What follows belongs to an exercise in optimizing a design on an open flow for small area; a production flow would make more cautious choices.
The RTL was checked by simulation tests, not by an equivalence proof against the original design.
Not every run is shown, and edits may drop behaviour that the tests do not exercise.

==> design.v <==
`timescale 1ns/1ps
module EdgeDetector(
	input Signal,
	input CLOCK_50,
	output reg Edge
	);
	reg CurrentInput, OneClockDelay;
	always @(posedge CLOCK_50) begin
		CurrentInput <= Signal;
		OneClockDelay <= CurrentInput;
	end
	always @(posedge CLOCK_50) begin
	 	Edge <= (CurrentInput & ~OneClockDelay) ? 1'b1 : 1'b0;
	end
endmodule
`timescale 1ns/1ps
module HEXDisplay(
	input [3:0] HexInput,
	output reg [7:0] DisplayOut
	);
	always @(*) begin
		case(HexInput)
			4'b0000: DisplayOut = ~8'b00111111;
			4'b0001: DisplayOut = ~8'b00000110;
			4'b0010: DisplayOut = ~8'b01011011;
			4'b0011: DisplayOut = ~8'b01001111;
			4'b0100: DisplayOut = ~8'b01100110;
			4'b0101: DisplayOut = ~8'b01101101;
			4'b0110: DisplayOut = ~8'b01111101;
			4'b0111: DisplayOut = ~8'b00000111;
			4'b1000: DisplayOut = ~8'b01111111;
			4'b1001: DisplayOut = ~8'b01100111;
			4'b1010: DisplayOut = ~8'b01110111;
			4'b1011: DisplayOut = ~8'b01111100;
			4'b1100: DisplayOut = ~8'b00111001;
			4'b1101: DisplayOut = ~8'b01011110;
			4'b1110: DisplayOut = ~8'b01111001;
			4'b1111: DisplayOut = ~8'b01110001;
			default: DisplayOut = ~8'b01101010;
		endcase
	end
endmodule
`timescale 1ns/1ps
module Timer_20_48us(
	input CLOCK_50, Reset,
	output reg [25:0] Count, Rollover
	);
	always @(posedge CLOCK_50) begin
		Rollover <= 1'b0;
		if (Reset) begin
			Count <= 26'b0;
			Rollover <= 1'b0;
		end else
			Count <= Count + 26'b1;
		if (Count >= 1024) begin
			Rollover <= 1'b1;
			Count <= 26'b0;
		end
	end
endmodule
`timescale 1ns/1ps
module BouncingLED(
	input CLOCK_50,
	input [2:0] KEY,
	output reg [9:0] LEDR,
	output [7:0] HEX0,
	output [7:0] HEX1,
	output [7:0] HEX2,
	output [7:0] HEX3
	);
	reg [1:0] KEY_sync, KEY_A, KEY_B;
	wire KEY_0, KEY_1;
	assign KEY_0 = KEY_sync[0];
	assign KEY_1 = KEY_sync[1];
	reg signed [31:0] velocity;
	localparam signed [31:0] delta_velocity_low = 32'sd3355; 
	localparam signed [31:0] delta_velocity_high = 32'sd3356; 
	reg [7:0] seconds_passed;
	wire time_step;
	reg time_step_reg;
	reg delta_switch_flag;
	wire [7:0] position_msb;
	assign position_msb = position[31:24];
	wire [7:0] velocity_msb;
	assign velocity_msb = velocity[31:24];
	localparam signed [31:0] FLOOR = 32'sd0;
	localparam signed [31:0] CEIL = 32'sd10;
	reg signed [31:0] position;
	always @(posedge CLOCK_50) begin
		KEY_sync <= KEY_B;
		KEY_B <= KEY_A;
		KEY_A <= KEY;
	end
	wire KEY_1_Edge;
	always @(posedge CLOCK_50) begin
		time_step_reg <= time_step;
		if (!KEY_0) begin  
			position <= 32'sd1000;
			velocity <= 32'sh03000000;
			delta_switch_flag <= 1'b0;
		end
		if (KEY_1_Edge)  
			velocity <= (velocity <= 32'sb0) ? 32'sh03000000 : velocity + 32'sh03000000;  
		if (time_step_reg) begin
			if (delta_switch_flag) begin
				velocity <= velocity - delta_velocity_low;
				delta_switch_flag <= !delta_switch_flag;
			end else begin
				velocity <= velocity - delta_velocity_high;
				delta_switch_flag <= ~delta_switch_flag;
			end
			position <= position + (velocity >>> 16);  
			if ((position <= FLOOR) && (velocity < 0)) begin
				velocity <= -((velocity >>> 2) * 3);  
				position <= 32'sh00000100;
			end
			if (position < 32'sb0)
				position <= 32'sb0;
			if ((position_msb >= CEIL) && (velocity > 0)) begin
				velocity <= -(velocity);
				position[31:24] <= CEIL - 1'b1;
			end
		end		
	end
	always @(*) begin  
		if (position < 32'sd1677721 * 1)
			LEDR[9:0] = 10'b0000000001;
		else if (position < 32'sd1677721 * 2)
			LEDR[9:0] = 10'b0000000010;
		else if (position < 32'sd1677721 * 3)
			LEDR[9:0] = 10'b0000000100;
		else if (position < 32'sd1677721 * 4)
			LEDR[9:0] = 10'b0000001000;
		else if (position < 32'sd1677721 * 5)
			LEDR[9:0] = 10'b0000010000;
		else if (position < 32'sd1677721 * 6)
			LEDR[9:0] = 10'b0000100000;
		else if (position < 32'sd1677721 * 7)
			LEDR[9:0] = 10'b0001000000;
		else if (position < 32'sd1677721 * 8)
			LEDR[9:0] = 10'b0010000000;
		else if (position < 32'sd1677721 * 9)
			LEDR[9:0] = 10'b0100000000;
		else
			LEDR[9:0] = 10'b1000000000;
	end
	EdgeDetector Key1_EdgeDetector(
		.CLOCK_50(CLOCK_50),
		.Signal(KEY_1),
		.Edge(KEY_1_Edge)
	);
	Timer_20_48us Timer_20_48us(
		.CLOCK_50(CLOCK_50),
		.Rollover(time_step),
		.Reset(!KEY[0])
		);
	HEXDisplay HEX0Display(
		.HexInput(position_msb[3:0]),
		.DisplayOut(HEX0)
		);
	HEXDisplay HEX1Display(
		.HexInput(position_msb[7:4]),
		.DisplayOut(HEX1)
		);
	HEXDisplay HEX2Display(
		.HexInput(velocity_msb[3:0]),
		.DisplayOut(HEX2)
		);
	HEXDisplay HEX3Display(
		.HexInput(velocity_msb[7:4]),
		.DisplayOut(HEX3)
		);
endmodule
==> run.sh <==
#!/bin/bash
# synth_recipe.tcl (not shown) runs the flow's synth.tcl, then flattens the netlist and writes it again
# the make line also repeats each setting of config.mk as NAME=value (left out here)
make -C /OpenROAD-flow-scripts/flow DESIGN_CONFIG=/design/flow/config.mk WORK_HOME=/design/flow/orfs CLKGATE_MAP_FILE= SYNTH_SCRIPT=/design/flow/synth_recipe.tcl finish
==> config.mk <==
export PLATFORM = sky130hd
export DESIGN_NAME = BouncingLED
export DESIGN_NICKNAME = BouncingLED
export VERILOG_FILES = /design/flow/design.v
export SDC_FILE = /design/flow/constraint.sdc
export NUM_CORES = 4
export LEC_CHECK = 0
export CAP_MARGIN = 20
export CORE_MARGIN = 2
export CORE_UTILIZATION = 40
export SLEW_MARGIN = 20
==> constraint.sdc <==
create_clock -name core_clock -period 10.0 [get_ports {CLOCK_50}]
set_input_delay 2.0000 -clock core_clock [delete_from_list [all_inputs] [get_ports {CLOCK_50}]]
set_output_delay 2.0000 -clock core_clock [all_outputs]
set_load 0.01 [all_outputs]
### The clock network, run 1

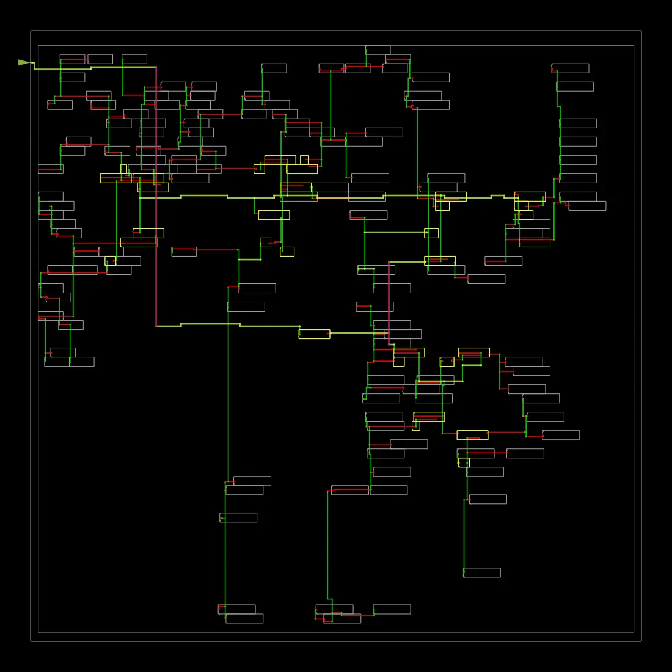
insertion delay of the later-clocked pin in the worst-skew pair: 430 ps
number of buffers created by CTS: 17

### Wiring by layer, run 1

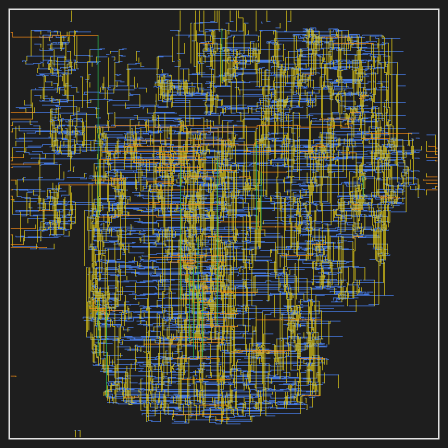
[orange] met3 | wire length: 1470 um
[green] met4 | wire length: 490 um
[yellow] met2 | wire length: 14500 um
[blue] met1 | wire length: 16300 um

==> flow_metrics.env, run 1 <==
export IMPL_result_of_the_run="finished clean"
export IMPL_postSynth_topFlopCell="sky130_fd_sc_hd__edfxtp_1"
export IMPL_synth_edf_count=65
export IMPL_timing_critical_path_required_ps=8000
export IMPL_timing_worst_setup_path_type="flop to primary output"
export IMPL_arrival_time_of_data_at_the_critical_path_endpoint_ps=3760
export IMPL_setup_worst_path_start_class="flop"
export IMPL_netlist_top_cells_count="sky130_fd_sc_hd__ha_1 (185), sky130_fd_sc_hd__nor2_1 (140), sky130_fd_sc_hd__inv_1 (132)"
export IMPL_total_number_of_vias=10984
export IMPL_drt_initial_drc_count=918
export IMPL_first_pass_grt_wire_length_um=53900
export IMPL_wl_um=32700
export IMPL_die_span_y_um=181
export IMPL_synth_largest_area_cell="sky130_fd_sc_hd__ha_1"
export IMPL_grtUsageTotal=0.201
export IMPL_drive_gt1_frac=0.0482
export IMPL_biggestRegsByFlops="position: 32 flops, velocity: 32 flops, Timer_20_48us.Count: 26 flops"
export IMPL_cp_slowest_stage_delay_ps=680
export IMPL_yosys_cell_count_top_type="sky130_fd_sc_hd__ha_1"
export IMPL_place_detailed_hpwl_um=24600
export IMPL_antenna_found_initial=0
export IMPL_highest_clock_rate_mhz=174
export IMPL_drtAntennaViolNets=0
export IMPL_floorplan_io_pins=46
export IMPL_post_synth_top_area_fraction=0.184
export IMPL_design_core_area_um2=30700
export IMPL_worst_slew_pin_slew_ps=1110
export IMPL_final_hold_viol_count=0
export IMPL_synthesis_yosys_warnings=5
export IMPL_cell_family_with_most_cp_delay="simple AND/OR/NAND/NOR gates"
export IMPL_fin_worst_skew_ps=21.3
export IMPL_synthDistinctLibCells=85
export IMPL_post_route_period_util=0.576
export IMPL_timing_max_transition_violations_final=0
export IMPL_number_of_gates_resized_after_cts=0
export IMPL_fillerInstances=3017
export IMPL_dieWidth_um=181
export IMPL_placement_rows=64
export IMPL_yosysSeqAreaShare=0.259
export IMPL_multi_input_area_um2=8640
export IMPL_yosys_register_bits=130
export IMPL_postSynthCellCount=1513
export IMPL_path_cells="or4_4 -> or2_2 -> or4b_2 -> nand3_1 -> nand3_1 -> a211oi_1 -> clkdlybuf4s50_1"
export IMPL_timing_hold_worst_class="flop to flop"
export IMPL_cts_setup_buffers=0
export IMPL_drc=0
export IMPL_timing_critical_path_fanout_max=15
export IMPL_buffer_depth_of_the_longest_clock_path=2
export IMPL_clock_tree_htree_level_count=4
export IMPL_synthesis_area_um2=12600
export IMPL_grt_max_degree=45
export IMPL_avgSynthCellArea_um2=8.30
export IMPL_fin_setup_tns_ps=0
export IMPL_final_period_minus_worst_setup_slack_ps=5760
export IMPL_critical_path_buf_inv_count=1
export IMPL_clkSlewWorstSetupHoldPaths_ps=60
export IMPL_regArea_um2=3250
export IMPL_async_reset_ff_frac=0
export IMPL_diodes=0
export IMPL_starting_density=0.408
export IMPL_nNetsFinal=1734
export IMPL_crit_path_frequent_cell="sky130_fd_sc_hd__nand3_1"
export IMPL_route_detailed_vias_per_inst=5.63
export IMPL_timing_critical_path_to_type="primary output"
export IMPL_final_core_util=0.455
export IMPL_first_global_vias=10425
export IMPL_gp_congestion=0.956
export IMPL_clock_root_buffer="sky130_fd_sc_hd__clkbuf_16"
export IMPL_rsz0062_at_grt="false"
export IMPL_detailedRoute_firstPassIterationCount=5
export IMPL_maxCapViolations=0
export IMPL_number_of_input_and_output_port_buffers_inserted=40
export IMPL_crit_path_top_delay_cell="sky130_fd_sc_hd__or4b_2"
export IMPL_place_detailed_instances=1920
export IMPL_syn2layout_area_growth_pct=11.3
export IMPL_post_detailed_route_wirelength_per_cell_um=16.8
export IMPL_max_slew_margin_rel=0.258
export IMPL_grt_ovfl_total=0
export IMPL_holdBufCountCts=0
export IMPL_post_synth_main_area_contributors="sky130_fd_sc_hd__ha_1 (18%), sky130_fd_sc_hd__edfxtp_1 (16%), sky130_fd_sc_hd__dfxtp_1 (10%)"
export IMPL_clkSinkCount=130
export IMPL_cts_tree="yes"
export IMPL_final_cells=1952
export IMPL_die_area_um2=32800
export IMPL_report_final_setup_viol=0
### Register map, names as in the netlist, run 1

Other sequential cells in the stronger grey, the rest of the logic in the fainter grey.
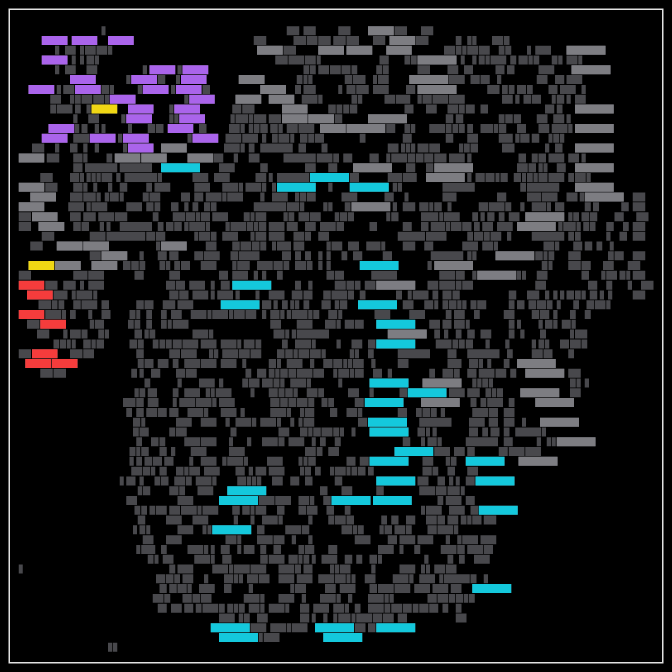
[red] HEX2 | sequential cells: 7 | where: west
[cyan] velocity | sequential cells: 32
[yellow] KEY_A | sequential cells: 2
[purple] Timer_20_48us.Count | sequential cells: 26 | where: north-west

-- run 1: layout make-up --
| type | count | area share |
|---|---|---|
| tap | 396 | 0.0355 |
| clock inverter | 15 | 0.0114 |
| clock buffer | 17 | 0.0304 |
| multi-input combinational | 1207 | 0.618 |
| inverter | 133 | 0.0357 |
| sequential | 130 | 0.233 |
| timing repair buffer | 54 | 0.0362 |
-- run 1: logic make-up after synthesis --
group	count (synthesis)	synth area share
compound gates	415	0.225
xor+xnor	104	0.0725
fa+ha+maj	187	0.188
buf+inv	193	0.0596
flops	130	0.259
mux	18	0.0148
other cells	2	0.000598
simple gates	464	0.181
-- run 1: layout by cell type (no fill, tap or decap), types with 26 or more instances in the layout --
master	n
sky130_fd_sc_hd__o21ai_0	73
sky130_fd_sc_hd__xnor2_1	75
sky130_fd_sc_hd__dfxtp_1	65
sky130_fd_sc_hd__clkdlybuf4s50_1	40
sky130_fd_sc_hd__nor3_1	32
sky130_fd_sc_hd__nor2_1	139
sky130_fd_sc_hd__ha_1	185
sky130_fd_sc_hd__a211oi_1	26
sky130_fd_sc_hd__nand2_1	103
sky130_fd_sc_hd__a21o_1	38
sky130_fd_sc_hd__nand3_1	45
sky130_fd_sc_hd__xor2_1	29
sky130_fd_sc_hd__inv_1	132
sky130_fd_sc_hd__nand4_1	32
sky130_fd_sc_hd__edfxtp_1	65
sky130_fd_sc_hd__a21oi_1	86
-- run 1: routing by layer --
layer  part of all wire  vias up  global-route usage
met4              0.015        0              0.0511
met1               0.50     5147               0.286
met3              0.045       29              0.0308
met5                  0        -                   0
met2               0.44      262               0.317
li1                   -     5546                   -
-- run 1: stage by stage --
step / instance area, um^2 / hold slack, ps / setup WS [ps]
final: 14000 / 326 / 4240
after global routing: 14000 / 335 / 4050
after CTS: 14000 / 327 / 4210
after detailed placement: 13400 / 312 / 4580
after global placement: 13400 / 310 / 4580
after floorplan: 12600 / 310 / 5470
-- run 1: final timing paths --
path	to	from	cells past startpoint	slack (ps)
hold reg to reg	KEY_sync[0]	KEY_B[0]	0	330
hold / removal	KEY_sync[0]	KEY_B[0]	0	330
setup / recovery	LEDR[4]	position[31]	7	4240
setup reg to reg	HEX2[1]	velocity[5]	18	4480
### Routing congestion, run 1

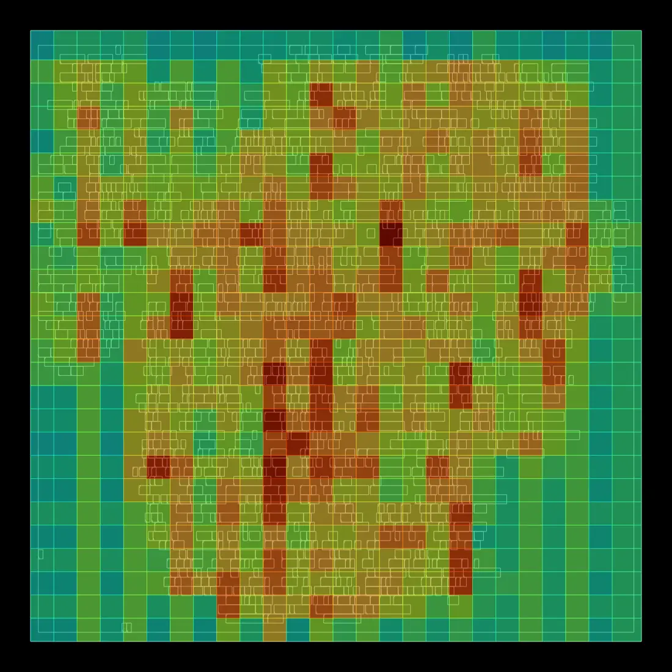

--- run 2 (changed files replaced; the others as in run 1) ---
==> design.v <==
`timescale 1ns/1ps
module EdgeDetector(
	input Signal,
	input CLOCK_50,
	output reg Edge
	);
	reg CurrentInput, OneClockDelay;
	always @(posedge CLOCK_50) begin
		CurrentInput <= Signal;
		OneClockDelay <= CurrentInput;
	end
	always @(posedge CLOCK_50) begin
	 	Edge <= (CurrentInput & ~OneClockDelay) ? 1'b1 : 1'b0;
	end
endmodule
`timescale 1ns/1ps
module HEXDisplay(
	input [3:0] HexInput,
	output [7:0] DisplayOut
	);
	localparam [15:0] LUT7 = 16'hffff;
	localparam [15:0] LUT6 = 16'h1083;
	localparam [15:0] LUT5 = 16'h208e;
	localparam [15:0] LUT4 = 16'h02ba;
	localparam [15:0] LUT3 = 16'h8692;
	localparam [15:0] LUT2 = 16'hd004;
	localparam [15:0] LUT1 = 16'hd860;
	localparam [15:0] LUT0 = 16'h2812;
	assign DisplayOut[0] = LUT0[HexInput];
	assign DisplayOut[1] = LUT1[HexInput];
	assign DisplayOut[2] = LUT2[HexInput];
	assign DisplayOut[3] = LUT3[HexInput];
	assign DisplayOut[4] = LUT4[HexInput];
	assign DisplayOut[5] = LUT5[HexInput];
	assign DisplayOut[6] = LUT6[HexInput];
	assign DisplayOut[7] = LUT7[HexInput];
endmodule
`timescale 1ns/1ps
module Timer_20_48us(
	input CLOCK_50, Reset,
	output reg Rollover
	);
	reg [10:0] Count;
	always @(posedge CLOCK_50) begin
		Rollover <= Count[10];
		if (Reset | Count[10])
			Count <= 11'b0;
		else
			Count <= Count + 11'b1;
	end
endmodule
`timescale 1ns/1ps
module BouncingLED(
	input CLOCK_50,
	input [2:0] KEY,
	output reg [9:0] LEDR,
	output [7:0] HEX0,
	output [7:0] HEX1,
	output [7:0] HEX2,
	output [7:0] HEX3
	);
	reg [1:0] KEY_sync, KEY_A, KEY_B;
	wire KEY_0 = KEY_sync[0];
	wire KEY_1 = KEY_sync[1];
	reg [31:0] velocity;
	reg [28:0] position;
	reg delta_switch_flag;
	reg time_step_reg;
	wire time_step;
	wire KEY_1_Edge;
	always @(posedge CLOCK_50) begin
		KEY_sync <= KEY_B;
		KEY_B <= KEY_A;
		KEY_A <= KEY[1:0];
	end
	wire v_neg  = velocity[31];
	wire v_zero = (velocity == 32'd0);
	wire v_pos  = ~v_neg & ~v_zero;
	wire p_neg  = position[28];
	wire p_zero = (position == 29'd0);
	wire ceil   = position[27] & position[25] & v_pos;
	wire floor_ = (p_neg | p_zero) & v_neg;
	wire [31:0] v_sra2 = {{2{velocity[31]}}, velocity[31:2]};
	wire [31:0] v_floor = -((v_sra2 << 1) + v_sra2);
	wire [28:0] p_sum = position + {{13{velocity[31]}}, velocity[31:16]};
	always @(posedge CLOCK_50) begin
		time_step_reg <= time_step;
		if (time_step_reg) begin
			delta_switch_flag <= ~delta_switch_flag;
			if (ceil)
				velocity <= -velocity;
			else if (floor_)
				velocity <= v_floor;
			else
				velocity <= velocity - (delta_switch_flag ? 32'd3355 : 32'd3356);
			if (p_neg)
				position <= v_pos ? 29'h09000000 : 29'd0;
			else if (p_zero & v_neg)
				position <= 29'h100;
			else if (ceil)
				position <= {5'b01001, p_sum[23:0]};
			else
				position <= p_sum;
		end else begin
			if (KEY_1_Edge)
				velocity <= (v_neg | v_zero) ? 32'h03000000 : velocity + 32'h03000000;
			else if (!KEY_0)
				velocity <= 32'h03000000;
			if (!KEY_0) begin
				position <= 29'd1000;
				delta_switch_flag <= 1'b0;
			end
		end
	end
	always @(*) begin
		if (p_neg)
			LEDR = 10'b0000000001;
		else if (position[28:24] != 5'd0)
			LEDR = 10'b1000000000;
		else if (position[23:0] < 24'd1677721 * 1)
			LEDR = 10'b0000000001;
		else if (position[23:0] < 24'd1677721 * 2)
			LEDR = 10'b0000000010;
		else if (position[23:0] < 24'd1677721 * 3)
			LEDR = 10'b0000000100;
		else if (position[23:0] < 24'd1677721 * 4)
			LEDR = 10'b0000001000;
		else if (position[23:0] < 24'd1677721 * 5)
			LEDR = 10'b0000010000;
		else if (position[23:0] < 24'd1677721 * 6)
			LEDR = 10'b0000100000;
		else if (position[23:0] < 24'd1677721 * 7)
			LEDR = 10'b0001000000;
		else if (position[23:0] < 24'd1677721 * 8)
			LEDR = 10'b0010000000;
		else if (position[23:0] < 24'd1677721 * 9)
			LEDR = 10'b0100000000;
		else
			LEDR = 10'b1000000000;
	end
	EdgeDetector Key1_EdgeDetector(
		.CLOCK_50(CLOCK_50),
		.Signal(KEY_1),
		.Edge(KEY_1_Edge)
	);
	Timer_20_48us Timer_20_48us(
		.CLOCK_50(CLOCK_50),
		.Rollover(time_step),
		.Reset(!KEY[0])
	);
	HEXDisplay HEX0Display(.HexInput(position[27:24]), .DisplayOut(HEX0));
	HEXDisplay HEX1Display(.HexInput({4{position[28]}}), .DisplayOut(HEX1));
	HEXDisplay HEX2Display(.HexInput(velocity[27:24]), .DisplayOut(HEX2));
	HEXDisplay HEX3Display(.HexInput(velocity[31:28]), .DisplayOut(HEX3));
endmodule
### Routing congestion, run 2

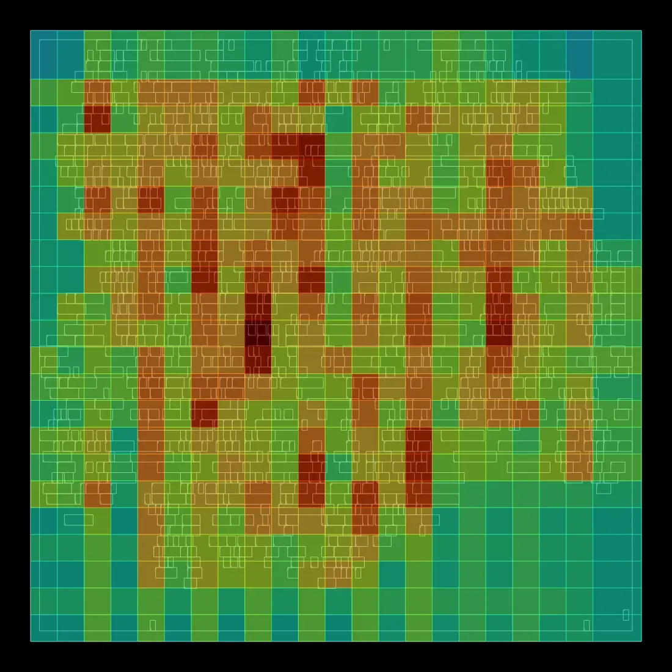
global route hottest layer: met2
aggregate global-route resource usage: 0.201
post-detailed-route wirelength per cell: 16.7 um

### Nets reached from selected ports, run 2

Bar = 50 um.
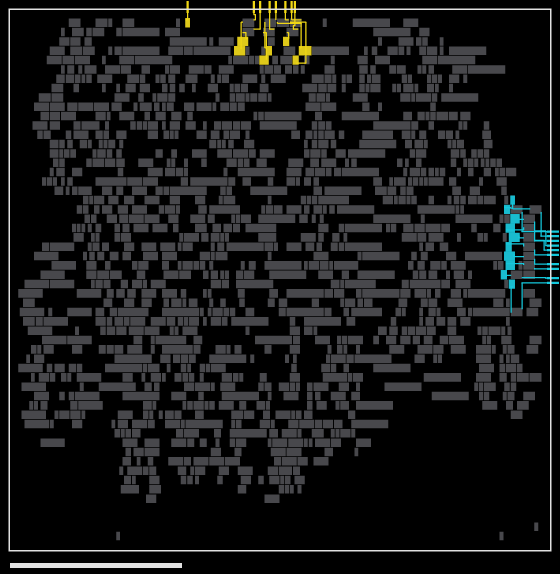
[cyan] LEDR | direction: output | end cells: 10 | buffers: 10 | wire: 127 um
[yellow] HEX3 | direction: output | end cells: 8 | buffers: 7 | wire: 104 um

==> flow_metrics.env, run 2 <==
export IMPL_detailedRoute_firstPassIterationCount=5
export IMPL_route_detailed_vias_per_inst=5.80
export IMPL_crit_path_frequent_cell="sky130_fd_sc_hd__o21a_1"
export IMPL_grt_max_degree=32
export IMPL_crit_path_top_delay_cell="sky130_fd_sc_hd__clkdlybuf4s50_1"
export IMPL_r2r_slack_ps=5900
export IMPL_placement_cell_area_um2=10100
export IMPL_clkSinkCount=84
export IMPL_highest_clock_rate_mhz=200
export IMPL_result_of_the_run="finished clean"
export IMPL_total_number_of_vias=8630
export IMPL_worst_skew_pair_late_latency_ps=350
export IMPL_design_core_area_um2=23300
export IMPL_number_of_gates_resized_after_cts=0
export IMPL_maxCapViolations=0
export IMPL_timing_hold_worst_class="flop to flop"
export IMPL_rr_startpoint="velocity[26]"
export IMPL_syn2layout_area_growth_pct=10.2
export IMPL_cts_setup_buffers=0
export IMPL_cell_family_with_most_cp_delay="simple AND/OR/NAND/NOR gates"
export IMPL_post_route_period_util=0.501
export IMPL_layout_cells_most_common_list="sky130_fd_sc_hd__ha_1 (124), sky130_fd_sc_hd__nor2_1 (116), sky130_fd_sc_hd__nand2_1 (82)"
export IMPL_postSynthCellCount=1147
export IMPL_worst_r2r_cell_count=11
export IMPL_wl_um=24800
export IMPL_cp_endpoint="LEDR[5]"
export IMPL_buffer_depth_of_the_longest_clock_path=2
export IMPL_final_common_cell="sky130_fd_sc_hd__ha_1"
export IMPL_floorplan_io_pins=46
export IMPL_post_synth_top_area_fraction=0.198
export IMPL_place_detailed_hpwl_um=18700
export IMPL_path_depth=8
export IMPL_timing_critical_path_required_ps=8000
export IMPL_yosysSeqAreaShare=0.245
export IMPL_number_of_input_and_output_port_buffers_inserted=37
export IMPL_path_cells="nor4_1 -> a31oi_1 -> nor3_1 -> o21a_1 -> o21a_1 -> o21ai_0 -> a211oi_1 -> clkdlybuf4s50_1"
export IMPL_synthesis_yosys_warnings=3
export IMPL_cts_buffers=9
export IMPL_critical_path_buf_inv_count=1
export IMPL_cts_tree="yes"
export IMPL_diodes=0
export IMPL_synth_edf_count=62
export IMPL_avgSynthCellArea_um2=8.21
export IMPL_fin_setup_tns_ps=0
export IMPL_first_global_vias=8002
export IMPL_clock_root_buffer="sky130_fd_sc_hd__clkbuf_16"
export IMPL_final_hold_viol_count=0
export IMPL_clock_tree_htree_level_count=3
export IMPL_fillerInstances=2384
export IMPL_synthesis_area_um2=9410
export IMPL_starting_density=0.405
export IMPL_placement_rows=56
export IMPL_biggestRegsByFlops="velocity: 32 flops, position: 29 flops, Timer_20_48us.Count: 11 flops"
export IMPL_rsz0062_at_grt="false"
export IMPL_worst_slew_pin_slew_ps=1070
export IMPL_timing_critical_path_fanout_max=7
export IMPL_drc=0
export IMPL_grt_ovfl_total=0
export IMPL_cp_slowest_stage_delay_ps=570
export IMPL_nNetsFinal=1295
export IMPL_gp_congestion=0.868
export IMPL_post_synth_main_area_contributors="sky130_fd_sc_hd__edfxtp_1 (20%), sky130_fd_sc_hd__ha_1 (16%), sky130_fd_sc_hd__xnor2_1 (5.4%)"
export IMPL_netlist_top_cells_count="sky130_fd_sc_hd__ha_1 (124), sky130_fd_sc_hd__nor2_1 (117), sky130_fd_sc_hd__nand2_1 (82)"
export IMPL_design_area_um2=10400
export IMPL_critical_path_origin="position[9]"
export IMPL_registers_top_by_ff_count="velocity"
export IMPL_yosys_cell_count_top_type="sky130_fd_sc_hd__ha_1"
export IMPL_drive_gt1_frac=0.0376
export IMPL_crit_reg_reg_endpoint="velocity[9]"
export IMPL_holdBufCountCts=0
export IMPL_fin_worst_skew_ps=7.32
export IMPL_synth_largest_area_cell="sky130_fd_sc_hd__edfxtp_1"
export IMPL_antenna_found_initial=0
export IMPL_drt_initial_drc_count=709
export IMPL_arrival_time_of_data_at_the_critical_path_endpoint_ps=3010
export IMPL_final_period_minus_worst_setup_slack_ps=5010
export IMPL_timing_max_transition_violations_final=0
export IMPL_drtAntennaViolNets=0
export IMPL_dieWidth_um=157
export IMPL_synthDistinctLibCells=85
export IMPL_first_pass_grt_wire_length_um=40500
export IMPL_setup_worst_path_start_class="flop"
export IMPL_report_final_setup_viol=0
export IMPL_yosys_register_bits=84
export IMPL_max_slew_margin_rel=0.284
export IMPL_postSynth_topFlopCell="sky130_fd_sc_hd__edfxtp_1"
export IMPL_timing_worst_setup_path_type="flop to primary output"
export IMPL_async_reset_ff_frac=0
export IMPL_die_span_y_um=157
[run 2: changes by cell type in the layout (fill, tap and decap cells not counted), sizes merged, moves of 21 or more]
cell / change
inv: -73
ha: -61
dfxtp: -43
nor2: -22
nand2: -21
[run 2: layout make-up]
class                           count  area [um^2]  share of cell area
Multi-Input combinational cell    955         6660               0.643
Sequential cell                    84         2300               0.222
Timing Repair Buffer               44          423              0.0408
Tap cell                          319          399              0.0385
Clock buffer                       11          275              0.0265
Inverter                           71          267              0.0257
Clock inverter                      5         38.8             0.00374
[run 2: worst min path at each step]
stage                     slack, ps  depth (start not counted)                    from       endpoint
after detailed placement        310                          0                KEY_B[1]    KEY_sync[1]
final                           330                          0                KEY_B[1]    KEY_sync[1]
after global routing            340                          0  Timer_20_48us.Rollover  time_step_reg
after floorplan                 310                          0                KEY_A[0]       KEY_B[0]
after global placement          310                          0  Timer_20_48us.Rollover  time_step_reg
after CTS                       330                          0  Timer_20_48us.Rollover  time_step_reg
[run 2: kinds of logic (layout without fill, tap and decap cells)]
kind of cell / Yosys count / after routing / synth area share
muxes: 10 / 10 / 0.0106
buffers and inverters: 113 / 131 / 0.0501
AOI/OAI and AO/OA: 352 / 352 / 0.251
DFF: 84 / 84 / 0.245
xor gates and xnor gates: 86 / 86 / 0.0800
other: 2 / 7 / 0.000798
and+or+nand+nor: 374 / 374 / 0.193
adders and majority gates: 126 / 126 / 0.169
[run 2: stage by stage]
| step | worst slack [ps] | util | instances | hold WS (ps) |
|---|---|---|---|---|
| after floorplan | 6080 | - | 1152 | 310 |
| after global placement | 5410 | 0.432 | 1473 | 310 |
| after detailed placement | 5400 | 0.432 | 1473 | 315 |
| after CTS | 5010 | 0.446 | 1489 | 332 |
| after global routing | 4760 | 0.446 | 1489 | 335 |
| final | 4990 | 0.446 | 1489 | 329 |
[run 2: layer usage]
metal | track usage | share of wire | vias up
met2 | 0.330 | 0.46 | 222
met4 | 0.0524 | 0.014 | 0
li1 | - | - | 4286
met3 | 0.0212 | 0.044 | 18
met1 | 0.281 | 0.48 | 4104
met5 | 0 | 0 | -
### Wiring by layer, run 2

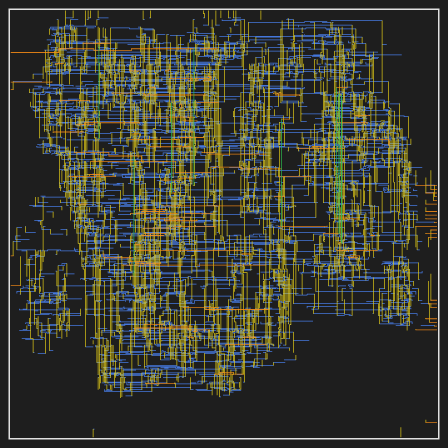

## Run 3: files that changed since run 2, shown whole
==> design.v <==
`timescale 1ns/1ps
module EdgeDetector(
	input Signal,
	input CLOCK_50,
	output reg Edge
	);
	reg CurrentInput, OneClockDelay;
	always @(posedge CLOCK_50) begin
		CurrentInput <= Signal;
		OneClockDelay <= CurrentInput;
	end
	always @(posedge CLOCK_50) begin
	 	Edge <= (CurrentInput & ~OneClockDelay) ? 1'b1 : 1'b0;
	end
endmodule
`timescale 1ns/1ps
module HEXDisplay(
	input [3:0] HexInput,
	output [7:0] DisplayOut
	);
	localparam [15:0] LUT7 = 16'hffff;
	localparam [15:0] LUT6 = 16'h1083;
	localparam [15:0] LUT5 = 16'h208e;
	localparam [15:0] LUT4 = 16'h02ba;
	localparam [15:0] LUT3 = 16'h8692;
	localparam [15:0] LUT2 = 16'hd004;
	localparam [15:0] LUT1 = 16'hd860;
	localparam [15:0] LUT0 = 16'h2812;
	assign DisplayOut[0] = LUT0[HexInput];
	assign DisplayOut[1] = LUT1[HexInput];
	assign DisplayOut[2] = LUT2[HexInput];
	assign DisplayOut[3] = LUT3[HexInput];
	assign DisplayOut[4] = LUT4[HexInput];
	assign DisplayOut[5] = LUT5[HexInput];
	assign DisplayOut[6] = LUT6[HexInput];
	assign DisplayOut[7] = LUT7[HexInput];
endmodule
`timescale 1ns/1ps
module Timer_20_48us(
	input CLOCK_50, Reset,
	output reg Rollover
	);
	localparam [10:0] POL  = 11'b01010101010;
	localparam [10:0] LAST = 11'h2bf;
	reg [10:0] State;
	wire [10:0] Count = State ^ POL;
	wire last = (Count == LAST);
	wire clear = Reset | last;
	wire feedback = ~(Count[10] ^ Count[8]);
	wire [10:0] next = clear ? 11'd0 : {Count[9:0], feedback};
	always @(posedge CLOCK_50) begin
		Rollover <= last;
		State <= next ^ POL;
	end
endmodule
`timescale 1ns/1ps
module BouncingLED(
	input CLOCK_50,
	input [2:0] KEY,
	output reg [9:0] LEDR,
	output [7:0] HEX0,
	output [7:0] HEX1,
	output [7:0] HEX2,
	output [7:0] HEX3
	);
	reg [1:0] KEY_sync, KEY_A, KEY_B;
	wire KEY_0 = KEY_sync[0];
	wire KEY_1 = KEY_sync[1];
	reg [31:0] velocity;
	reg [28:0] position;
	reg delta_switch_flag;
	reg time_step_reg;
	reg v_zero_q, p_zero_q;
	wire time_step;
	wire KEY_1_Edge;
	always @(posedge CLOCK_50) begin
		KEY_sync <= KEY_B;
		KEY_B <= KEY_A;
		KEY_A <= KEY[1:0];
	end
	wire ts     = time_step_reg;
	wire kick   = KEY_1_Edge;
	wire v_neg  = velocity[31];
	wire v_zero = ~|velocity;
	wire p_neg  = position[28];
	wire p_zero = ~|position;
	wire v_pos_t = ~v_neg & ~v_zero_q;
	wire ceil   = position[27] & position[25] & v_pos_t;
	wire floor_ = (p_neg | p_zero_q) & v_neg;
	wire bounce = ceil | floor_;
	wire neg_b  = ts & bounce;
	wire sel_v  = ~neg_b;
	wire sel_x  = ts & floor_;
	wire [31:0] v_sra2 = {{2{velocity[31]}}, velocity[31:2]};
	wire [31:0] add_a = ({32{sel_v}} & velocity) | ({32{sel_x}} & v_sra2);
	wire [31:0] b_const = ts ? 32'hFFFFF2E4 : (kick ? 32'h03000000 : 32'd0);
	wire [31:0] add_b = neg_b ? {~velocity[31:2], floor_ ? 2'b11 : ~velocity[1:0]} : b_const;
	wire add_c = ts & (bounce | delta_switch_flag);
	wire [31:0] na = ~add_a;
	wire [31:0] nb = ~add_b;
	wire [31:0] ns;
	wire [32:0] nc;
	assign nc[0] = ~add_c;
	assign nc[16] = 1'b1;
	genvar i;
	generate
		for (i = 0; i < 32; i = i + 1) begin : vadd
			assign ns[i] = na[i] ^ nb[i] ^ nc[i];
			if (i != 15)
				assign nc[i+1] = (na[i] & nb[i]) | (nc[i] & (na[i] ^ nb[i]));
		end
	endgenerate
	wire c16 = ~((na[15] & nb[15]) | (nc[15] & (na[15] ^ nb[15])));
	wire [31:0] v_sum;
	assign v_sum[15:0] = ~ns[15:0];
	wire [15:0] v_ones;
	assign v_ones[0] = 1'b1;
	generate
		for (i = 0; i < 16; i = i + 1) begin : vinc
			assign v_sum[16+i] = ~ns[16+i] ^ (c16 & v_ones[i]);
			if (i < 15)
				assign v_ones[i+1] = v_ones[i] & ~ns[16+i];
		end
	endgenerate
	wire set_3 = ~ts & (kick ? (v_neg | v_zero) : ~KEY_0);
	wire [15:0] p_b = {16{ts}} & velocity[31:16];
	wire [15:0] p_lo;
	wire [16:0] p_c;
	assign p_c[0] = 1'b0;
	generate
		for (i = 0; i < 16; i = i + 1) begin : padd
			assign p_lo[i] = position[i] ^ p_b[i] ^ p_c[i];
			assign p_c[i+1] = (position[i] & p_b[i]) | (p_c[i] & (position[i] ^ p_b[i]));
		end
	endgenerate
	wire p_sign = ts & velocity[31];
	wire p_up = p_c[16] & ~p_sign;
	wire p_dn = ~p_c[16] & p_sign;
	wire [13:0] p_ones, p_zeros;
	assign p_ones[0] = 1'b1;
	assign p_zeros[0] = 1'b1;
	wire [12:0] p_hi;
	generate
		for (i = 0; i < 13; i = i + 1) begin : phi
			assign p_hi[i] = position[16+i] ^ ((p_up & p_ones[i]) | (p_dn & p_zeros[i]));
			assign p_ones[i+1] = p_ones[i] & position[16+i];
			assign p_zeros[i+1] = p_zeros[i] & ~position[16+i];
		end
	endgenerate
	wire [28:0] p_sum = {p_hi, p_lo};
	reg [28:0] p_next;
	always @(*) begin
		if (ts) begin
			if (p_neg)
				p_next = v_pos_t ? 29'h09000000 : 29'd0;
			else if (p_zero_q & v_neg)
				p_next = 29'h100;
			else if (ceil)
				p_next = {5'b01001, p_sum[23:0]};
			else
				p_next = p_sum;
		end else if (!KEY_0)
			p_next = 29'd1000;
		else
			p_next = p_sum;
	end
	always @(posedge CLOCK_50) begin
		time_step_reg <= time_step;
		velocity <= set_3 ? 32'h03000000 : v_sum;
		position <= p_next;
		v_zero_q <= ~ts & ~kick & KEY_0 & v_zero;
		p_zero_q <= ~ts & KEY_0 & p_zero;
		if (ts)
			delta_switch_flag <= ~delta_switch_flag;
		else if (!KEY_0)
			delta_switch_flag <= 1'b0;
	end
	always @(*) begin
		if (p_neg)
			LEDR = 10'b0000000001;
		else if (position[28:24] != 5'd0)
			LEDR = 10'b1000000000;
		else if (position[23:0] < 24'd1677721 * 1)
			LEDR = 10'b0000000001;
		else if (position[23:0] < 24'd1677721 * 2)
			LEDR = 10'b0000000010;
		else if (position[23:0] < 24'd1677721 * 3)
			LEDR = 10'b0000000100;
		else if (position[23:0] < 24'd1677721 * 4)
			LEDR = 10'b0000001000;
		else if (position[23:0] < 24'd1677721 * 5)
			LEDR = 10'b0000010000;
		else if (position[23:0] < 24'd1677721 * 6)
			LEDR = 10'b0000100000;
		else if (position[23:0] < 24'd1677721 * 7)
			LEDR = 10'b0001000000;
		else if (position[23:0] < 24'd1677721 * 8)
			LEDR = 10'b0010000000;
		else if (position[23:0] < 24'd1677721 * 9)
			LEDR = 10'b0100000000;
		else
			LEDR = 10'b1000000000;
	end
	EdgeDetector Key1_EdgeDetector(
		.CLOCK_50(CLOCK_50),
		.Signal(KEY_1),
		.Edge(KEY_1_Edge)
	);
	Timer_20_48us Timer_20_48us(
		.CLOCK_50(CLOCK_50),
		.Rollover(time_step),
		.Reset(!KEY[0])
	);
	HEXDisplay HEX0Display(.HexInput(position[27:24]), .DisplayOut(HEX0));
	HEXDisplay HEX1Display(.HexInput({4{position[28]}}), .DisplayOut(HEX1));
	HEXDisplay HEX2Display(.HexInput(velocity[27:24]), .DisplayOut(HEX2));
	HEXDisplay HEX3Display(.HexInput(velocity[31:28]), .DisplayOut(HEX3));
endmodule
### Wiring by layer, run 3

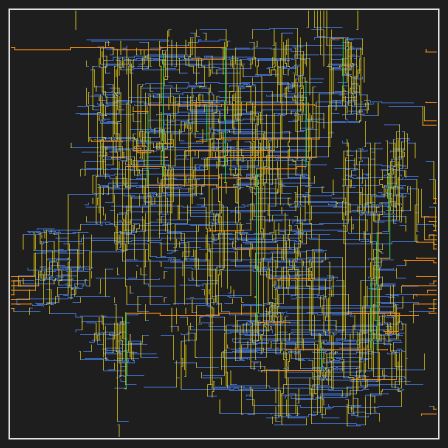
[yellow] met2 | wire length: 6720 um
[blue] met1 | wire length: 6940 um
[orange] met3 | wire length: 660 um
[green] met4 | wire length: 307 um

### Register map, names as in the netlist, run 3

Other sequential cells in the stronger grey, the rest of the logic in the fainter grey.
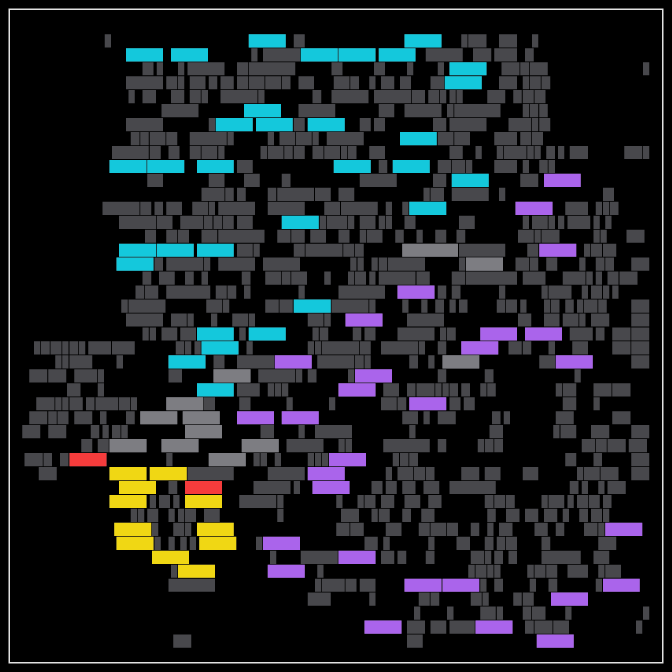
[red] KEY_A | sequential cells: 2
[purple] position | sequential cells: 29
[cyan] velocity | sequential cells: 32
[yellow] Timer_20_48us.State | sequential cells: 11 | where: south-west

==> flow_metrics.env, run 3 <==
export IMPL_regArea_um2=1730
export IMPL_arrival_time_of_data_at_the_critical_path_endpoint_ps=9110
export IMPL_final_cells=906
export IMPL_clkSlewWorstSetupHoldPaths_ps=70
export IMPL_highest_clock_rate_mhz=113
export IMPL_post_synth_top_area_fraction=0.281
export IMPL_holdBufCountCts=0
export IMPL_diodes=0
export IMPL_layout_cells_most_common_list="sky130_fd_sc_hd__dfxtp_1 (85), sky130_fd_sc_hd__nor2_1 (85), sky130_fd_sc_hd__nand2_1 (61)"
export IMPL_result_of_the_run="finished clean"
export IMPL_first_global_vias=4982
export IMPL_synth_largest_area_cell="sky130_fd_sc_hd__dfxtp_1"
export IMPL_crit_path_top_delay_cell="sky130_fd_sc_hd__dfxtp_1"
export IMPL_synthDistinctLibCells=62
export IMPL_avgSynthCellArea_um2=8.57
export IMPL_synthesis_area_um2=6060
export IMPL_multi_input_area_um2=3860
export IMPL_cts_tree="yes"
export IMPL_postSynth_topFlopCell="sky130_fd_sc_hd__dfxtp_1"
export IMPL_die_area_um2=16100
export IMPL_cp_slowest_stage_delay_ps=590
export IMPL_number_of_gates_resized_after_cts=0
export IMPL_biggestRegsByFlops="velocity: 32 flops, position: 29 flops, Timer_20_48us.State: 11 flops"
export IMPL_yosysSeqAreaShare=0.286
export IMPL_final_period_minus_worst_setup_slack_ps=8870
export IMPL_critical_path_buf_inv_count=3
export IMPL_path_cells="inv_1 -> o41ai_4 -> buf_4 -> nand2_1 -> a22o_1 -> ha_1 -> fa_1 -> fa_1 -> fa_1 -> fa_1 -> fa_1 -> fa_1 -> fa_1 -> fa_1 -> fa_1 -> fa_1 -> fa_1 -> fa_1 -> fa_1 -> inv_1 -> fa_1 -> nor4b_4 -> xnor2_1 -> nor2_1"
export IMPL_fin_worst_skew_ps=9.58
export IMPL_timing_critical_path_fanout_max=26
export IMPL_cts_setup_buffers=0
export IMPL_registers_top_by_ff_count="velocity"
export IMPL_syn2layout_area_growth_pct=10.9
export IMPL_clock_root_buffer="sky130_fd_sc_hd__clkbuf_16"
export IMPL_maxCapViolations=0
export IMPL_detailedRoute_firstPassIterationCount=5
export IMPL_rsz0062_at_grt="false"
export IMPL_place_detailed_instances=890
export IMPL_post_detailed_route_wirelength_per_cell_um=16.1
export IMPL_async_reset_ff_frac=0
export IMPL_setup_worst_path_start_class="flop"
export IMPL_buffer_depth_of_the_longest_clock_path=2
export IMPL_post_synth_main_area_contributors="sky130_fd_sc_hd__dfxtp_1 (28%), sky130_fd_sc_hd__fa_1 (15%), sky130_fd_sc_hd__nor2_1 (5.3%)"
export IMPL_fin_setup_tns_ps=0
export IMPL_clock_tree_htree_level_count=3
export IMPL_synth_edf_count=1
export IMPL_max_slew_margin_rel=0.413
export IMPL_drc=0
export IMPL_place_detailed_hpwl_um=10900
export IMPL_timing_hold_worst_class="flop to flop"
export IMPL_report_final_setup_viol=0
export IMPL_netlist_top_cells_count="sky130_fd_sc_hd__nor2_1 (86), sky130_fd_sc_hd__dfxtp_1 (85), sky130_fd_sc_hd__nand2_1 (61)"
export IMPL_antenna_found_initial=0
export IMPL_number_of_input_and_output_port_buffers_inserted=37
export IMPL_cts_buffers=9
export IMPL_die_span_y_um=127
export IMPL_grt_max_degree=30
export IMPL_design_core_area_um2=14600
export IMPL_nNetsFinal=786
export IMPL_gp_congestion=0.872
export IMPL_floorplan_io_pins=46
export IMPL_first_pass_grt_wire_length_um=24900
export IMPL_grtUsageTotal=0.191
[run 3: changes by cell type after synthesis, moves of 21 or more]
cell,before,now
sky130_fd_sc_hd__a21o_1,34,7
sky130_fd_sc_hd__a21oi_1,77,49
sky130_fd_sc_hd__dfxtp_1,22,85
sky130_fd_sc_hd__edfxtp_1,62,1
sky130_fd_sc_hd__fa_1,2,45
sky130_fd_sc_hd__ha_1,124,20
sky130_fd_sc_hd__inv_1,68,47
sky130_fd_sc_hd__nand2_1,82,61
sky130_fd_sc_hd__nand3_1,36,14
sky130_fd_sc_hd__nor2_1,117,86
sky130_fd_sc_hd__o21ai_0,66,27
sky130_fd_sc_hd__xnor2_1,58,15
[run 3: cell type report]
class                   instances  area share
clock buffers                  10      0.0341
clock inverters                 6     0.00782
inverters                      48      0.0268
multi-input cells             527       0.575
flip-flops and latches         86       0.258
well taps                     184      0.0343
repair buffers                 45      0.0641
[run 3: logic make-up (layout without fill, tap and decap cells)]
group / Yosys count / in the layout / synth area share
simple gates: 262 / 262 / 0.216
mux: 8 / 8 / 0.0132
flops: 86 / 86 / 0.286
buf+inv: 99 / 109 / 0.0795
xor+xnor: 26 / 26 / 0.0376
other cells: 2 / 7 / 0.00124
compound gates: 159 / 159 / 0.176
fa+ha+maj: 65 / 65 / 0.190
[run 3: path summary, 6_finish.rpt]
kind                                     end  slack (ps)         start  cells past startpoint
worst max-delay path            velocity[31]        1130  position[27]                     24
worst min register to register   KEY_sync[0]         330      KEY_B[0]                      0
worst min-delay path             KEY_sync[0]         330      KEY_B[0]                      0
worst max register to register  velocity[31]        1130  position[27]                     24
[run 3: metrics by stage]
stage                     cell area [um^2]  setup slack, ps   util
final                                 6720             1130  0.459
after global routing                  6720              652  0.459
after CTS                             6720             1130  0.459
after detailed placement              6440             1220  0.440
after global placement                6440             1340  0.440
after floorplan                       6080             2260      -
[run 3: metal layers]
layer | vias to the layer above | track usage | routed length (um)
met4 | 0 | 0.0718 | 306
met2 | 112 | 0.306 | 6720
met5 | - | 0 | 0
met3 | 29 | 0.0410 | 659
li1 | 2441 | - | -
met1 | 2412 | 0.255 | 6940
### Nets reached from selected ports, run 3

Bar = 50 um.
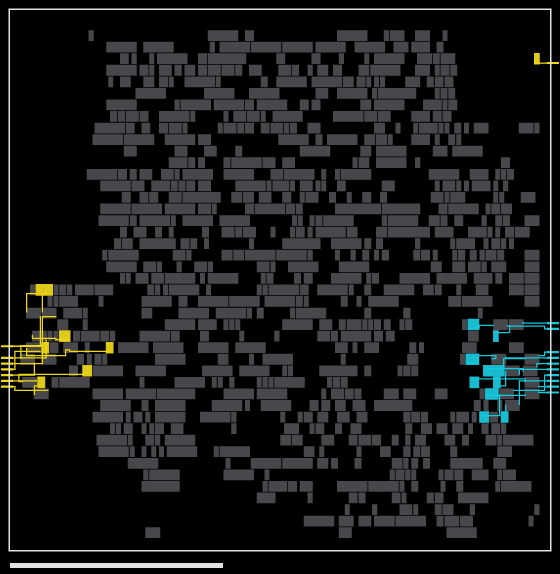

==> run 4: a larger rewrite; changed files in full <==
==> design.v <==
`timescale 1ns/1ps
module EdgeDetector(
	input Signal,
	input CLOCK_50,
	output reg Edge
	);
	reg CurrentInput, OneClockDelay;
	always @(posedge CLOCK_50) begin
		CurrentInput <= Signal;
		OneClockDelay <= CurrentInput;
	end
	always @(posedge CLOCK_50) begin
	 	Edge <= (CurrentInput & ~OneClockDelay) ? 1'b1 : 1'b0;
	end
endmodule
`timescale 1ns/1ps
module HEXDisplay(
	input [3:0] HexInput,
	output [7:0] DisplayOut
	);
	assign DisplayOut[0] = ~((~HexInput[0] & ~HexInput[2]) | (HexInput[0] & HexInput[2] & ~HexInput[3]) | (HexInput[1] & HexInput[2]) | (~HexInput[1] & ~HexInput[2] & HexInput[3]) | (~HexInput[0] & HexInput[3]) | (HexInput[1] & ~HexInput[3]));
	assign DisplayOut[1] = (~HexInput[0] & HexInput[2] & HexInput[3]) | (HexInput[0] & ~HexInput[1] & HexInput[2] & ~HexInput[3]) | (~HexInput[0] & HexInput[1] & HexInput[2]) | (HexInput[0] & HexInput[1] & HexInput[3]);
	assign DisplayOut[2] = (~HexInput[0] & HexInput[1] & ~HexInput[2] & ~HexInput[3]) | (HexInput[1] & HexInput[2] & HexInput[3]) | (~HexInput[0] & HexInput[2] & HexInput[3]);
	assign DisplayOut[3] = (HexInput[0] & HexInput[1] & HexInput[2]) | (~HexInput[0] & ~HexInput[1] & HexInput[2] & ~HexInput[3]) | (~HexInput[0] & HexInput[1] & ~HexInput[2] & HexInput[3]) | (HexInput[0] & ~HexInput[1] & ~HexInput[2]);
	assign DisplayOut[4] = (HexInput[0] & ~HexInput[3]) | (~HexInput[1] & HexInput[2] & ~HexInput[3]) | (HexInput[0] & ~HexInput[1] & ~HexInput[2]);
	assign DisplayOut[5] = ~((~HexInput[2] & HexInput[3]) | (HexInput[1] & HexInput[3]) | (~HexInput[0] & HexInput[2]) | (~HexInput[0] & ~HexInput[1]) | (~HexInput[1] & HexInput[2] & ~HexInput[3]));
	assign DisplayOut[6] = (~HexInput[0] & ~HexInput[1] & HexInput[2] & HexInput[3]) | (HexInput[0] & HexInput[1] & HexInput[2] & ~HexInput[3]) | (~HexInput[1] & ~HexInput[2] & ~HexInput[3]);
	assign DisplayOut[7] = 1'b1;
endmodule
module HEXDisplayPos(
	input [3:0] HexInput,
	output [7:0] DisplayOut
	);
	assign DisplayOut[0] = ~((HexInput[1]) | (HexInput[0] & HexInput[2]) | (~HexInput[0] & ~HexInput[2]) | (HexInput[3]));
	assign DisplayOut[1] = ~((HexInput[0] & HexInput[1] & ~HexInput[3]) | (~HexInput[2]) | (~HexInput[0] & ~HexInput[1]));
	assign DisplayOut[2] = (~HexInput[0] & HexInput[1] & ~HexInput[2] & ~HexInput[3]) | (HexInput[2] & HexInput[3]);
	assign DisplayOut[3] = (HexInput[1] & HexInput[3]) | (~HexInput[0] & ~HexInput[1] & HexInput[2]) | (HexInput[0] & ~HexInput[1] & ~HexInput[2]) | (HexInput[0] & HexInput[1] & HexInput[2]);
	assign DisplayOut[4] = (HexInput[0] & ~HexInput[1]) | (HexInput[0] & ~HexInput[3]) | (~HexInput[1] & HexInput[2]);
	assign DisplayOut[5] = ~((~HexInput[0] & HexInput[2]) | (~HexInput[0] & ~HexInput[1]) | (HexInput[3]) | (~HexInput[1] & HexInput[2]));
	assign DisplayOut[6] = (HexInput[0] & HexInput[1] & HexInput[2] & ~HexInput[3]) | (~HexInput[1] & ~HexInput[2] & ~HexInput[3]);
	assign DisplayOut[7] = 1'b1;
endmodule
`timescale 1ns/1ps
module Timer_20_48us(
	input CLOCK_50, Reset,
	output reg Rollover
	);
	localparam [10:0] POL  = 11'b01010101010;
	localparam [10:0] LAST = 11'h2bf;
	reg [10:0] State;
	wire [10:0] Count = State ^ POL;
	wire last = (Count == LAST);
	wire clear = Reset | last;
	wire feedback = ~(Count[10] ^ Count[8]);
	wire [10:0] next = clear ? 11'd0 : {Count[9:0], feedback};
	always @(posedge CLOCK_50) begin
		Rollover <= last;
		State <= next ^ POL;
	end
endmodule
`timescale 1ns/1ps
module BouncingLED(
	input CLOCK_50,
	input [2:0] KEY,
	output reg [9:0] LEDR,
	output [7:0] HEX0,
	output [7:0] HEX1,
	output [7:0] HEX2,
	output [7:0] HEX3
	);
	reg [1:0] KEY_sync, KEY_A, KEY_B;
	wire KEY_0 = KEY_sync[0];
	wire KEY_1 = KEY_sync[1];
	reg [31:0] velocity;
	reg [27:0] position;
	reg delta_switch_flag;
	reg time_step_reg;
	reg v_zero_q, p_zero_q;
	wire time_step;
	wire KEY_1_Edge;
	always @(posedge CLOCK_50) begin
		KEY_sync <= KEY_B;
		KEY_B <= KEY_A;
		KEY_A <= KEY[1:0];
	end
	wire ts     = time_step_reg;
	wire kick   = KEY_1_Edge;
	wire v_neg  = velocity[31];
	wire v_zero = ~|velocity;
	wire p_neg  = position[27] & position[26];
	wire p_zero = ~|position;
	wire v_pos_t = ~v_neg & ~v_zero_q;
	wire ceil   = position[27] & position[25] & v_pos_t;
	wire floor_ = (p_neg | p_zero_q) & v_neg;
	wire bounce = ceil | floor_;
	wire neg_b  = ts & bounce;
	wire sel_v  = ~neg_b;
	wire sel_x  = ts & floor_;
	wire [31:0] v_sra2 = {{2{velocity[31]}}, velocity[31:2]};
	wire [31:0] add_a = ({32{sel_v}} & velocity) | ({32{sel_x}} & v_sra2);
	wire [31:0] b_const = ts ? 32'hFFFFF2E4 : (kick ? 32'h03000000 : 32'd0);
	wire [31:0] add_b = neg_b ? {~velocity[31:2], floor_ ? 2'b11 : ~velocity[1:0]} : b_const;
	wire add_c = ts & (bounce | delta_switch_flag);
	wire [31:0] na = ~add_a;
	wire [31:0] nb = ~add_b;
	wire [31:0] ns;
	wire [32:0] nc;
	assign nc[0] = ~add_c;
	assign nc[16] = 1'b1;
	genvar i;
	generate
		for (i = 0; i < 32; i = i + 1) begin : vadd
			assign ns[i] = na[i] ^ nb[i] ^ nc[i];
			if (i != 15)
				assign nc[i+1] = (na[i] & nb[i]) | (nc[i] & (na[i] ^ nb[i]));
		end
	endgenerate
	wire c16 = ~((na[15] & nb[15]) | (nc[15] & (na[15] ^ nb[15])));
	wire [31:0] v_sum;
	assign v_sum[15:0] = ~ns[15:0];
	wire [15:0] v_ones;
	assign v_ones[0] = 1'b1;
	generate
		for (i = 0; i < 16; i = i + 1) begin : vinc
			assign v_sum[16+i] = ~ns[16+i] ^ (c16 & v_ones[i]);
			if (i < 15)
				assign v_ones[i+1] = v_ones[i] & ~ns[16+i];
		end
	endgenerate
	wire set_3 = ~ts & (kick ? (v_neg | v_zero) : ~KEY_0);
	wire [15:0] p_b = {16{ts}} & velocity[31:16];
	wire [15:0] p_lo;
	wire [16:0] p_c;
	assign p_c[0] = 1'b0;
	generate
		for (i = 0; i < 16; i = i + 1) begin : padd
			assign p_lo[i] = position[i] ^ p_b[i] ^ p_c[i];
			assign p_c[i+1] = (position[i] & p_b[i]) | (p_c[i] & (position[i] ^ p_b[i]));
		end
	endgenerate
	wire p_sign = ts & velocity[31];
	wire p_up = p_c[16] & ~p_sign;
	wire p_dn = ~p_c[16] & p_sign;
	wire [12:0] p_ones, p_zeros;
	assign p_ones[0] = 1'b1;
	assign p_zeros[0] = 1'b1;
	wire [11:0] p_hi;
	generate
		for (i = 0; i < 12; i = i + 1) begin : phi
			assign p_hi[i] = position[16+i] ^ ((p_up & p_ones[i]) | (p_dn & p_zeros[i]));
			assign p_ones[i+1] = p_ones[i] & position[16+i];
			assign p_zeros[i+1] = p_zeros[i] & ~position[16+i];
		end
	endgenerate
	wire [27:0] p_sum = {p_hi, p_lo};
	reg [27:0] p_next;
	always @(*) begin
		if (ts) begin
			if (p_neg)
				p_next = v_pos_t ? 28'h9000000 : 28'd0;
			else if (p_zero_q & v_neg)
				p_next = 28'h100;
			else if (ceil)
				p_next = {4'b1001, p_sum[23:0]};
			else
				p_next = p_sum;
		end else if (!KEY_0)
			p_next = 28'd1000;
		else
			p_next = p_sum;
	end
	always @(posedge CLOCK_50) begin
		time_step_reg <= time_step;
		velocity <= set_3 ? 32'h03000000 : v_sum;
		position <= p_next;
		v_zero_q <= ~ts & ~kick & KEY_0 & v_zero;
		p_zero_q <= ~ts & KEY_0 & p_zero;
		if (ts)
			delta_switch_flag <= ~delta_switch_flag;
		else if (!KEY_0)
			delta_switch_flag <= 1'b0;
	end
	always @(*) begin
		if (p_neg)
			LEDR = 10'b0000000001;
		else if (position[27:24] != 4'd0)
			LEDR = 10'b1000000000;
		else if (position[23:0] < 24'd1677721 * 1)
			LEDR = 10'b0000000001;
		else if (position[23:0] < 24'd1677721 * 2)
			LEDR = 10'b0000000010;
		else if (position[23:0] < 24'd1677721 * 3)
			LEDR = 10'b0000000100;
		else if (position[23:0] < 24'd1677721 * 4)
			LEDR = 10'b0000001000;
		else if (position[23:0] < 24'd1677721 * 5)
			LEDR = 10'b0000010000;
		else if (position[23:0] < 24'd1677721 * 6)
			LEDR = 10'b0000100000;
		else if (position[23:0] < 24'd1677721 * 7)
			LEDR = 10'b0001000000;
		else if (position[23:0] < 24'd1677721 * 8)
			LEDR = 10'b0010000000;
		else if (position[23:0] < 24'd1677721 * 9)
			LEDR = 10'b0100000000;
		else
			LEDR = 10'b1000000000;
	end
	EdgeDetector Key1_EdgeDetector(
		.CLOCK_50(CLOCK_50),
		.Signal(KEY_1),
		.Edge(KEY_1_Edge)
	);
	Timer_20_48us Timer_20_48us(
		.CLOCK_50(CLOCK_50),
		.Rollover(time_step),
		.Reset(!KEY[0])
	);
	HEXDisplayPos HEX0Display(.HexInput(position[27:24]), .DisplayOut(HEX0));
	HEXDisplay HEX1Display(.HexInput({4{p_neg}}), .DisplayOut(HEX1));
	HEXDisplay HEX2Display(.HexInput(velocity[27:24]), .DisplayOut(HEX2));
	HEXDisplay HEX3Display(.HexInput(velocity[31:28]), .DisplayOut(HEX3));
endmodule
==> config.mk <==
export PLATFORM = sky130hd
export DESIGN_NAME = BouncingLED
export DESIGN_NICKNAME = BouncingLED
export VERILOG_FILES = /design/flow/design.v
export SDC_FILE = /design/flow/constraint.sdc
export NUM_CORES = 4
export LEC_CHECK = 0
export CAP_MARGIN = 20
export CORE_MARGIN = 2
export CORE_UTILIZATION = 60
export CTS_BUF_LIST = sky130_fd_sc_hd__clkbuf_8
export SLEW_MARGIN = 20
### Nets reached from selected ports, run 4

Bar = 20 um.
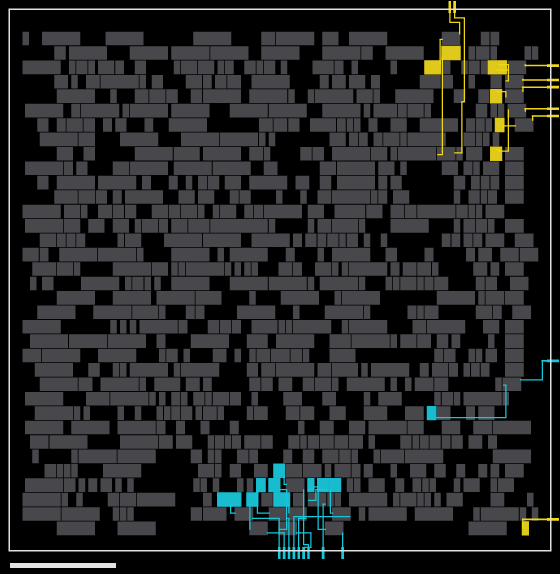
[cyan] LEDR | direction: output | end cells: 10 | buffers: 10 | wire: 157 um
[yellow] HEX3 | direction: output | end cells: 8 | buffers: 7 | wire: 115 um

### Routing congestion, run 4

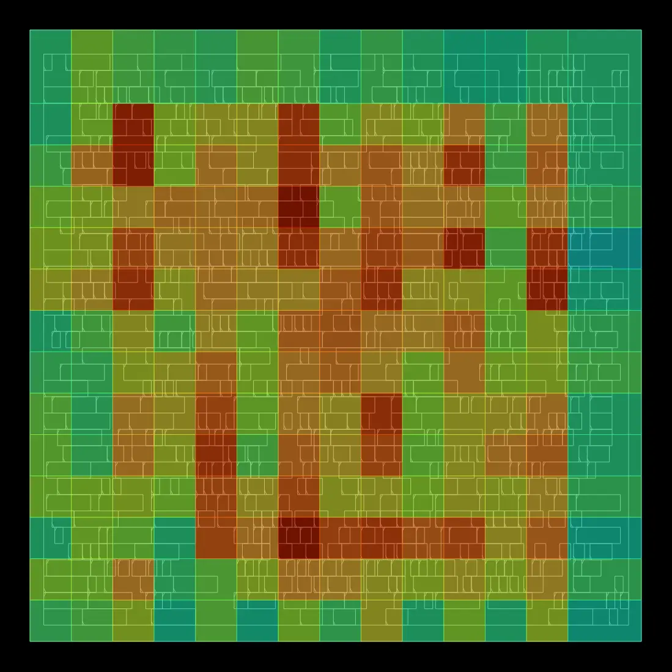
global-route track usage on met2: 0.423
post-detailed-route wirelength per cell: 15.9 um
global-route track usage on met1: 0.396
aggregate global-route resource usage: 0.271
met3 Track Usage GR: 0.0479

==> flow_metrics.env, run 4 <==
export IMPL_crit_path_frequent_cell="sky130_fd_sc_hd__fa_1"
export IMPL_yosysSeqAreaShare=0.297
export IMPL_avgSynthCellArea_um2=8.42
export IMPL_result_of_the_run="finished clean"
export IMPL_highest_clock_rate_mhz=119
export IMPL_drtAntennaViolNets=0
export IMPL_holdBufCountCts=0
export IMPL_post_synth_main_area_contributors="sky130_fd_sc_hd__dfxtp_1 (29%), sky130_fd_sc_hd__fa_1 (16%), sky130_fd_sc_hd__nor2_1 (5.0%)"
export IMPL_fin_setup_tns_ps=0
export IMPL_clock_tree_htree_level_count=3
export IMPL_design_core_area_um2=9280
export IMPL_synthDistinctLibCells=64
export IMPL_gp_congestion=0.916
export IMPL_nNetsFinal=737
export IMPL_postSynthCellCount=684
export IMPL_final_period_minus_worst_setup_slack_ps=8400
export IMPL_die_area_um2=10400
export IMPL_antenna_found_initial=0
export IMPL_setup_worst_path_start_class="flop"
export IMPL_timing_worst_setup_path_type="flop to flop"
export IMPL_clock_root_buffer="sky130_fd_sc_hd__clkbuf_8"
export IMPL_first_pass_grt_wire_length_um=22500
export IMPL_yosys_register_bits=85
export IMPL_cp_slowest_stage_delay_ps=650
export IMPL_first_global_vias=4626
export IMPL_synthesis_yosys_warnings=3
export IMPL_route_detailed_vias_per_inst=6.03
export IMPL_final_common_cell="sky130_fd_sc_hd__dfxtp_1"
export IMPL_floorplan_io_pins=46
export IMPL_cts_buffers=9
export IMPL_async_reset_ff_frac=0
export IMPL_worst_skew_pair_late_latency_ps=360
export IMPL_netlist_top_cells_count="sky130_fd_sc_hd__dfxtp_1 (84), sky130_fd_sc_hd__nor2_1 (76), sky130_fd_sc_hd__nand2_1 (62)"
export IMPL_max_slew_margin_rel=0.491
export IMPL_drc=0
export IMPL_drive_gt1_frac=0.0596
export IMPL_rsz0062_at_grt="false"
export IMPL_critical_path_buf_inv_count=2
export IMPL_registers_top_by_ff_count="velocity"
export IMPL_report_final_setup_viol=0
export IMPL_detailedRoute_firstPassIterationCount=6
export IMPL_placement_cell_area_um2=6050
export IMPL_starting_density=0.620
export IMPL_post_route_period_util=0.840
export IMPL_postSynth_topFlopCell="sky130_fd_sc_hd__dfxtp_1"
export IMPL_syn2layout_area_growth_pct=8.61
export IMPL_grt_max_degree=37
export IMPL_worst_slew_pin_slew_ps=764
export IMPL_wl_um=13000
export IMPL_timing_critical_path_fanout_max=26
export IMPL_timing_critical_path_required_ps=10240
export IMPL_timing_hold_worst_class="flop to flop"
export IMPL_total_number_of_vias=4923
export IMPL_layout_cells_most_common_list="sky130_fd_sc_hd__dfxtp_1 (84), sky130_fd_sc_hd__nor2_1 (75), sky130_fd_sc_hd__nand2_1 (62)"
export IMPL_placement_rows=35
run 4: changes by cell type after synthesis, moves of 6 or more:
cell,delta
sky130_fd_sc_hd__ha_1,-15
sky130_fd_sc_hd__nor2_1,-10
sky130_fd_sc_hd__a211oi_1,+8
sky130_fd_sc_hd__inv_1,-8
sky130_fd_sc_hd__clkbuf_1,+6
sky130_fd_sc_hd__o21ai_0,-6
run 4: through the flow:
step	hold WS, ps	util	std cells	setup slack (ps)
2_1_floorplan	310	-	689	2250
3_3_place_gp	314	0.652	801	1810
3_5_place_dp	313	0.652	801	1690
4_1_cts	342	0.673	817	1650
5_1_grt	348	0.673	817	1030
6_report	337	0.673	817	1600
run 4: cells by family (layout without fill, tap and decap cells):
| family | Yosys count | in the layout | synth area share |
|---|---|---|---|
| AND/OR/NAND/NOR | 258 | 258 | 0.223 |
| AO/OA/AOI/OAI | 159 | 159 | 0.185 |
| buffers and inverters | 99 | 98 | 0.0774 |
| flip-flops | 85 | 85 | 0.297 |
| adder cells (fa/ha/maj) | 50 | 50 | 0.167 |
| XOR/XNOR | 25 | 25 | 0.0380 |
| multiplexers | 6 | 6 | 0.0107 |
| other | 2 | 7 | 0.00130 |
run 4: area by class of cell:
cell class | count | area [um^2] | area share
Multi-Input combinational cell | 505 | 3620 | 0.579
Sequential cell | 85 | 1710 | 0.274
Timing Repair Buffer | 42 | 408 | 0.0652
Tap cell | 129 | 161 | 0.0258
Inverter | 40 | 150 | 0.0240
Clock buffer | 9 | 124 | 0.0198
Clock inverter | 7 | 76.3 | 0.0122
run 4: path summary, 6_finish.rpt:
check | start | to | slack, ps | cells after the start
setup / recovery | position[25] | velocity[31] | 1600 | 26
hold reg to reg | KEY_sync[1] | Key1_EdgeDetector.CurrentInput | 340 | 0
hold / removal | KEY_sync[1] | Key1_EdgeDetector.CurrentInput | 340 | 0
setup reg to reg | position[25] | velocity[31] | 1600 | 26
run 4: layer usage:
metal | part of all wire | track usage | vias to the layer above
met1 | 0.45 | 0.396 | 2376
li1 | - | - | 2353
met5 | 0 | 0 | -
met4 | 0.012 | 0.0626 | 0
met2 | 0.47 | 0.423 | 179
met3 | 0.070 | 0.0479 | 15
### Register map, names as in the netlist, run 4

Other sequential cells in the stronger grey, the rest of the logic in the fainter grey.
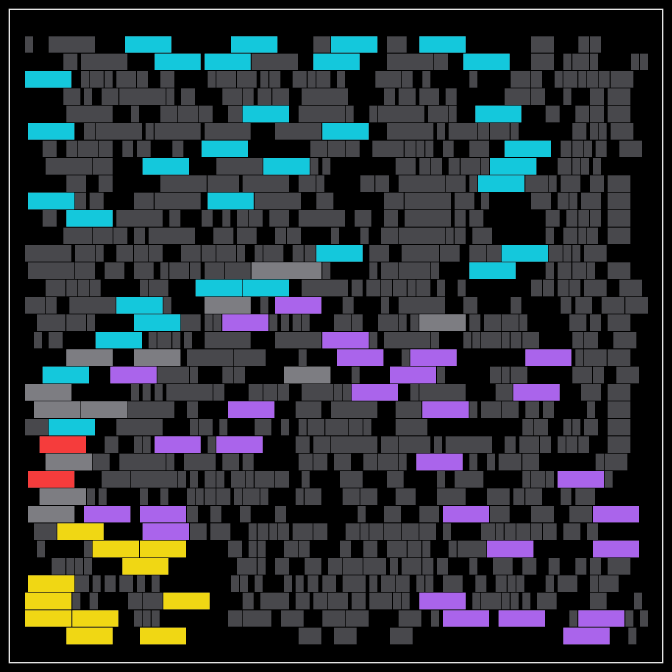

==> inputs of run 5 (changes only) <==
==> flow/run.sh (new file) <==
#!/bin/bash
# The standard layout (standard.sh: the standard synthesis, then ORFS to
# finish) with two changes to how the layout is built: each port gets the
# smallest buffer, and clock tree synthesis adds no dummy loads.
# make's full output goes to make_finish.log in this folder; ORFS keeps each
# step's own log under orfs/logs/.
set -euo pipefail
bash standard.sh \
	"BUFFER_PORTS_ARGS=-buffer_cell sky130_fd_sc_hd__buf_1" \
	"CTS_ARGS=-sink_clustering_enable -repair_clock_nets -dont_use_dummy_load -buf_list sky130_fd_sc_hd__clkbuf_8" \
	finish > make_finish.log 2>&1
==> standard.sh (new file) <==
#!/bin/bash
# synth_recipe.tcl (not shown) runs the flow's synth.tcl, then flattens the netlist and writes it again
# the make line also repeats each setting of config.mk as NAME=value (left out here)
make -C /OpenROAD-flow-scripts/flow DESIGN_CONFIG=/design/flow/config.mk WORK_HOME=/design/flow/orfs CLKGATE_MAP_FILE= SYNTH_SCRIPT=/design/flow/synth_recipe.tcl "${@:-finish}"
removed: run.sh
### Register map, names as in the netlist, run 5

Other sequential cells in the stronger grey, the rest of the logic in the fainter grey.
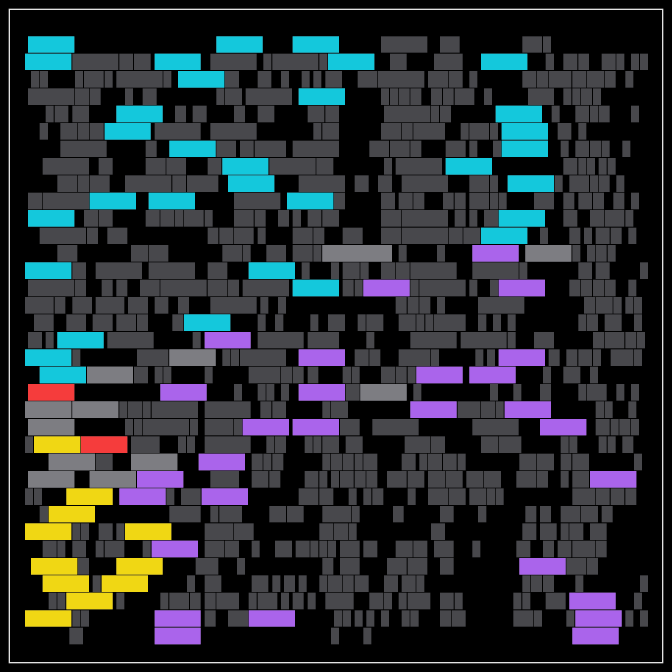
[red] KEY_A | sequential cells: 2
[cyan] velocity | sequential cells: 32
[purple] position | sequential cells: 28
[yellow] Timer_20_48us.State | sequential cells: 11 | where: south-west
not coloured: 12

### Nets reached from selected ports, run 5

Bar = 20 um.
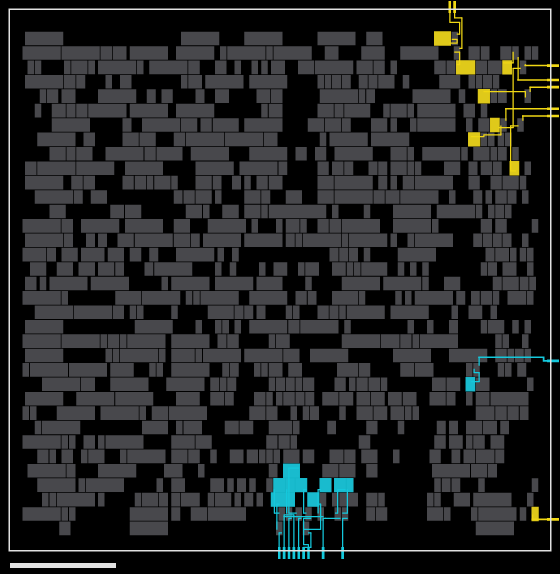
[cyan] LEDR | direction: output | end cells: 10 | buffers: 10 | wire: 142 um
[yellow] HEX3 | direction: output | end cells: 8 | buffers: 7 | wire: 107 um

==> flow_metrics.env, run 5 <==
export IMPL_place_detailed_hpwl_um=9450
export IMPL_dieWidth_um=102
export IMPL_routed_met3_length_um=832
export IMPL_number_of_gates_resized_after_cts=0
export IMPL_grtUsageTotal=0.266
export IMPL_post_detailed_route_wirelength_per_cell_um=16.3
export IMPL_setup_worst_path_start_class="flop"
export IMPL_grt_ovfl_total=0
export IMPL_layout_cells_most_common_list="sky130_fd_sc_hd__dfxtp_1 (84), sky130_fd_sc_hd__nor2_1 (75), sky130_fd_sc_hd__nand2_1 (62)"
export IMPL_path_depth=24
export IMPL_synthesis_area_um2=5760
export IMPL_buffer_depth_of_the_longest_clock_path=2
export IMPL_design_area_um2=5940
export IMPL_arrival_time_of_data_at_the_critical_path_endpoint_ps=8570
export IMPL_met2_usage=0.428
export IMPL_routed_top_layer="met4"
export IMPL_detailedRoute_firstPassIterationCount=5
export IMPL_post_route_period_util=0.835
export IMPL_yosys_register_bits=85
export IMPL_registers_top_by_ff_count="velocity"
export IMPL_holdBufCountCts=0
export IMPL_final_period_minus_worst_setup_slack_ps=8350
export IMPL_clock_tree_htree_level_count=3
export IMPL_met1Wirelength_um=6040
export IMPL_die_span_y_um=102
export IMPL_drt_initial_drc_count=312
export IMPL_clkSinkCount=85
export IMPL_r2r_slack_ps=1650
export IMPL_design_core_area_um2=9280
export IMPL_holdWs_ps=313
export IMPL_total_number_of_vias=4859
export IMPL_crit_reg_reg_endpoint="velocity[31]"
export IMPL_grt_use_met1=0.383
export IMPL_place_detailed_instances=801
export IMPL_post_synth_main_area_contributors="sky130_fd_sc_hd__dfxtp_1 (29%), sky130_fd_sc_hd__fa_1 (16%), sky130_fd_sc_hd__nor2_1 (5.0%)"
export IMPL_final_hold_viol_count=0
export IMPL_first_pass_grt_wire_length_um=22000
export IMPL_critical_path_buf_inv_count=1
export IMPL_nNetsFinal=737
export IMPL_timing_hold_worst_class="flop to flop"
export IMPL_fin_setup_tns_ps=0
export IMPL_path_cells="a21oi_1 -> o21ai_2 -> nand2_1 -> a22o_1 -> ha_1 -> fa_1 -> fa_1 -> fa_1 -> fa_1 -> fa_1 -> fa_1 -> fa_1 -> fa_1 -> fa_1 -> fa_1 -> fa_1 -> fa_1 -> fa_1 -> inv_1 -> fa_1 -> nand2b_1 -> nor4_2 -> xnor2_1 -> nor2_1"
export IMPL_cp_slowest_stage_delay_ps=810
export IMPL_result_of_the_run="finished clean"
export IMPL_post_synth_top_area_fraction=0.292
export IMPL_placement_rows=35
export IMPL_report_final_setup_viol=0
export IMPL_worst_slew_pin_slew_ps=799
export IMPL_netlist_top_cells_count="sky130_fd_sc_hd__dfxtp_1 (84), sky130_fd_sc_hd__nor2_1 (76), sky130_fd_sc_hd__nand2_1 (62)"
export IMPL_setup_ws_ps=1650
export IMPL_final_core_util=0.640
export IMPL_async_reset_ff_frac=0
export IMPL_synth_edf_count=1
export IMPL_gp_congestion=0.940
export IMPL_timing_worst_setup_path_type="flop to flop"
export IMPL_max_slew_margin_rel=0.468
export IMPL_antenna_found_initial=0
## run 5: changes by cell type in the layout (fill, tap and decap cells not counted), sizes merged
cell,previous run,this run
inv,44,40
clkdlybuf4s50,37,0
buf,5,42
clkinv,3,0
## run 5: worst reg2reg max path, cell delays in order (launching register included)
cell and delay [ps]:
sky130_fd_sc_hd__dfxtp_1 810, sky130_fd_sc_hd__a21oi_1 180, sky130_fd_sc_hd__o21ai_2 210, sky130_fd_sc_hd__nand2_1 230
sky130_fd_sc_hd__a22o_1 250, sky130_fd_sc_hd__ha_1 210, sky130_fd_sc_hd__fa_1 390, sky130_fd_sc_hd__fa_1 410
sky130_fd_sc_hd__fa_1 390, sky130_fd_sc_hd__fa_1 410, sky130_fd_sc_hd__fa_1 420, sky130_fd_sc_hd__fa_1 410
sky130_fd_sc_hd__fa_1 430, sky130_fd_sc_hd__fa_1 400, sky130_fd_sc_hd__fa_1 400, sky130_fd_sc_hd__fa_1 390
sky130_fd_sc_hd__fa_1 400, sky130_fd_sc_hd__fa_1 400, sky130_fd_sc_hd__fa_1 370, sky130_fd_sc_hd__inv_1 80
sky130_fd_sc_hd__fa_1 420, sky130_fd_sc_hd__nand2b_1 160, sky130_fd_sc_hd__nor4_2 220, sky130_fd_sc_hd__xnor2_1 160
sky130_fd_sc_hd__nor2_1 50
## run 5: how the worst min path moves through the flow
stage	from	to	slack, ps	depth (start not counted)
5_1_grt	KEY_A[0]	KEY_B[0]	310	0
6_report	KEY_A[0]	KEY_B[0]	310	0
3_5_place_dp	KEY_B[0]	KEY_sync[0]	310	0
3_3_place_gp	KEY_A[0]	KEY_B[0]	310	0
2_1_floorplan	KEY_A[0]	KEY_B[0]	310	0
4_1_cts	KEY_A[0]	KEY_B[0]	320	0
## run 5: layout make-up
cell class	count	area [um^2]
clock buffer	9	124
fill	820	3340
multi-input combinational	505	3620
sequential	85	1710
timing repair buffer	42	176
inverter	40	150
tap	129	161
## run 5: cell families (layout without fill, tap and decap cells)
kind of cell | after synthesis | count (layout) | synth area share
AND/OR/NAND/NOR | 258 | 258 | 0.223
AO/OA/AOI/OAI | 159 | 159 | 0.185
buffers and inverters | 99 | 91 | 0.0774
flip-flops | 85 | 85 | 0.297
adder cells (fa/ha/maj) | 50 | 50 | 0.167
XOR/XNOR | 25 | 25 | 0.0380
multiplexers | 6 | 6 | 0.0107
other | 2 | 7 | 0.00130
### Routing congestion, run 5

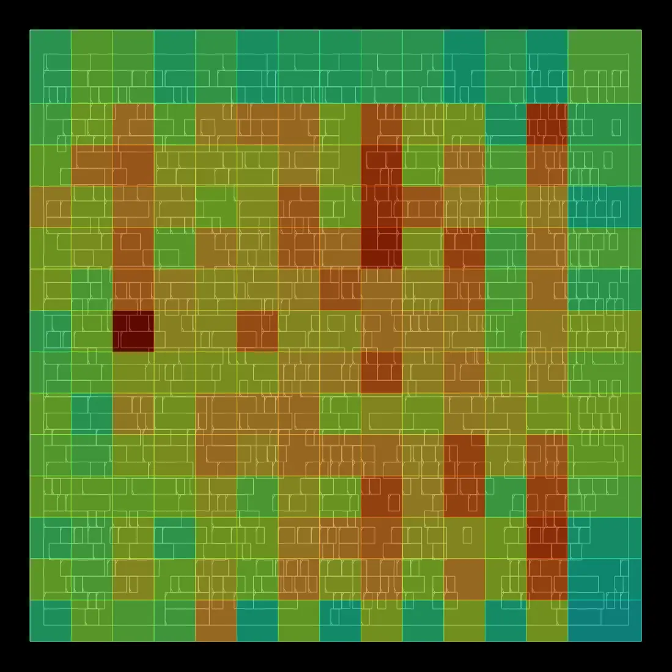

==> inputs of run 6 (changes only) <==
--- a/flow/run.sh
+++ b/flow/run.sh
@@ -7,5 +7,5 @@
 set -euo pipefail
 bash standard.sh \
 	"BUFFER_PORTS_ARGS=-buffer_cell sky130_fd_sc_hd__buf_1" \
-	"CTS_ARGS=-sink_clustering_enable -repair_clock_nets -dont_use_dummy_load -buf_list sky130_fd_sc_hd__clkbuf_8" \
+	"CTS_ARGS=-sink_clustering_enable -repair_clock_nets -dont_use_dummy_load -buf_list sky130_fd_sc_hd__clkbuf_8 -sink_clustering_size 30 -sink_clustering_max_diameter 100" \
 	finish > make_finish.log 2>&1
--- a/config.mk
+++ b/config.mk
@@ -7,6 +7,6 @@
 export LEC_CHECK = 0
 export CAP_MARGIN = 20
 export CORE_MARGIN = 2
-export CORE_UTILIZATION = 60
+export CORE_UTILIZATION = 75
 export CTS_BUF_LIST = sky130_fd_sc_hd__clkbuf_8
 export SLEW_MARGIN = 20
### Routing congestion, run 6

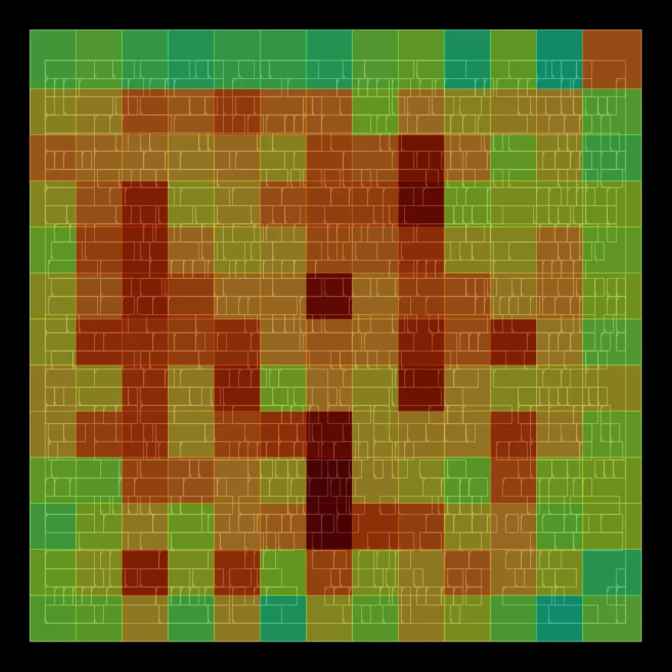
post-detailed-route wirelength per cell: 18.2 um
global-route track usage on met1: 0.473

### Wiring by layer, run 6

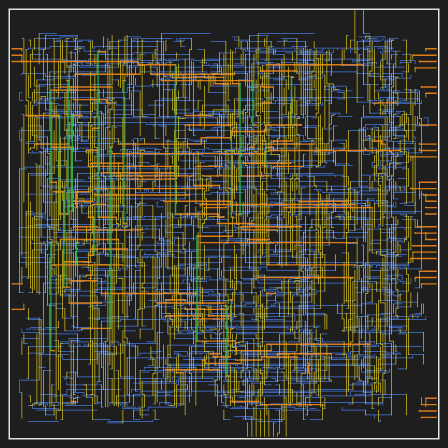
[yellow] met2 | wire length: 6830 um
[blue] met1 | wire length: 5850 um
[green] met4 | wire length: 396 um
[orange] met3 | wire length: 1110 um

==> flow_metrics.env, run 6 <==
export IMPL_result_of_the_run="finished clean"
export IMPL_registers_top_by_ff_count="velocity"
export IMPL_fin_setup_tns_ps=0
export IMPL_clock_root_buffer="sky130_fd_sc_hd__clkbuf_8"
export IMPL_synth_xor_xnor_area_share=0.0380
export IMPL_setup_worst_path_start_class="flop"
export IMPL_synth_edf_count=1
export IMPL_setup_ws_ps=1520
export IMPL_final_hold_viol_count=0
export IMPL_grtUsageTotal=0.352
export IMPL_maxCapViolations=0
export IMPL_yosysSeqAreaShare=0.297
export IMPL_number_of_input_and_output_port_buffers_inserted=37
export IMPL_floorplan_io_pins=46
export IMPL_biggestRegsByFlops="velocity: 32 flops, position: 28 flops, Timer_20_48us.State: 11 flops"
export IMPL_synth_adder_area_share=0.167
export IMPL_place_detailed_instances=771
export IMPL_postSynth_topFlopCell="sky130_fd_sc_hd__dfxtp_1"
export IMPL_clock_tree_htree_level_count=3
export IMPL_post_synth_main_area_contributors="sky130_fd_sc_hd__dfxtp_1 (29%), sky130_fd_sc_hd__fa_1 (16%), sky130_fd_sc_hd__nor2_1 (5.0%)"
export IMPL_final_cells=780
export IMPL_yosys_register_bits=85
export IMPL_drt_initial_drc_count=452
export IMPL_layout_cells_most_common_list="sky130_fd_sc_hd__dfxtp_1 (84), sky130_fd_sc_hd__nor2_1 (75), sky130_fd_sc_hd__nand2_1 (62)"
export IMPL_starting_density=0.785
export IMPL_timing_critical_path_fanout_max=31
export IMPL_first_global_vias=4906
export IMPL_drtAntennaViolNets=0
export IMPL_postSynthCellCount=684
export IMPL_grt_max_degree=33
export IMPL_post_synthesis_compound_gate_area_fraction=0.185
export IMPL_synthesis_area_um2=5760
export IMPL_post_synth_top_area_fraction=0.292
export IMPL_synthesis_yosys_warnings=3
export IMPL_diodes=0
export IMPL_placement_rows=31
export IMPL_number_of_gates_resized_after_cts=0
export IMPL_cp_slowest_stage_delay_ps=830
export IMPL_place_detailed_hpwl_um=9970
export IMPL_cts_tree="yes"
export IMPL_worst_slew_pin_slew_ps=842
export IMPL_first_pass_grt_wire_length_um=23500
export IMPL_cts_buffers=9
export IMPL_design_core_area_um2=7330
export IMPL_fin_worst_skew_ps=26.2
export IMPL_timing_critical_path_required_ps=10220
export IMPL_total_number_of_vias=5093
export IMPL_holdBufCountCts=0
export IMPL_nNetsFinal=737
export IMPL_timing_worst_setup_path_type="flop to flop"
export IMPL_holdWs_ps=330
export IMPL_netlist_top_cells_count="sky130_fd_sc_hd__dfxtp_1 (84), sky130_fd_sc_hd__nor2_1 (76), sky130_fd_sc_hd__nand2_1 (62)"
export IMPL_rsz0062_at_grt="false"
export IMPL_cts_setup_buffers=0
export IMPL_post_route_period_util=0.848
export IMPL_max_slew_margin_rel=0.438
export IMPL_final_common_cell="sky130_fd_sc_hd__dfxtp_1"
export IMPL_yosys_mux_area_fraction=0.0106
export IMPL_synth_top_family_by_area="simple AND/OR/NAND/NOR gates"
export IMPL_timing_max_transition_violations_final=0
export IMPL_clkSinkCount=85
export IMPL_timing_critical_path_to_type="flop"
export IMPL_timing_hold_worst_class="flop to flop"
export IMPL_buffer_depth_of_the_longest_clock_path=2
export IMPL_yosys_cell_count_top_type="sky130_fd_sc_hd__dfxtp_1"
export IMPL_clkSlewWorstSetupHoldPaths_ps=70
export IMPL_detailedRoute_firstPassIterationCount=5
export IMPL_final_period_minus_worst_setup_slack_ps=8480
export IMPL_pre_cts_slack_ps=1660
export IMPL_syn2layout_area_growth_pct=2.61
export IMPL_gp_congestion=0.942
export IMPL_report_final_setup_viol=0
export IMPL_worst_skew_pair_late_latency_ps=370
export IMPL_crit_path_top_delay_cell="sky130_fd_sc_hd__dfxtp_1"
export IMPL_die_area_um2=8390
export IMPL_async_reset_ff_frac=0
export IMPL_drive_gt1_frac=0.0499
export IMPL_highest_clock_rate_mhz=118
export IMPL_dieWidth_um=91.6
export IMPL_avgSynthCellArea_um2=8.42
export IMPL_grt_ovfl_total=0
export IMPL_crit_path_frequent_cell="sky130_fd_sc_hd__fa_1"
export IMPL_synth_simple_gate_area_frac=0.223
export IMPL_arrival_time_of_data_at_the_critical_path_endpoint_ps=8710
export IMPL_synth_largest_area_cell="sky130_fd_sc_hd__dfxtp_1"
export IMPL_antenna_found_initial=0
export IMPL_die_span_y_um=91.6
export IMPL_final_core_util=0.806
export IMPL_route_detailed_vias_per_inst=6.53
export IMPL_largest_register_ffs=32
export IMPL_wl_um=14200
export IMPL_drc=0
export IMPL_synthDistinctLibCells=64
run 6: cell type report:
type	count	area, um^2
flip-flops and latches	85	1710
fillers	480	1420
inverters	40	150
clock buffers	9	124
multi-input cells	505	3620
well taps	99	124
repair buffers	42	176
run 6: per-layer routing:
layer  global-route usage  wire length (um)  part of all wire  up-vias
li1                     -                 -                 -     2345
met2                0.570              6830              0.48      255
met1                0.473              5850              0.41     2451
met5                    0                 0                 0        -
met4                0.126               396             0.028        0
met3               0.0698              1110             0.078       42
run 6: worst paths after layout:
kind                            slack, ps  cells past startpoint         start                              to
worst max-delay path                 1520                     32  velocity[31]                    velocity[31]
worst max register to register       1520                     32  velocity[31]                    velocity[31]
worst min register to register        330                      0   KEY_sync[1]  Key1_EdgeDetector.CurrentInput
worst min-delay path                  330                      0   KEY_sync[1]  Key1_EdgeDetector.CurrentInput
run 6: worst max-delay path, delay by kind of cell (launching register included):
| family | cells | cell delay, ps |
|---|---|---|
| xor gates and xnor gates | 1 | 160 |
| AOI/OAI and AO/OA | 3 | 450 |
| buffers and inverters | 6 | 760 |
| DFF | 1 | 830 |
| and+or+nand+nor | 6 | 1540 |
| adders and majority gates | 16 | 4610 |
run 6: cell families (layout without fill, tap and decap cells):
family / Yosys count / count (layout)
buffers and inverters: 99 / 91
adders and majority gates: 50 / 50
xor gates and xnor gates: 25 / 25
DFF: 85 / 85
AOI/OAI and AO/OA: 159 / 159
and+or+nand+nor: 258 / 258
muxes: 6 / 6
other: 2 / 7
run 6: metrics by stage:
step | cell area [um^2]
2_1_floorplan | 5780
6_report | 5910
5_1_grt | 5910
4_1_cts | 5910
3_3_place_gp | 5780
3_5_place_dp | 5780
### Routed metal per tile, run 6

Bar = 20 um. The die is cut into 18 by 18 equal tiles; black is low, pale yellow is high, scaled to the fullest tile. Values are wire area over tile area, all layers added.
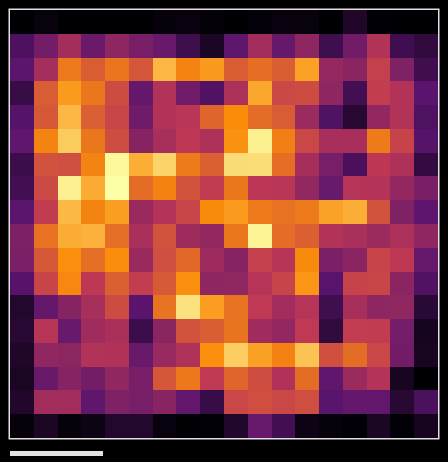

==> inputs of run 7 (changes only) <==
--- a/flow/run.sh
+++ b/flow/run.sh
@@ -7,5 +7,5 @@
 set -euo pipefail
 bash standard.sh \
 	"BUFFER_PORTS_ARGS=-buffer_cell sky130_fd_sc_hd__buf_1" \
-	"CTS_ARGS=-sink_clustering_enable -repair_clock_nets -dont_use_dummy_load -buf_list sky130_fd_sc_hd__clkbuf_8 -sink_clustering_size 30 -sink_clustering_max_diameter 100" \
+	"CTS_ARGS=-sink_clustering_enable -repair_clock_nets -dont_use_dummy_load -root_buf sky130_fd_sc_hd__clkbuf_8 -buf_list sky130_fd_sc_hd__clkbuf_4 -sink_clustering_size 12 -sink_clustering_max_diameter 60" \
 	finish > make_finish.log 2>&1
--- a/config.mk
+++ b/config.mk
@@ -7,6 +7,6 @@
 export LEC_CHECK = 0
 export CAP_MARGIN = 20
 export CORE_MARGIN = 2
-export CORE_UTILIZATION = 75
+export CORE_UTILIZATION = 60
 export CTS_BUF_LIST = sky130_fd_sc_hd__clkbuf_8
 export SLEW_MARGIN = 20
### Routed metal per tile, run 7

Bar = 20 um. The die is cut into 20 by 20 equal tiles; black is low, pale yellow is high, scaled to the fullest tile. Values are wire area over tile area, all layers added.
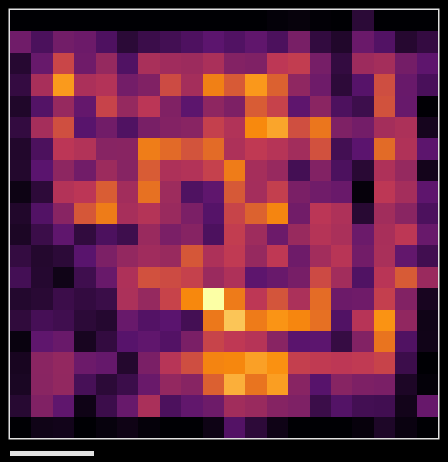
fullest tile: 0.62
emptiest ninth of the die: south-west
nearly empty tiles: 8.3%
tiles over half the peak: 19%
mean over tiles: 0.20

### Wiring by layer, run 7

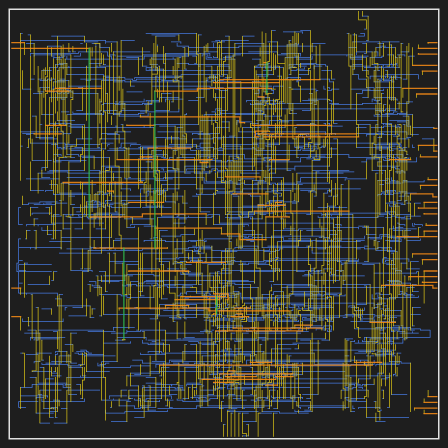
[blue] met1 | wire length: 6040 um
[green] met4 | wire length: 111 um
[orange] met3 | wire length: 833 um
[yellow] met2 | wire length: 6230 um

==> flow_metrics.env, run 7 <==
export IMPL_result_of_the_run="finished clean"
export IMPL_drtAntennaViolNets=0
export IMPL_clock_root_buffer="sky130_fd_sc_hd__clkbuf_8"
export IMPL_first_global_vias=4537
export IMPL_met1Wirelength_um=6040
export IMPL_fin_setup_tns_ps=0
export IMPL_yosys_register_bits=85
export IMPL_routed_top_layer="met4"
export IMPL_drt_initial_drc_count=312
export IMPL_netlist_top_cells_count="sky130_fd_sc_hd__dfxtp_1 (84), sky130_fd_sc_hd__nor2_1 (76), sky130_fd_sc_hd__nand2_1 (62)"
export IMPL_avgSynthCellArea_um2=8.42
export IMPL_design_core_area_um2=9280
export IMPL_synth_largest_area_cell="sky130_fd_sc_hd__dfxtp_1"
export IMPL_drc=0
export IMPL_timing_critical_path_required_ps=10220
export IMPL_clkSlewWorstSetupHoldPaths_ps=100
export IMPL_routed_met3_length_um=832
export IMPL_multi_input_area_um2=3620
export IMPL_layout_cells_most_common_list="sky130_fd_sc_hd__dfxtp_1 (84), sky130_fd_sc_hd__nor2_1 (75), sky130_fd_sc_hd__nand2_1 (62)"
export IMPL_clock_tree_htree_level_count=3
export IMPL_die_area_um2=10400
export IMPL_yosysSeqAreaShare=0.297
export IMPL_maxCapViolations=0
export IMPL_nNetsFinal=737
export IMPL_post_detailed_route_wirelength_per_cell_um=16.3
export IMPL_r2r_slack_ps=1650
export IMPL_cell_family_with_most_cp_delay="adder cells"
export IMPL_crit_path_top_delay_cell="sky130_fd_sc_hd__dfxtp_1"
export IMPL_synthesis_yosys_warnings=3
export IMPL_number_of_gates_resized_after_cts=0
export IMPL_post_synth_main_area_contributors="sky130_fd_sc_hd__dfxtp_1 (29%), sky130_fd_sc_hd__fa_1 (16%), sky130_fd_sc_hd__nor2_1 (5.0%)"
export IMPL_diodes=0
export IMPL_whs_path_depth=0
export IMPL_buffer_depth_of_the_longest_clock_path=2
export IMPL_fin_worst_skew_ps=30.8
export IMPL_first_pass_grt_wire_length_um=22000
export IMPL_dieWidth_um=102
export IMPL_rsz0062_at_grt="false"
export IMPL_holdWs_ps=313
export IMPL_postSynth_topFlopCell="sky130_fd_sc_hd__dfxtp_1"
export IMPL_clkSinkCount=85
export IMPL_starting_density=0.620
export IMPL_max_slew_margin_rel=0.468
export IMPL_detailedRoute_firstPassIterationCount=5
export IMPL_die_span_y_um=102
export IMPL_timing_critical_path_fanout_max=22
export IMPL_regArea_um2=1710
export IMPL_total_number_of_vias=4859
export IMPL_holdBufCountCts=0
export IMPL_report_final_setup_viol=0
export IMPL_placement_rows=35
export IMPL_route_detailed_vias_per_inst=6.00
export IMPL_worst_skew_pair_late_latency_ps=360
export IMPL_path_depth=24
export IMPL_timing_worst_setup_path_type="flop to flop"
export IMPL_floorplan_io_pins=46
export IMPL_grt_max_degree=33
export IMPL_yosys_cell_count_top_type="sky130_fd_sc_hd__dfxtp_1"
export IMPL_cp_slowest_stage_delay_ps=810
export IMPL_timing_hold_worst_class="flop to flop"
export IMPL_biggestRegsByFlops="velocity: 32 flops, position: 28 flops, Timer_20_48us.State: 11 flops"
export IMPL_synth_edf_count=1
export IMPL_synthDistinctLibCells=64
export IMPL_cts_buffers=9
export IMPL_number_of_input_and_output_port_buffers_inserted=37
export IMPL_gp_congestion=0.940
export IMPL_critical_path_buf_inv_count=1
export IMPL_final_common_cell="sky130_fd_sc_hd__dfxtp_1"
export IMPL_fillerInstances=820
export IMPL_timing_critical_path_to_type="flop"
export IMPL_crit_path_frequent_cell="sky130_fd_sc_hd__fa_1"
export IMPL_worst_r2r_cell_count=24
export IMPL_place_detailed_instances=801
export IMPL_wl_um=13200
export IMPL_grtUsageTotal=0.266
export IMPL_arrival_time_of_data_at_the_critical_path_endpoint_ps=8570
export IMPL_grt_ovfl_total=0
export IMPL_async_reset_ff_frac=0
export IMPL_path_cells="a21oi_1 -> o21ai_2 -> nand2_1 -> a22o_1 -> ha_1 -> fa_1 -> fa_1 -> fa_1 -> fa_1 -> fa_1 -> fa_1 -> fa_1 -> fa_1 -> fa_1 -> fa_1 -> fa_1 -> fa_1 -> fa_1 -> inv_1 -> fa_1 -> nand2b_1 -> nor4_2 -> xnor2_1 -> nor2_1"
export IMPL_final_cells=810
export IMPL_place_detailed_hpwl_um=9450
export IMPL_wl_met2_um=6230
export IMPL_timing_max_transition_violations_final=0
export IMPL_post_route_period_util=0.835
export IMPL_drive_gt1_frac=0.0499
export IMPL_synthesis_area_um2=5760
export IMPL_final_period_minus_worst_setup_slack_ps=8350
export IMPL_setup_worst_path_start_class="flop"
export IMPL_worst_slew_pin_slew_ps=799
export IMPL_highest_clock_rate_mhz=120
export IMPL_antenna_found_initial=0
export IMPL_cts_tree="yes"
export IMPL_postSynthCellCount=684
export IMPL_cts_setup_buffers=0
export IMPL_syn2layout_area_growth_pct=3.26
export IMPL_final_hold_viol_count=0
export IMPL_post_synth_top_area_fraction=0.292
export IMPL_largest_register_ffs=32
export IMPL_registers_top_by_ff_count="velocity"
[run 7: cell counts after synthesis]
No cell type changed its count.
[run 7: kinds of logic after synthesis]
logic type / count (synthesis) / share of synthesized area
simple gates: 258 / 0.223
xor+xnor: 25 / 0.0380
compound gates: 159 / 0.185
mux: 6 / 0.0107
buf+inv: 99 / 0.0774
flops: 85 / 0.297
other cells: 2 / 0.00130
fa+ha+maj: 50 / 0.167
[run 7: worst paths after layout]
check | start | end
worst min register to register | KEY_A[0] | KEY_B[0]
worst min-delay path | KEY_A[0] | KEY_B[0]
worst max register to register | velocity[31] | velocity[31]
worst max-delay path | velocity[31] | velocity[31]
[run 7: cell type report]
class / count / area share
Timing Repair Buffer: 42 / 0.0297
Inverter: 40 / 0.0253
Multi-Input combinational cell: 505 / 0.609
Tap cell: 129 / 0.0272
Sequential cell: 85 / 0.288
Clock buffer: 9 / 0.0208
[run 7: stage by stage]
stage	instance area, um^2	setup WS [ps]	util
floorplan	5780	2250	-
global placement	5820	1870	0.627
detailed placement	5820	1760	0.627
CTS	5940	1720	0.640
global route	5940	1160	0.640
finish	5940	1650	0.640
[run 7: layer usage]
metal | track usage | vias up
met5 | 0 | -
met4 | 0.0554 | 0
met3 | 0.0451 | 12
met2 | 0.428 | 163
met1 | 0.383 | 2333
li1 | - | 2351
### The clock network, run 7

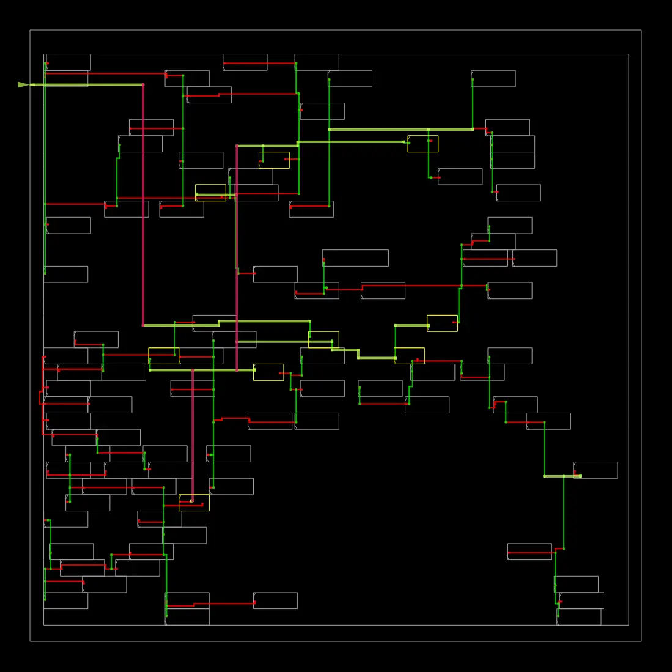

==> inputs of run 8 (changes only) <==
==> flow/run.sh (replaced) <==
#!/bin/bash
# The standard layout (standard.sh) with three changes to how the layout
# is built:
#  - after the standard synthesis, its combinational cells are mapped again
#    for area (flow/remap.sh); flip-flops, adders and tie cells are kept as
#    they are, with their names;
#  - each port gets the smallest buffer;
#  - clock tree synthesis adds no dummy loads.
# Each tool's full output goes to a log file of its own in this folder
# (make_synth.log, remap_yosys.log, make_finish.log); ORFS keeps each
# step's own log under orfs/logs/.
set -euo pipefail
results=$PWD/orfs/results/$FLOW_PLATFORM/BouncingLED/base
bash standard.sh "$results/1_2_yosys.v" > make_synth.log 2>&1
bash flow/remap.sh "$results/1_2_yosys.v" > remap_yosys.log 2>&1
bash standard.sh \
	"BUFFER_PORTS_ARGS=-buffer_cell sky130_fd_sc_hd__buf_1" \
	"CTS_ARGS=-sink_clustering_enable -repair_clock_nets -dont_use_dummy_load -buf_list sky130_fd_sc_hd__clkbuf_8" \
	finish > make_finish.log 2>&1
==> flow/remap.sh (new file) <==
#!/bin/bash
# remap.sh NETLIST: maps the combinational cells of the synthesized netlist
# again, for area, in place. Flip-flops, full and half adders and tie cells
# stay as they are. The standard netlist is kept beside it as *.standard.v.
set -euo pipefail
net=$1
lib=$FLOW_HOME/platforms/$FLOW_PLATFORM/lib/sky130_fd_sc_hd__tt_025C_1v80.lib
yosys=$FLOW_HOME/../tools/install/yosys/bin/yosys
cp "$net" "${net%.v}.standard.v"
dont_use=""
for c in sky130_fd_sc_hd__probe_p_8 sky130_fd_sc_hd__probec_p_8 sky130_fd_sc_hd__lpflow_bleeder_1 sky130_fd_sc_hd__lpflow_clkbufkapwr_1 sky130_fd_sc_hd__lpflow_clkbufkapwr_16 sky130_fd_sc_hd__lpflow_clkbufkapwr_2 sky130_fd_sc_hd__lpflow_clkbufkapwr_4 sky130_fd_sc_hd__lpflow_clkbufkapwr_8 sky130_fd_sc_hd__lpflow_clkinvkapwr_1 sky130_fd_sc_hd__lpflow_clkinvkapwr_16 sky130_fd_sc_hd__lpflow_clkinvkapwr_2 sky130_fd_sc_hd__lpflow_clkinvkapwr_4 sky130_fd_sc_hd__lpflow_clkinvkapwr_8 sky130_fd_sc_hd__lpflow_decapkapwr_12 sky130_fd_sc_hd__lpflow_decapkapwr_3 sky130_fd_sc_hd__lpflow_decapkapwr_4 sky130_fd_sc_hd__lpflow_decapkapwr_6 sky130_fd_sc_hd__lpflow_decapkapwr_8 sky130_fd_sc_hd__lpflow_inputiso0n_1 sky130_fd_sc_hd__lpflow_inputiso0p_1 sky130_fd_sc_hd__lpflow_inputiso1n_1 sky130_fd_sc_hd__lpflow_inputiso1p_1 sky130_fd_sc_hd__lpflow_inputisolatch_1 sky130_fd_sc_hd__lpflow_isobufsrc_1 sky130_fd_sc_hd__lpflow_isobufsrc_16 sky130_fd_sc_hd__lpflow_isobufsrc_2 sky130_fd_sc_hd__lpflow_isobufsrc_4 sky130_fd_sc_hd__lpflow_isobufsrc_8 sky130_fd_sc_hd__lpflow_isobufsrckapwr_16 sky130_fd_sc_hd__lpflow_lsbuf_lh_hl_isowell_tap_1 sky130_fd_sc_hd__lpflow_lsbuf_lh_hl_isowell_tap_2 sky130_fd_sc_hd__lpflow_lsbuf_lh_hl_isowell_tap_4 sky130_fd_sc_hd__lpflow_lsbuf_lh_isowell_4 sky130_fd_sc_hd__lpflow_lsbuf_lh_isowell_tap_1 sky130_fd_sc_hd__lpflow_lsbuf_lh_isowell_tap_2 sky130_fd_sc_hd__lpflow_lsbuf_lh_isowell_tap_4 sky130_fd_sc_hd__fill_1 sky130_fd_sc_hd__fill_2 sky130_fd_sc_hd__fill_4 sky130_fd_sc_hd__fill_8 ; do dont_use="$dont_use -dont_use $c"; done
printf 'strash\n&get -n\n&deepsyn -T 60\n&put\ndch -f\nmap -a\ntopo\n' > remap.abc
$yosys -p "
read_liberty -ignore_miss_func $lib
read_verilog ${net%.v}.standard.v
hierarchy -top $FLOW_TOP
setattr -mod -set keep_hierarchy 1 sky130_fd_sc_hd__fa_1 sky130_fd_sc_hd__ha_1 sky130_fd_sc_hd__dfxtp_1 sky130_fd_sc_hd__edfxtp_1 sky130_fd_sc_hd__conb_1
flatten
opt_clean
opt -purge
abc -liberty $lib $dont_use -script remap.abc
opt_clean -purge
insbuf -buf sky130_fd_sc_hd__buf_1 A X
splitnets
opt_clean -purge
stat -liberty $lib
select $FLOW_TOP
write_verilog -selected -noattr -noexpr -nohex -nodec $net
"
### The clock network, run 8

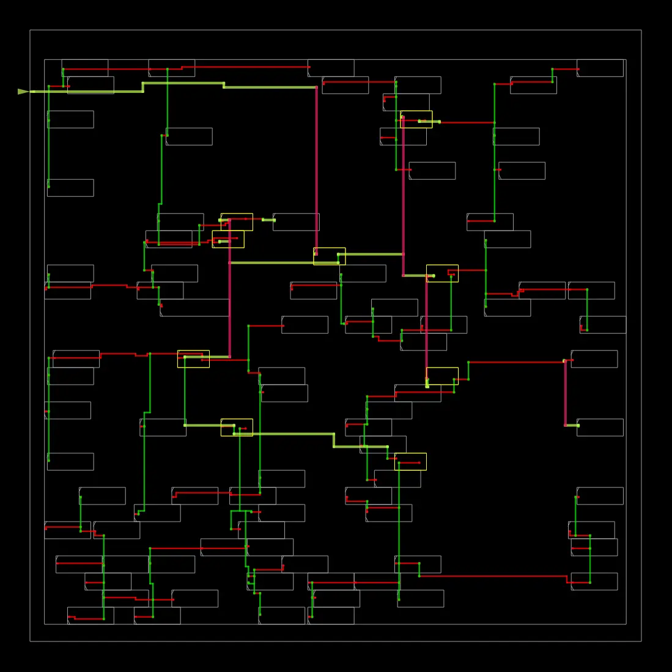
setup skew after layout: 44.8 ps
number of clock sinks: 85
insertion delay of the later-clocked pin in the worst-skew pair: 370 ps

### Register map, names as in the netlist, run 8

Other sequential cells in the stronger grey, the rest of the logic in the fainter grey.
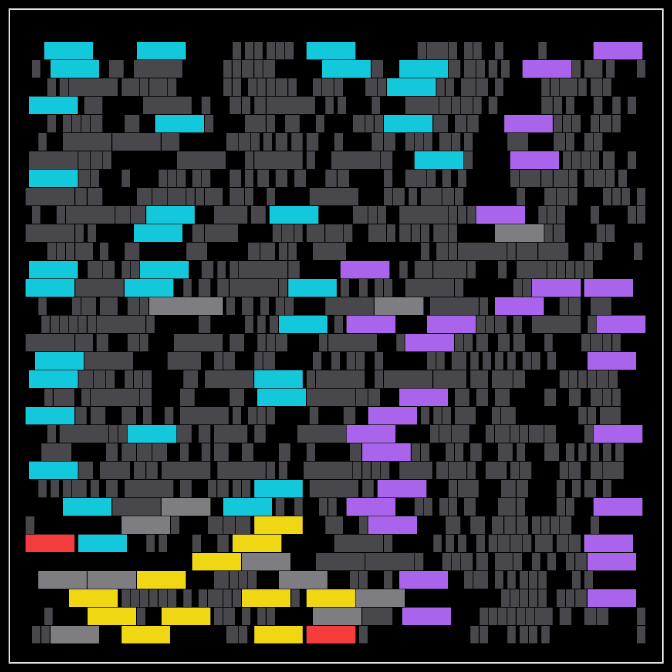
[yellow] Timer_20_48us.State | sequential cells: 11
[cyan] velocity | sequential cells: 32
[red] KEY_A | sequential cells: 2
[purple] position | sequential cells: 28
not coloured: 12

==> flow_metrics.env, run 8 <==
export IMPL_placement_rows=33
export IMPL_first_pass_grt_wire_length_um=21300
export IMPL_routed_met3_length_um=557
export IMPL_wl_um=12300
export IMPL_synthesis_yosys_warnings=3
export IMPL_final_hold_viol_count=0
export IMPL_post_route_period_util=0.918
export IMPL_r2r_slack_ps=820
export IMPL_timing_critical_path_to_type="flop"
export IMPL_die_area_um2=9440
export IMPL_gp_congestion=0.980
export IMPL_drc=0
export IMPL_synthesis_area_um2=5210
export IMPL_avgSynthCellArea_um2=7.46
export IMPL_grt_ovfl_total=0
export IMPL_floorplan_io_pins=46
export IMPL_biggestRegsByFlops="velocity: 32 flops, position: 28 flops, Timer_20_48us.State: 11 flops"
export IMPL_setup_worst_path_start_class="flop"
export IMPL_antenna_found_initial=0
export IMPL_timing_worst_setup_path_type="flop to flop"
export IMPL_cts_setup_buffers=0
export IMPL_fin_setup_tns_ps=0
export IMPL_nNetsFinal=802
export IMPL_registers_top_by_ff_count="velocity"
export IMPL_holdWs_ps=333
export IMPL_wl_met2_um=6110
export IMPL_clock_root_buffer="sky130_fd_sc_hd__clkbuf_8"
export IMPL_holdBufCountCts=0
export IMPL_number_of_gates_resized_after_cts=0
export IMPL_total_number_of_vias=4801
export IMPL_worst_r2r_cell_count=54
export IMPL_rsz0062_at_grt="false"
export IMPL_drt_initial_drc_count=232
export IMPL_crit_reg_reg_endpoint="velocity[31]"
export IMPL_crit_path_frequent_cell="sky130_fd_sc_hd__clkinv_1"
export IMPL_largest_register_ffs=32
export IMPL_timing_max_transition_violations_final=0
export IMPL_layout_cells_most_common_list="sky130_fd_sc_hd__nor2_1 (134), sky130_fd_sc_hd__clkinv_1 (123), sky130_fd_sc_hd__nand2_1 (88)"
export IMPL_drive_gt1_frac=0.0335
export IMPL_cts_buffers=9
export IMPL_postSynthCellCount=698
export IMPL_place_detailed_hpwl_um=9590
export IMPL_route_detailed_vias_per_inst=5.64
export IMPL_max_slew_margin_rel=0.515
export IMPL_routed_top_layer="met4"
export IMPL_grtUsageTotal=0.272
export IMPL_maxCapViolations=0
export IMPL_drtAntennaViolNets=0
export IMPL_whs_endpoint="KEY_sync[0]"
export IMPL_final_cells=851
export IMPL_final_period_minus_worst_setup_slack_ps=9180
export IMPL_cts_tree="yes"
export IMPL_met1Wirelength_um=5310
export IMPL_syn2layout_area_growth_pct=8.19
export IMPL_rr_startpoint="velocity[31]"
export IMPL_timing_hold_worst_class="flop to flop"
export IMPL_result_of_the_run="finished clean"
export IMPL_clock_tree_htree_level_count=3
export IMPL_place_detailed_instances=842
export IMPL_final_core_util=0.679
export IMPL_timing_critical_path_fanout_max=16
export IMPL_buffer_depth_of_the_longest_clock_path=2
export IMPL_final_common_cell="sky130_fd_sc_hd__nor2_1"
export IMPL_crit_path_top_delay_cell="sky130_fd_sc_hd__dfxtp_1"
export IMPL_arrival_time_of_data_at_the_critical_path_endpoint_ps=9390
export IMPL_fillerInstances=737
export IMPL_whs_path_depth=0
export IMPL_die_span_y_um=97.2
export IMPL_design_core_area_um2=8300
export IMPL_diodes=0
export IMPL_dieWidth_um=97.2
export IMPL_starting_density=0.628
export IMPL_report_final_setup_viol=0
export IMPL_number_of_input_and_output_port_buffers_inserted=37
export IMPL_worst_slew_pin_slew_ps=721
export IMPL_timing_critical_path_required_ps=10220
export IMPL_post_detailed_route_wirelength_per_cell_um=14.5
export IMPL_detailedRoute_firstPassIterationCount=5
export IMPL_cp_slowest_stage_delay_ps=420
export IMPL_clkSlewWorstSetupHoldPaths_ps=80
export IMPL_first_global_vias=4753
export IMPL_min_delay_start="KEY_B[0]"
export IMPL_grt_max_degree=28
export IMPL_highest_clock_rate_mhz=109
[run 8: worst max path at each step]
stage / start / end / depth (start not counted)
floorplan: time_step_reg / velocity[31] / 53
finish: velocity[31] / velocity[31] / 54
detailed placement: velocity[31] / velocity[31] / 54
global placement: velocity[31] / velocity[31] / 54
CTS: velocity[31] / velocity[31] / 54
global route: velocity[31] / velocity[31] / 54
[run 8: cell type report]
class,count,area (um^2),share of cell area
Clock buffer,9,124,0.0220
Timing Repair Buffer,43,184,0.0326
Tap cell,105,131,0.0233
Sequential cell,85,1710,0.304
Multi-Input combinational cell,486,3020,0.536
Inverter,123,462,0.0819
[run 8: worst max-delay path: cells and delay by family (launching register included)]
family	cells	cell delay, ps
and+or+nand+nor	17	1600
xor gates and xnor gates	1	140
DFF	1	420
buffers and inverters	19	2090
adders and majority gates	16	4590
AOI/OAI and AO/OA	1	220
[run 8: metal layers]
layer	vias up	GRT usage
met2	142	0.465
met4	0	0.111
met1	2269	0.346
li1	2356	-
met3	34	0.0417
met5	-	0
[run 8: per-stage QoR]
| stage | setup WS (ps) | area (um^2) |
|---|---|---|
| after floorplan | 617 | 5230 |
| after global placement | 1010 | 5510 |
| after detailed placement | 724 | 5510 |
| after CTS | 722 | 5630 |
| after global routing | 26.4 | 5640 |
| final | 822 | 5640 |
==> inputs of run 9 (changes only) <==
--- a/flow/remap.sh
+++ b/flow/remap.sh
@@ -18,7 +18,7 @@
 flatten
 opt_clean
 opt -purge
-abc -liberty $lib $dont_use -script remap.abc
+abc -liberty $lib $dont_use -script remap.abc $FLOW_TOP
 opt_clean -purge
 insbuf -buf sky130_fd_sc_hd__buf_1 A X
 splitnets
### Routed metal per tile, run 9

Bar = 20 um. The die is cut into 19 by 19 equal tiles; black is low, pale yellow is high, scaled to the fullest tile. Values are wire area over tile area, all layers added.
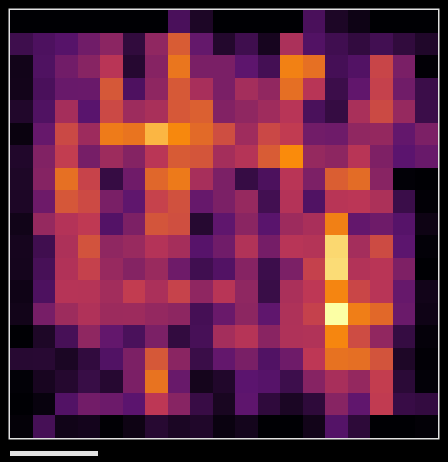
mean over tiles: 0.21
fullest tile: 0.66
nearly empty tiles: 9.1%
emptiest ninth of the die: south-west
tiles over half the peak: 18%

### Routing congestion, run 9

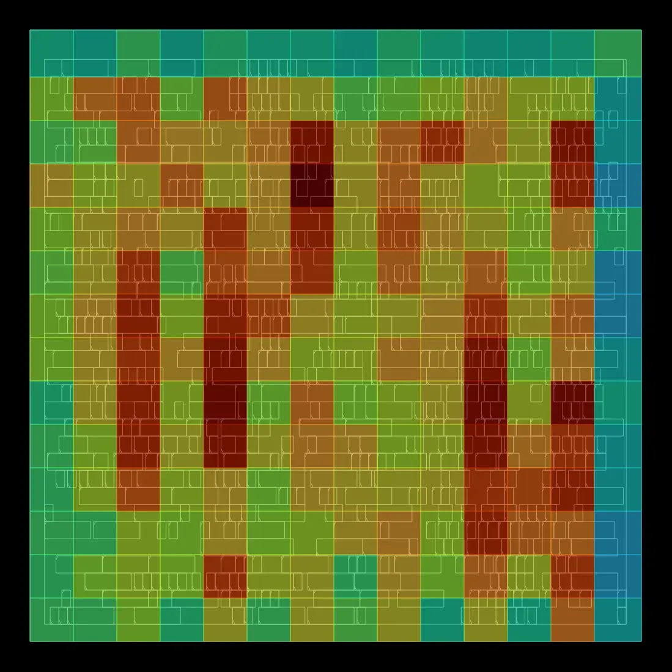
global-route track usage on met1: 0.346
post-detailed-route wirelength per cell: 14.5 um
met3 Track Usage GR: 0.0417
final design utilization: 0.679

==> flow_metrics.env, run 9 <==
export IMPL_layout_cells_most_common_list="sky130_fd_sc_hd__nor2_1 (134), sky130_fd_sc_hd__clkinv_1 (123), sky130_fd_sc_hd__nand2_1 (88)"
export IMPL_antenna_found_initial=0
export IMPL_worst_slew_pin_slew_ps=721
export IMPL_clkSinkCount=85
export IMPL_avgSynthCellArea_um2=7.46
export IMPL_first_pass_grt_wire_length_um=21300
export IMPL_timing_critical_path_required_ps=10220
export IMPL_place_detailed_hpwl_um=9590
export IMPL_timing_critical_path_fanout_max=16
export IMPL_timing_worst_setup_path_type="flop to flop"
export IMPL_critical_path_buf_inv_count=19
export IMPL_grt_max_degree=28
export IMPL_diodes=0
export IMPL_clkSlewWorstSetupHoldPaths_ps=80
export IMPL_timing_hold_worst_class="flop to flop"
export IMPL_registers_top_by_ff_count="velocity"
export IMPL_biggestRegsByFlops="velocity: 32 flops, position: 28 flops, Timer_20_48us.State: 11 flops"
export IMPL_drc=0
export IMPL_design_area_um2=5640
export IMPL_whs_endpoint="KEY_sync[0]"
export IMPL_die_area_um2=9440
export IMPL_cell_family_with_most_cp_delay="adder cells"
export IMPL_synthesis_area_um2=5210
export IMPL_crit_path_top_delay_cell="sky130_fd_sc_hd__dfxtp_1"
export IMPL_rr_startpoint="velocity[31]"
export IMPL_highest_clock_rate_mhz=109
export IMPL_starting_density=0.628
export IMPL_rsz0062_at_grt="false"
export IMPL_final_common_cell="sky130_fd_sc_hd__nor2_1"
export IMPL_crit_reg_reg_endpoint="velocity[31]"
export IMPL_final_period_minus_worst_setup_slack_ps=9180
export IMPL_number_of_input_and_output_port_buffers_inserted=37
export IMPL_postSynthCellCount=698
export IMPL_total_number_of_vias=4801
export IMPL_buffer_depth_of_the_longest_clock_path=2
export IMPL_fillerInstances=737
export IMPL_wl_um=12300
export IMPL_maxCapViolations=0
export IMPL_largest_register_ffs=32
export IMPL_result_of_the_run="finished clean"
export IMPL_crit_path_frequent_cell="sky130_fd_sc_hd__clkinv_1"
export IMPL_cts_tree="yes"
export IMPL_whs_path_depth=0
export IMPL_place_detailed_instances=842
export IMPL_post_route_period_util=0.918
export IMPL_arrival_time_of_data_at_the_critical_path_endpoint_ps=9390
export IMPL_route_detailed_vias_per_inst=5.64
export IMPL_holdWs_ps=333
export IMPL_timing_critical_path_to_type="flop"
export IMPL_drt_initial_drc_count=232
export IMPL_drive_gt1_frac=0.0335
export IMPL_placement_cell_area_um2=5510
export IMPL_synthesis_yosys_warnings=3
export IMPL_grtUsageTotal=0.272
export IMPL_setup_ws_ps=822
export IMPL_fin_setup_tns_ps=0
export IMPL_timing_max_transition_violations_final=0
export IMPL_worst_r2r_cell_count=54
export IMPL_report_final_setup_viol=0
export IMPL_clock_tree_htree_level_count=3
export IMPL_die_span_y_um=97.2
export IMPL_final_cells=851
export IMPL_max_slew_margin_rel=0.515
export IMPL_pre_cts_slack_ps=724
export IMPL_holdBufCountCts=0
export IMPL_cts_setup_buffers=0
export IMPL_fin_worst_skew_ps=44.8
export IMPL_syn2layout_area_growth_pct=8.19
export IMPL_r2r_slack_ps=820
export IMPL_cts_buffers=9
export IMPL_nNetsFinal=802
export IMPL_cp_slowest_stage_delay_ps=420
export IMPL_floorplan_io_pins=46
export IMPL_placement_rows=33
export IMPL_detailedRoute_firstPassIterationCount=5
export IMPL_min_delay_start="KEY_B[0]"
export IMPL_setup_worst_path_start_class="flop"
export IMPL_dieWidth_um=97.2
export IMPL_grt_ovfl_total=0
export IMPL_worst_skew_pair_late_latency_ps=370
export IMPL_final_hold_viol_count=0
export IMPL_design_core_area_um2=8300
export IMPL_gp_congestion=0.980
export IMPL_first_global_vias=4753
export IMPL_drtAntennaViolNets=0
export IMPL_clock_root_buffer="sky130_fd_sc_hd__clkbuf_8"
run 9: worst max path at each step:
stage,slack [ps],depth (start not counted),from,to
finish,820,54,velocity[31],velocity[31]
global route,30,54,velocity[31],velocity[31]
CTS,720,54,velocity[31],velocity[31]
detailed placement,720,54,velocity[31],velocity[31]
global placement,1010,54,velocity[31],velocity[31]
floorplan,620,53,time_step_reg,velocity[31]
run 9: metal layers:
metal,vias up,global-route usage,part of all wire
li1,2356,-,-
met2,142,0.465,0.50
met5,-,0,0
met4,0,0.111,0.028
met3,34,0.0417,0.045
met1,2269,0.346,0.43
run 9: timing repair:
action                                 in CTS  in global routing
endpoints found under the hold margin       0                  0
resized for setup                           0                  1
setup endpoints to repair                   0                  2
run 9: cell type report:
| type | count | area (um^2) | area share |
|---|---|---|---|
| flip-flops and latches | 85 | 1710 | 0.304 |
| multi-input cells | 486 | 3020 | 0.536 |
| inverters | 123 | 462 | 0.0819 |
| clock buffers | 9 | 124 | 0.0220 |
| well taps | 105 | 131 | 0.0233 |
| repair buffers | 43 | 184 | 0.0326 |
run 9: worst reg2reg max path, delay by kind of cell, from the launching register on:
| kind | cells | cell delay, ps |
|---|---|---|
| adders and majority gates | 16 | 4590 |
| buffers and inverters | 19 | 2090 |
| and+or+nand+nor | 17 | 1600 |
| DFF | 1 | 420 |
| AOI/OAI and AO/OA | 1 | 230 |
| xor gates and xnor gates | 1 | 140 |
### Wiring by layer, run 9

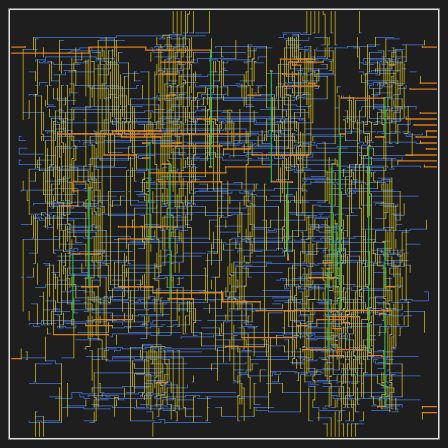

==> inputs of run 10 (changes only) <==
--- a/design.v
+++ b/design.v
@@ -94,11 +94,12 @@
 	wire floor_ = (p_neg | p_zero_q) & v_neg;
 	wire bounce = ceil | floor_;
 	wire neg_b  = ts & bounce;
-	wire sel_v  = ~neg_b;
+	wire set_3  = ~ts & (kick ? (v_neg | v_zero) : ~KEY_0);
+	wire sel_v  = ~neg_b & ~set_3;
 	wire sel_x  = ts & floor_;
 	wire [31:0] v_sra2 = {{2{velocity[31]}}, velocity[31:2]};
 	wire [31:0] add_a = ({32{sel_v}} & velocity) | ({32{sel_x}} & v_sra2);
-	wire [31:0] b_const = ts ? 32'hFFFFF2E4 : (kick ? 32'h03000000 : 32'd0);
+	wire [31:0] b_const = ts ? 32'hFFFFF2E4 : ((kick | ~KEY_0) ? 32'h03000000 : 32'd0);
 	wire [31:0] add_b = neg_b ? {~velocity[31:2], floor_ ? 2'b11 : ~velocity[1:0]} : b_const;
 	wire add_c = ts & (bounce | delta_switch_flag);
 	wire [31:0] na = ~add_a;
@@ -127,7 +128,6 @@
 				assign v_ones[i+1] = v_ones[i] & ~ns[16+i];
 		end
 	endgenerate
-	wire set_3 = ~ts & (kick ? (v_neg | v_zero) : ~KEY_0);
 	wire [15:0] p_b = {16{ts}} & velocity[31:16];
 	wire [15:0] p_lo;
 	wire [16:0] p_c;
@@ -171,7 +171,7 @@
 	end
 	always @(posedge CLOCK_50) begin
 		time_step_reg <= time_step;
-		velocity <= set_3 ? 32'h03000000 : v_sum;
+		velocity <= v_sum;
 		position <= p_next;
 		v_zero_q <= ~ts & ~kick & KEY_0 & v_zero;
 		p_zero_q <= ~ts & KEY_0 & p_zero;
### Wiring by layer, run 10

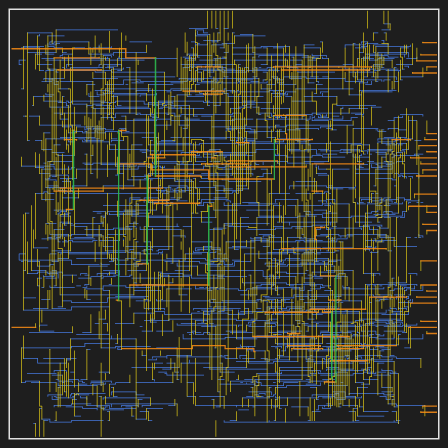
[yellow] met2 | wire length: 5310 um
[green] met4 | wire length: 167 um
[blue] met1 | wire length: 5330 um
[orange] met3 | wire length: 616 um

### Routed metal per tile, run 10

Bar = 20 um. The die is cut into 19 by 19 equal tiles; black is low, pale yellow is high, scaled to the fullest tile. Values are wire area over tile area, all layers added.
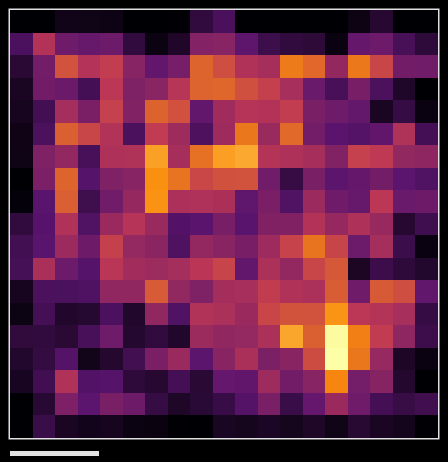
mean over tiles: 0.20
fullest tile: 0.63
densest ninth of the die: centre

==> flow_metrics.env, run 10 <==
export IMPL_report_final_setup_viol=0
export IMPL_cts_tree="yes"
export IMPL_timing_critical_path_to_type="flop"
export IMPL_fillerInstances=725
export IMPL_dieWidth_um=96.1
export IMPL_wl_um=11400
export IMPL_cts_buffers=9
export IMPL_layout_cells_most_common_list="sky130_fd_sc_hd__clkinv_1 (114), sky130_fd_sc_hd__nor2_1 (108), sky130_fd_sc_hd__dfxtp_1 (84)"
export IMPL_maxCapViolations=0
export IMPL_placement_rows=33
export IMPL_fin_setup_tns_ps=0
export IMPL_clock_root_buffer="sky130_fd_sc_hd__clkbuf_8"
export IMPL_whs_endpoint="KEY_sync[1]"
export IMPL_first_pass_grt_wire_length_um=19000
export IMPL_holdBufCountCts=0
export IMPL_cts_setup_buffers=0
export IMPL_largest_register_ffs=32
export IMPL_design_core_area_um2=8220
export IMPL_clkSlewWorstSetupHoldPaths_ps=110
export IMPL_design_area_um2=5500
export IMPL_worst_r2r_cell_count=40
export IMPL_timing_worst_setup_path_type="flop to flop"
export IMPL_timing_critical_path_required_ps=10270
export IMPL_placement_cell_area_um2=5370
export IMPL_timing_hold_worst_class="flop to flop"
export IMPL_drtAntennaViolNets=0
export IMPL_registers_top_by_ff_count="velocity"
export IMPL_die_area_um2=9230
export IMPL_avgSynthCellArea_um2=7.74
export IMPL_post_detailed_route_wirelength_per_cell_um=14.1
export IMPL_r2r_slack_ps=1030
export IMPL_nNetsFinal=759
export IMPL_total_number_of_vias=4495
export IMPL_diodes=0
export IMPL_worst_slew_pin_slew_ps=693
export IMPL_final_hold_viol_count=0
export IMPL_synthesis_area_um2=5090
export IMPL_post_route_period_util=0.897
export IMPL_die_span_y_um=96.1
export IMPL_gp_congestion=0.953
export IMPL_first_global_vias=4156
export IMPL_antenna_found_initial=0
export IMPL_rsz0062_at_grt="false"
export IMPL_timing_max_transition_violations_final=0
export IMPL_whs_path_depth=0
export IMPL_timing_critical_path_fanout_max=12
export IMPL_starting_density=0.619
export IMPL_synthesis_yosys_warnings=3
export IMPL_result_of_the_run="finished clean"
export IMPL_min_delay_start="KEY_B[1]"
export IMPL_detailedRoute_firstPassIterationCount=6
[run 10: per-stage QoR]
stage               cells  worst slack [ps]  hold WS, ps
floorplan             662              1290          310
global placement      799              1170          311
detailed placement    799              1010          315
CTS                   808               991          326
global route          808               302          326
finish                808              1030          322
[run 10: critical path, delay by kind of cell, from the launching register on]
family / cells / cell delay, ps
adders and majority gates: 16 / 4580
buffers and inverters: 10 / 1260
DFF: 1 / 510
and+or+nand+nor: 12 / 2250
AOI/OAI and AO/OA: 1 / 130
xor gates and xnor gates: 1 / 130
[run 10: worst max path at each step]
stage                        startpoint  depth (start not counted)      endpoint  slack (ps)
final                      velocity[31]                         40  velocity[31]        1030
after global routing       position[26]                         41  velocity[31]         300
after CTS                  velocity[31]                         40  velocity[31]         990
after detailed placement   velocity[31]                         40  velocity[31]        1010
after global placement     velocity[31]                         40  velocity[31]        1170
after floorplan           time_step_reg                         39  velocity[31]        1290
[run 10: final cells by class]
type / instances / area, um^2 / share of cell area
Multi-Input combinational cell: 454 / 2930 / 0.534
Inverter: 114 / 428 / 0.0779
Tap cell: 105 / 131 / 0.0239
Sequential cell: 85 / 1710 / 0.311
Clock buffer: 9 / 124 / 0.0225
Timing Repair Buffer: 41 / 169 / 0.0307
[run 10: layer usage]
metal / track usage / vias to the layer above / share of wire
met5: 0 / - / 0
met2: 0.426 / 132 / 0.46
met1: 0.379 / 2102 / 0.47
met3: 0.0423 / 17 / 0.054
li1: - / 2244 / -
met4: 0.0833 / 0 / 0.015

[static timing again, ports no longer ideal]
The results above use ideal ports. As a check the final layouts listed here were re-extracted and re-timed, cells and wires unchanged.
Step 1 sets driving cells, clkbuf_16 on the clock port and buf_2 on the other inputs (assumed; they add their load-dependent delay and slew).
Step 2 moves the port delays by t, midway between the first and last clock arrival at a register: inputs arrive t later, outputs are due t later. That takes back most of the time a late clock gives input paths.
a / b / c = ideal ports / drivers / drivers and shift; a / b = the first two.
| run | t (ns) | setup slack, ns | hold slack, ns | clock arrival spread, ns | slew at the worst register clock pin (ns) |
|---|---|---|---|---|---|
| run 1 | 0.471 | 4.240 / 4.190 / 4.484 | 0.326 / 0.326 / 0.326 | 0.021 / 0.021 | 0.07 / 0.07 |
| run 2 | 0.393 | 4.988 / 4.943 / 5.336 | 0.329 / 0.329 / 0.329 | 0.008 / 0.007 | 0.07 / 0.07 |
| run 3 | 0.391 | 1.130 / 1.130 / 1.130 | 0.328 / 0.328 / 0.328 | 0.010 / 0.010 | 0.07 / 0.07 |
| run 4 | 0.390 | 1.599 / 1.599 / 1.599 | 0.337 / 0.337 / 0.337 | 0.013 / 0.012 | 0.10 / 0.10 |
| run 5 | 0.381 | 1.649 / 1.649 / 1.649 | 0.313 / 0.313 / 0.313 | 0.031 / 0.031 | 0.10 / 0.10 |
| run 6 | 0.388 | 1.519 / 1.519 / 1.519 | 0.330 / 0.330 / 0.330 | 0.027 / 0.026 | 0.10 / 0.10 |
| run 7 | 0.381 | 1.649 / 1.649 / 1.649 | 0.313 / 0.313 / 0.313 | 0.031 / 0.031 | 0.10 / 0.10 |
| run 8 | 0.377 | 0.822 / 0.822 / 0.822 | 0.333 / 0.333 / 0.333 | 0.045 / 0.045 | 0.10 / 0.10 |
| run 9 | 0.377 | 0.822 / 0.822 / 0.822 | 0.333 / 0.333 / 0.333 | 0.045 / 0.045 | 0.10 / 0.10 |
| run 10 | 0.383 | 1.031 / 1.031 / 1.031 | 0.322 / 0.322 / 0.322 | 0.041 / 0.041 | 0.11 / 0.11 |
After both steps setup and hold are still met in every run listed.
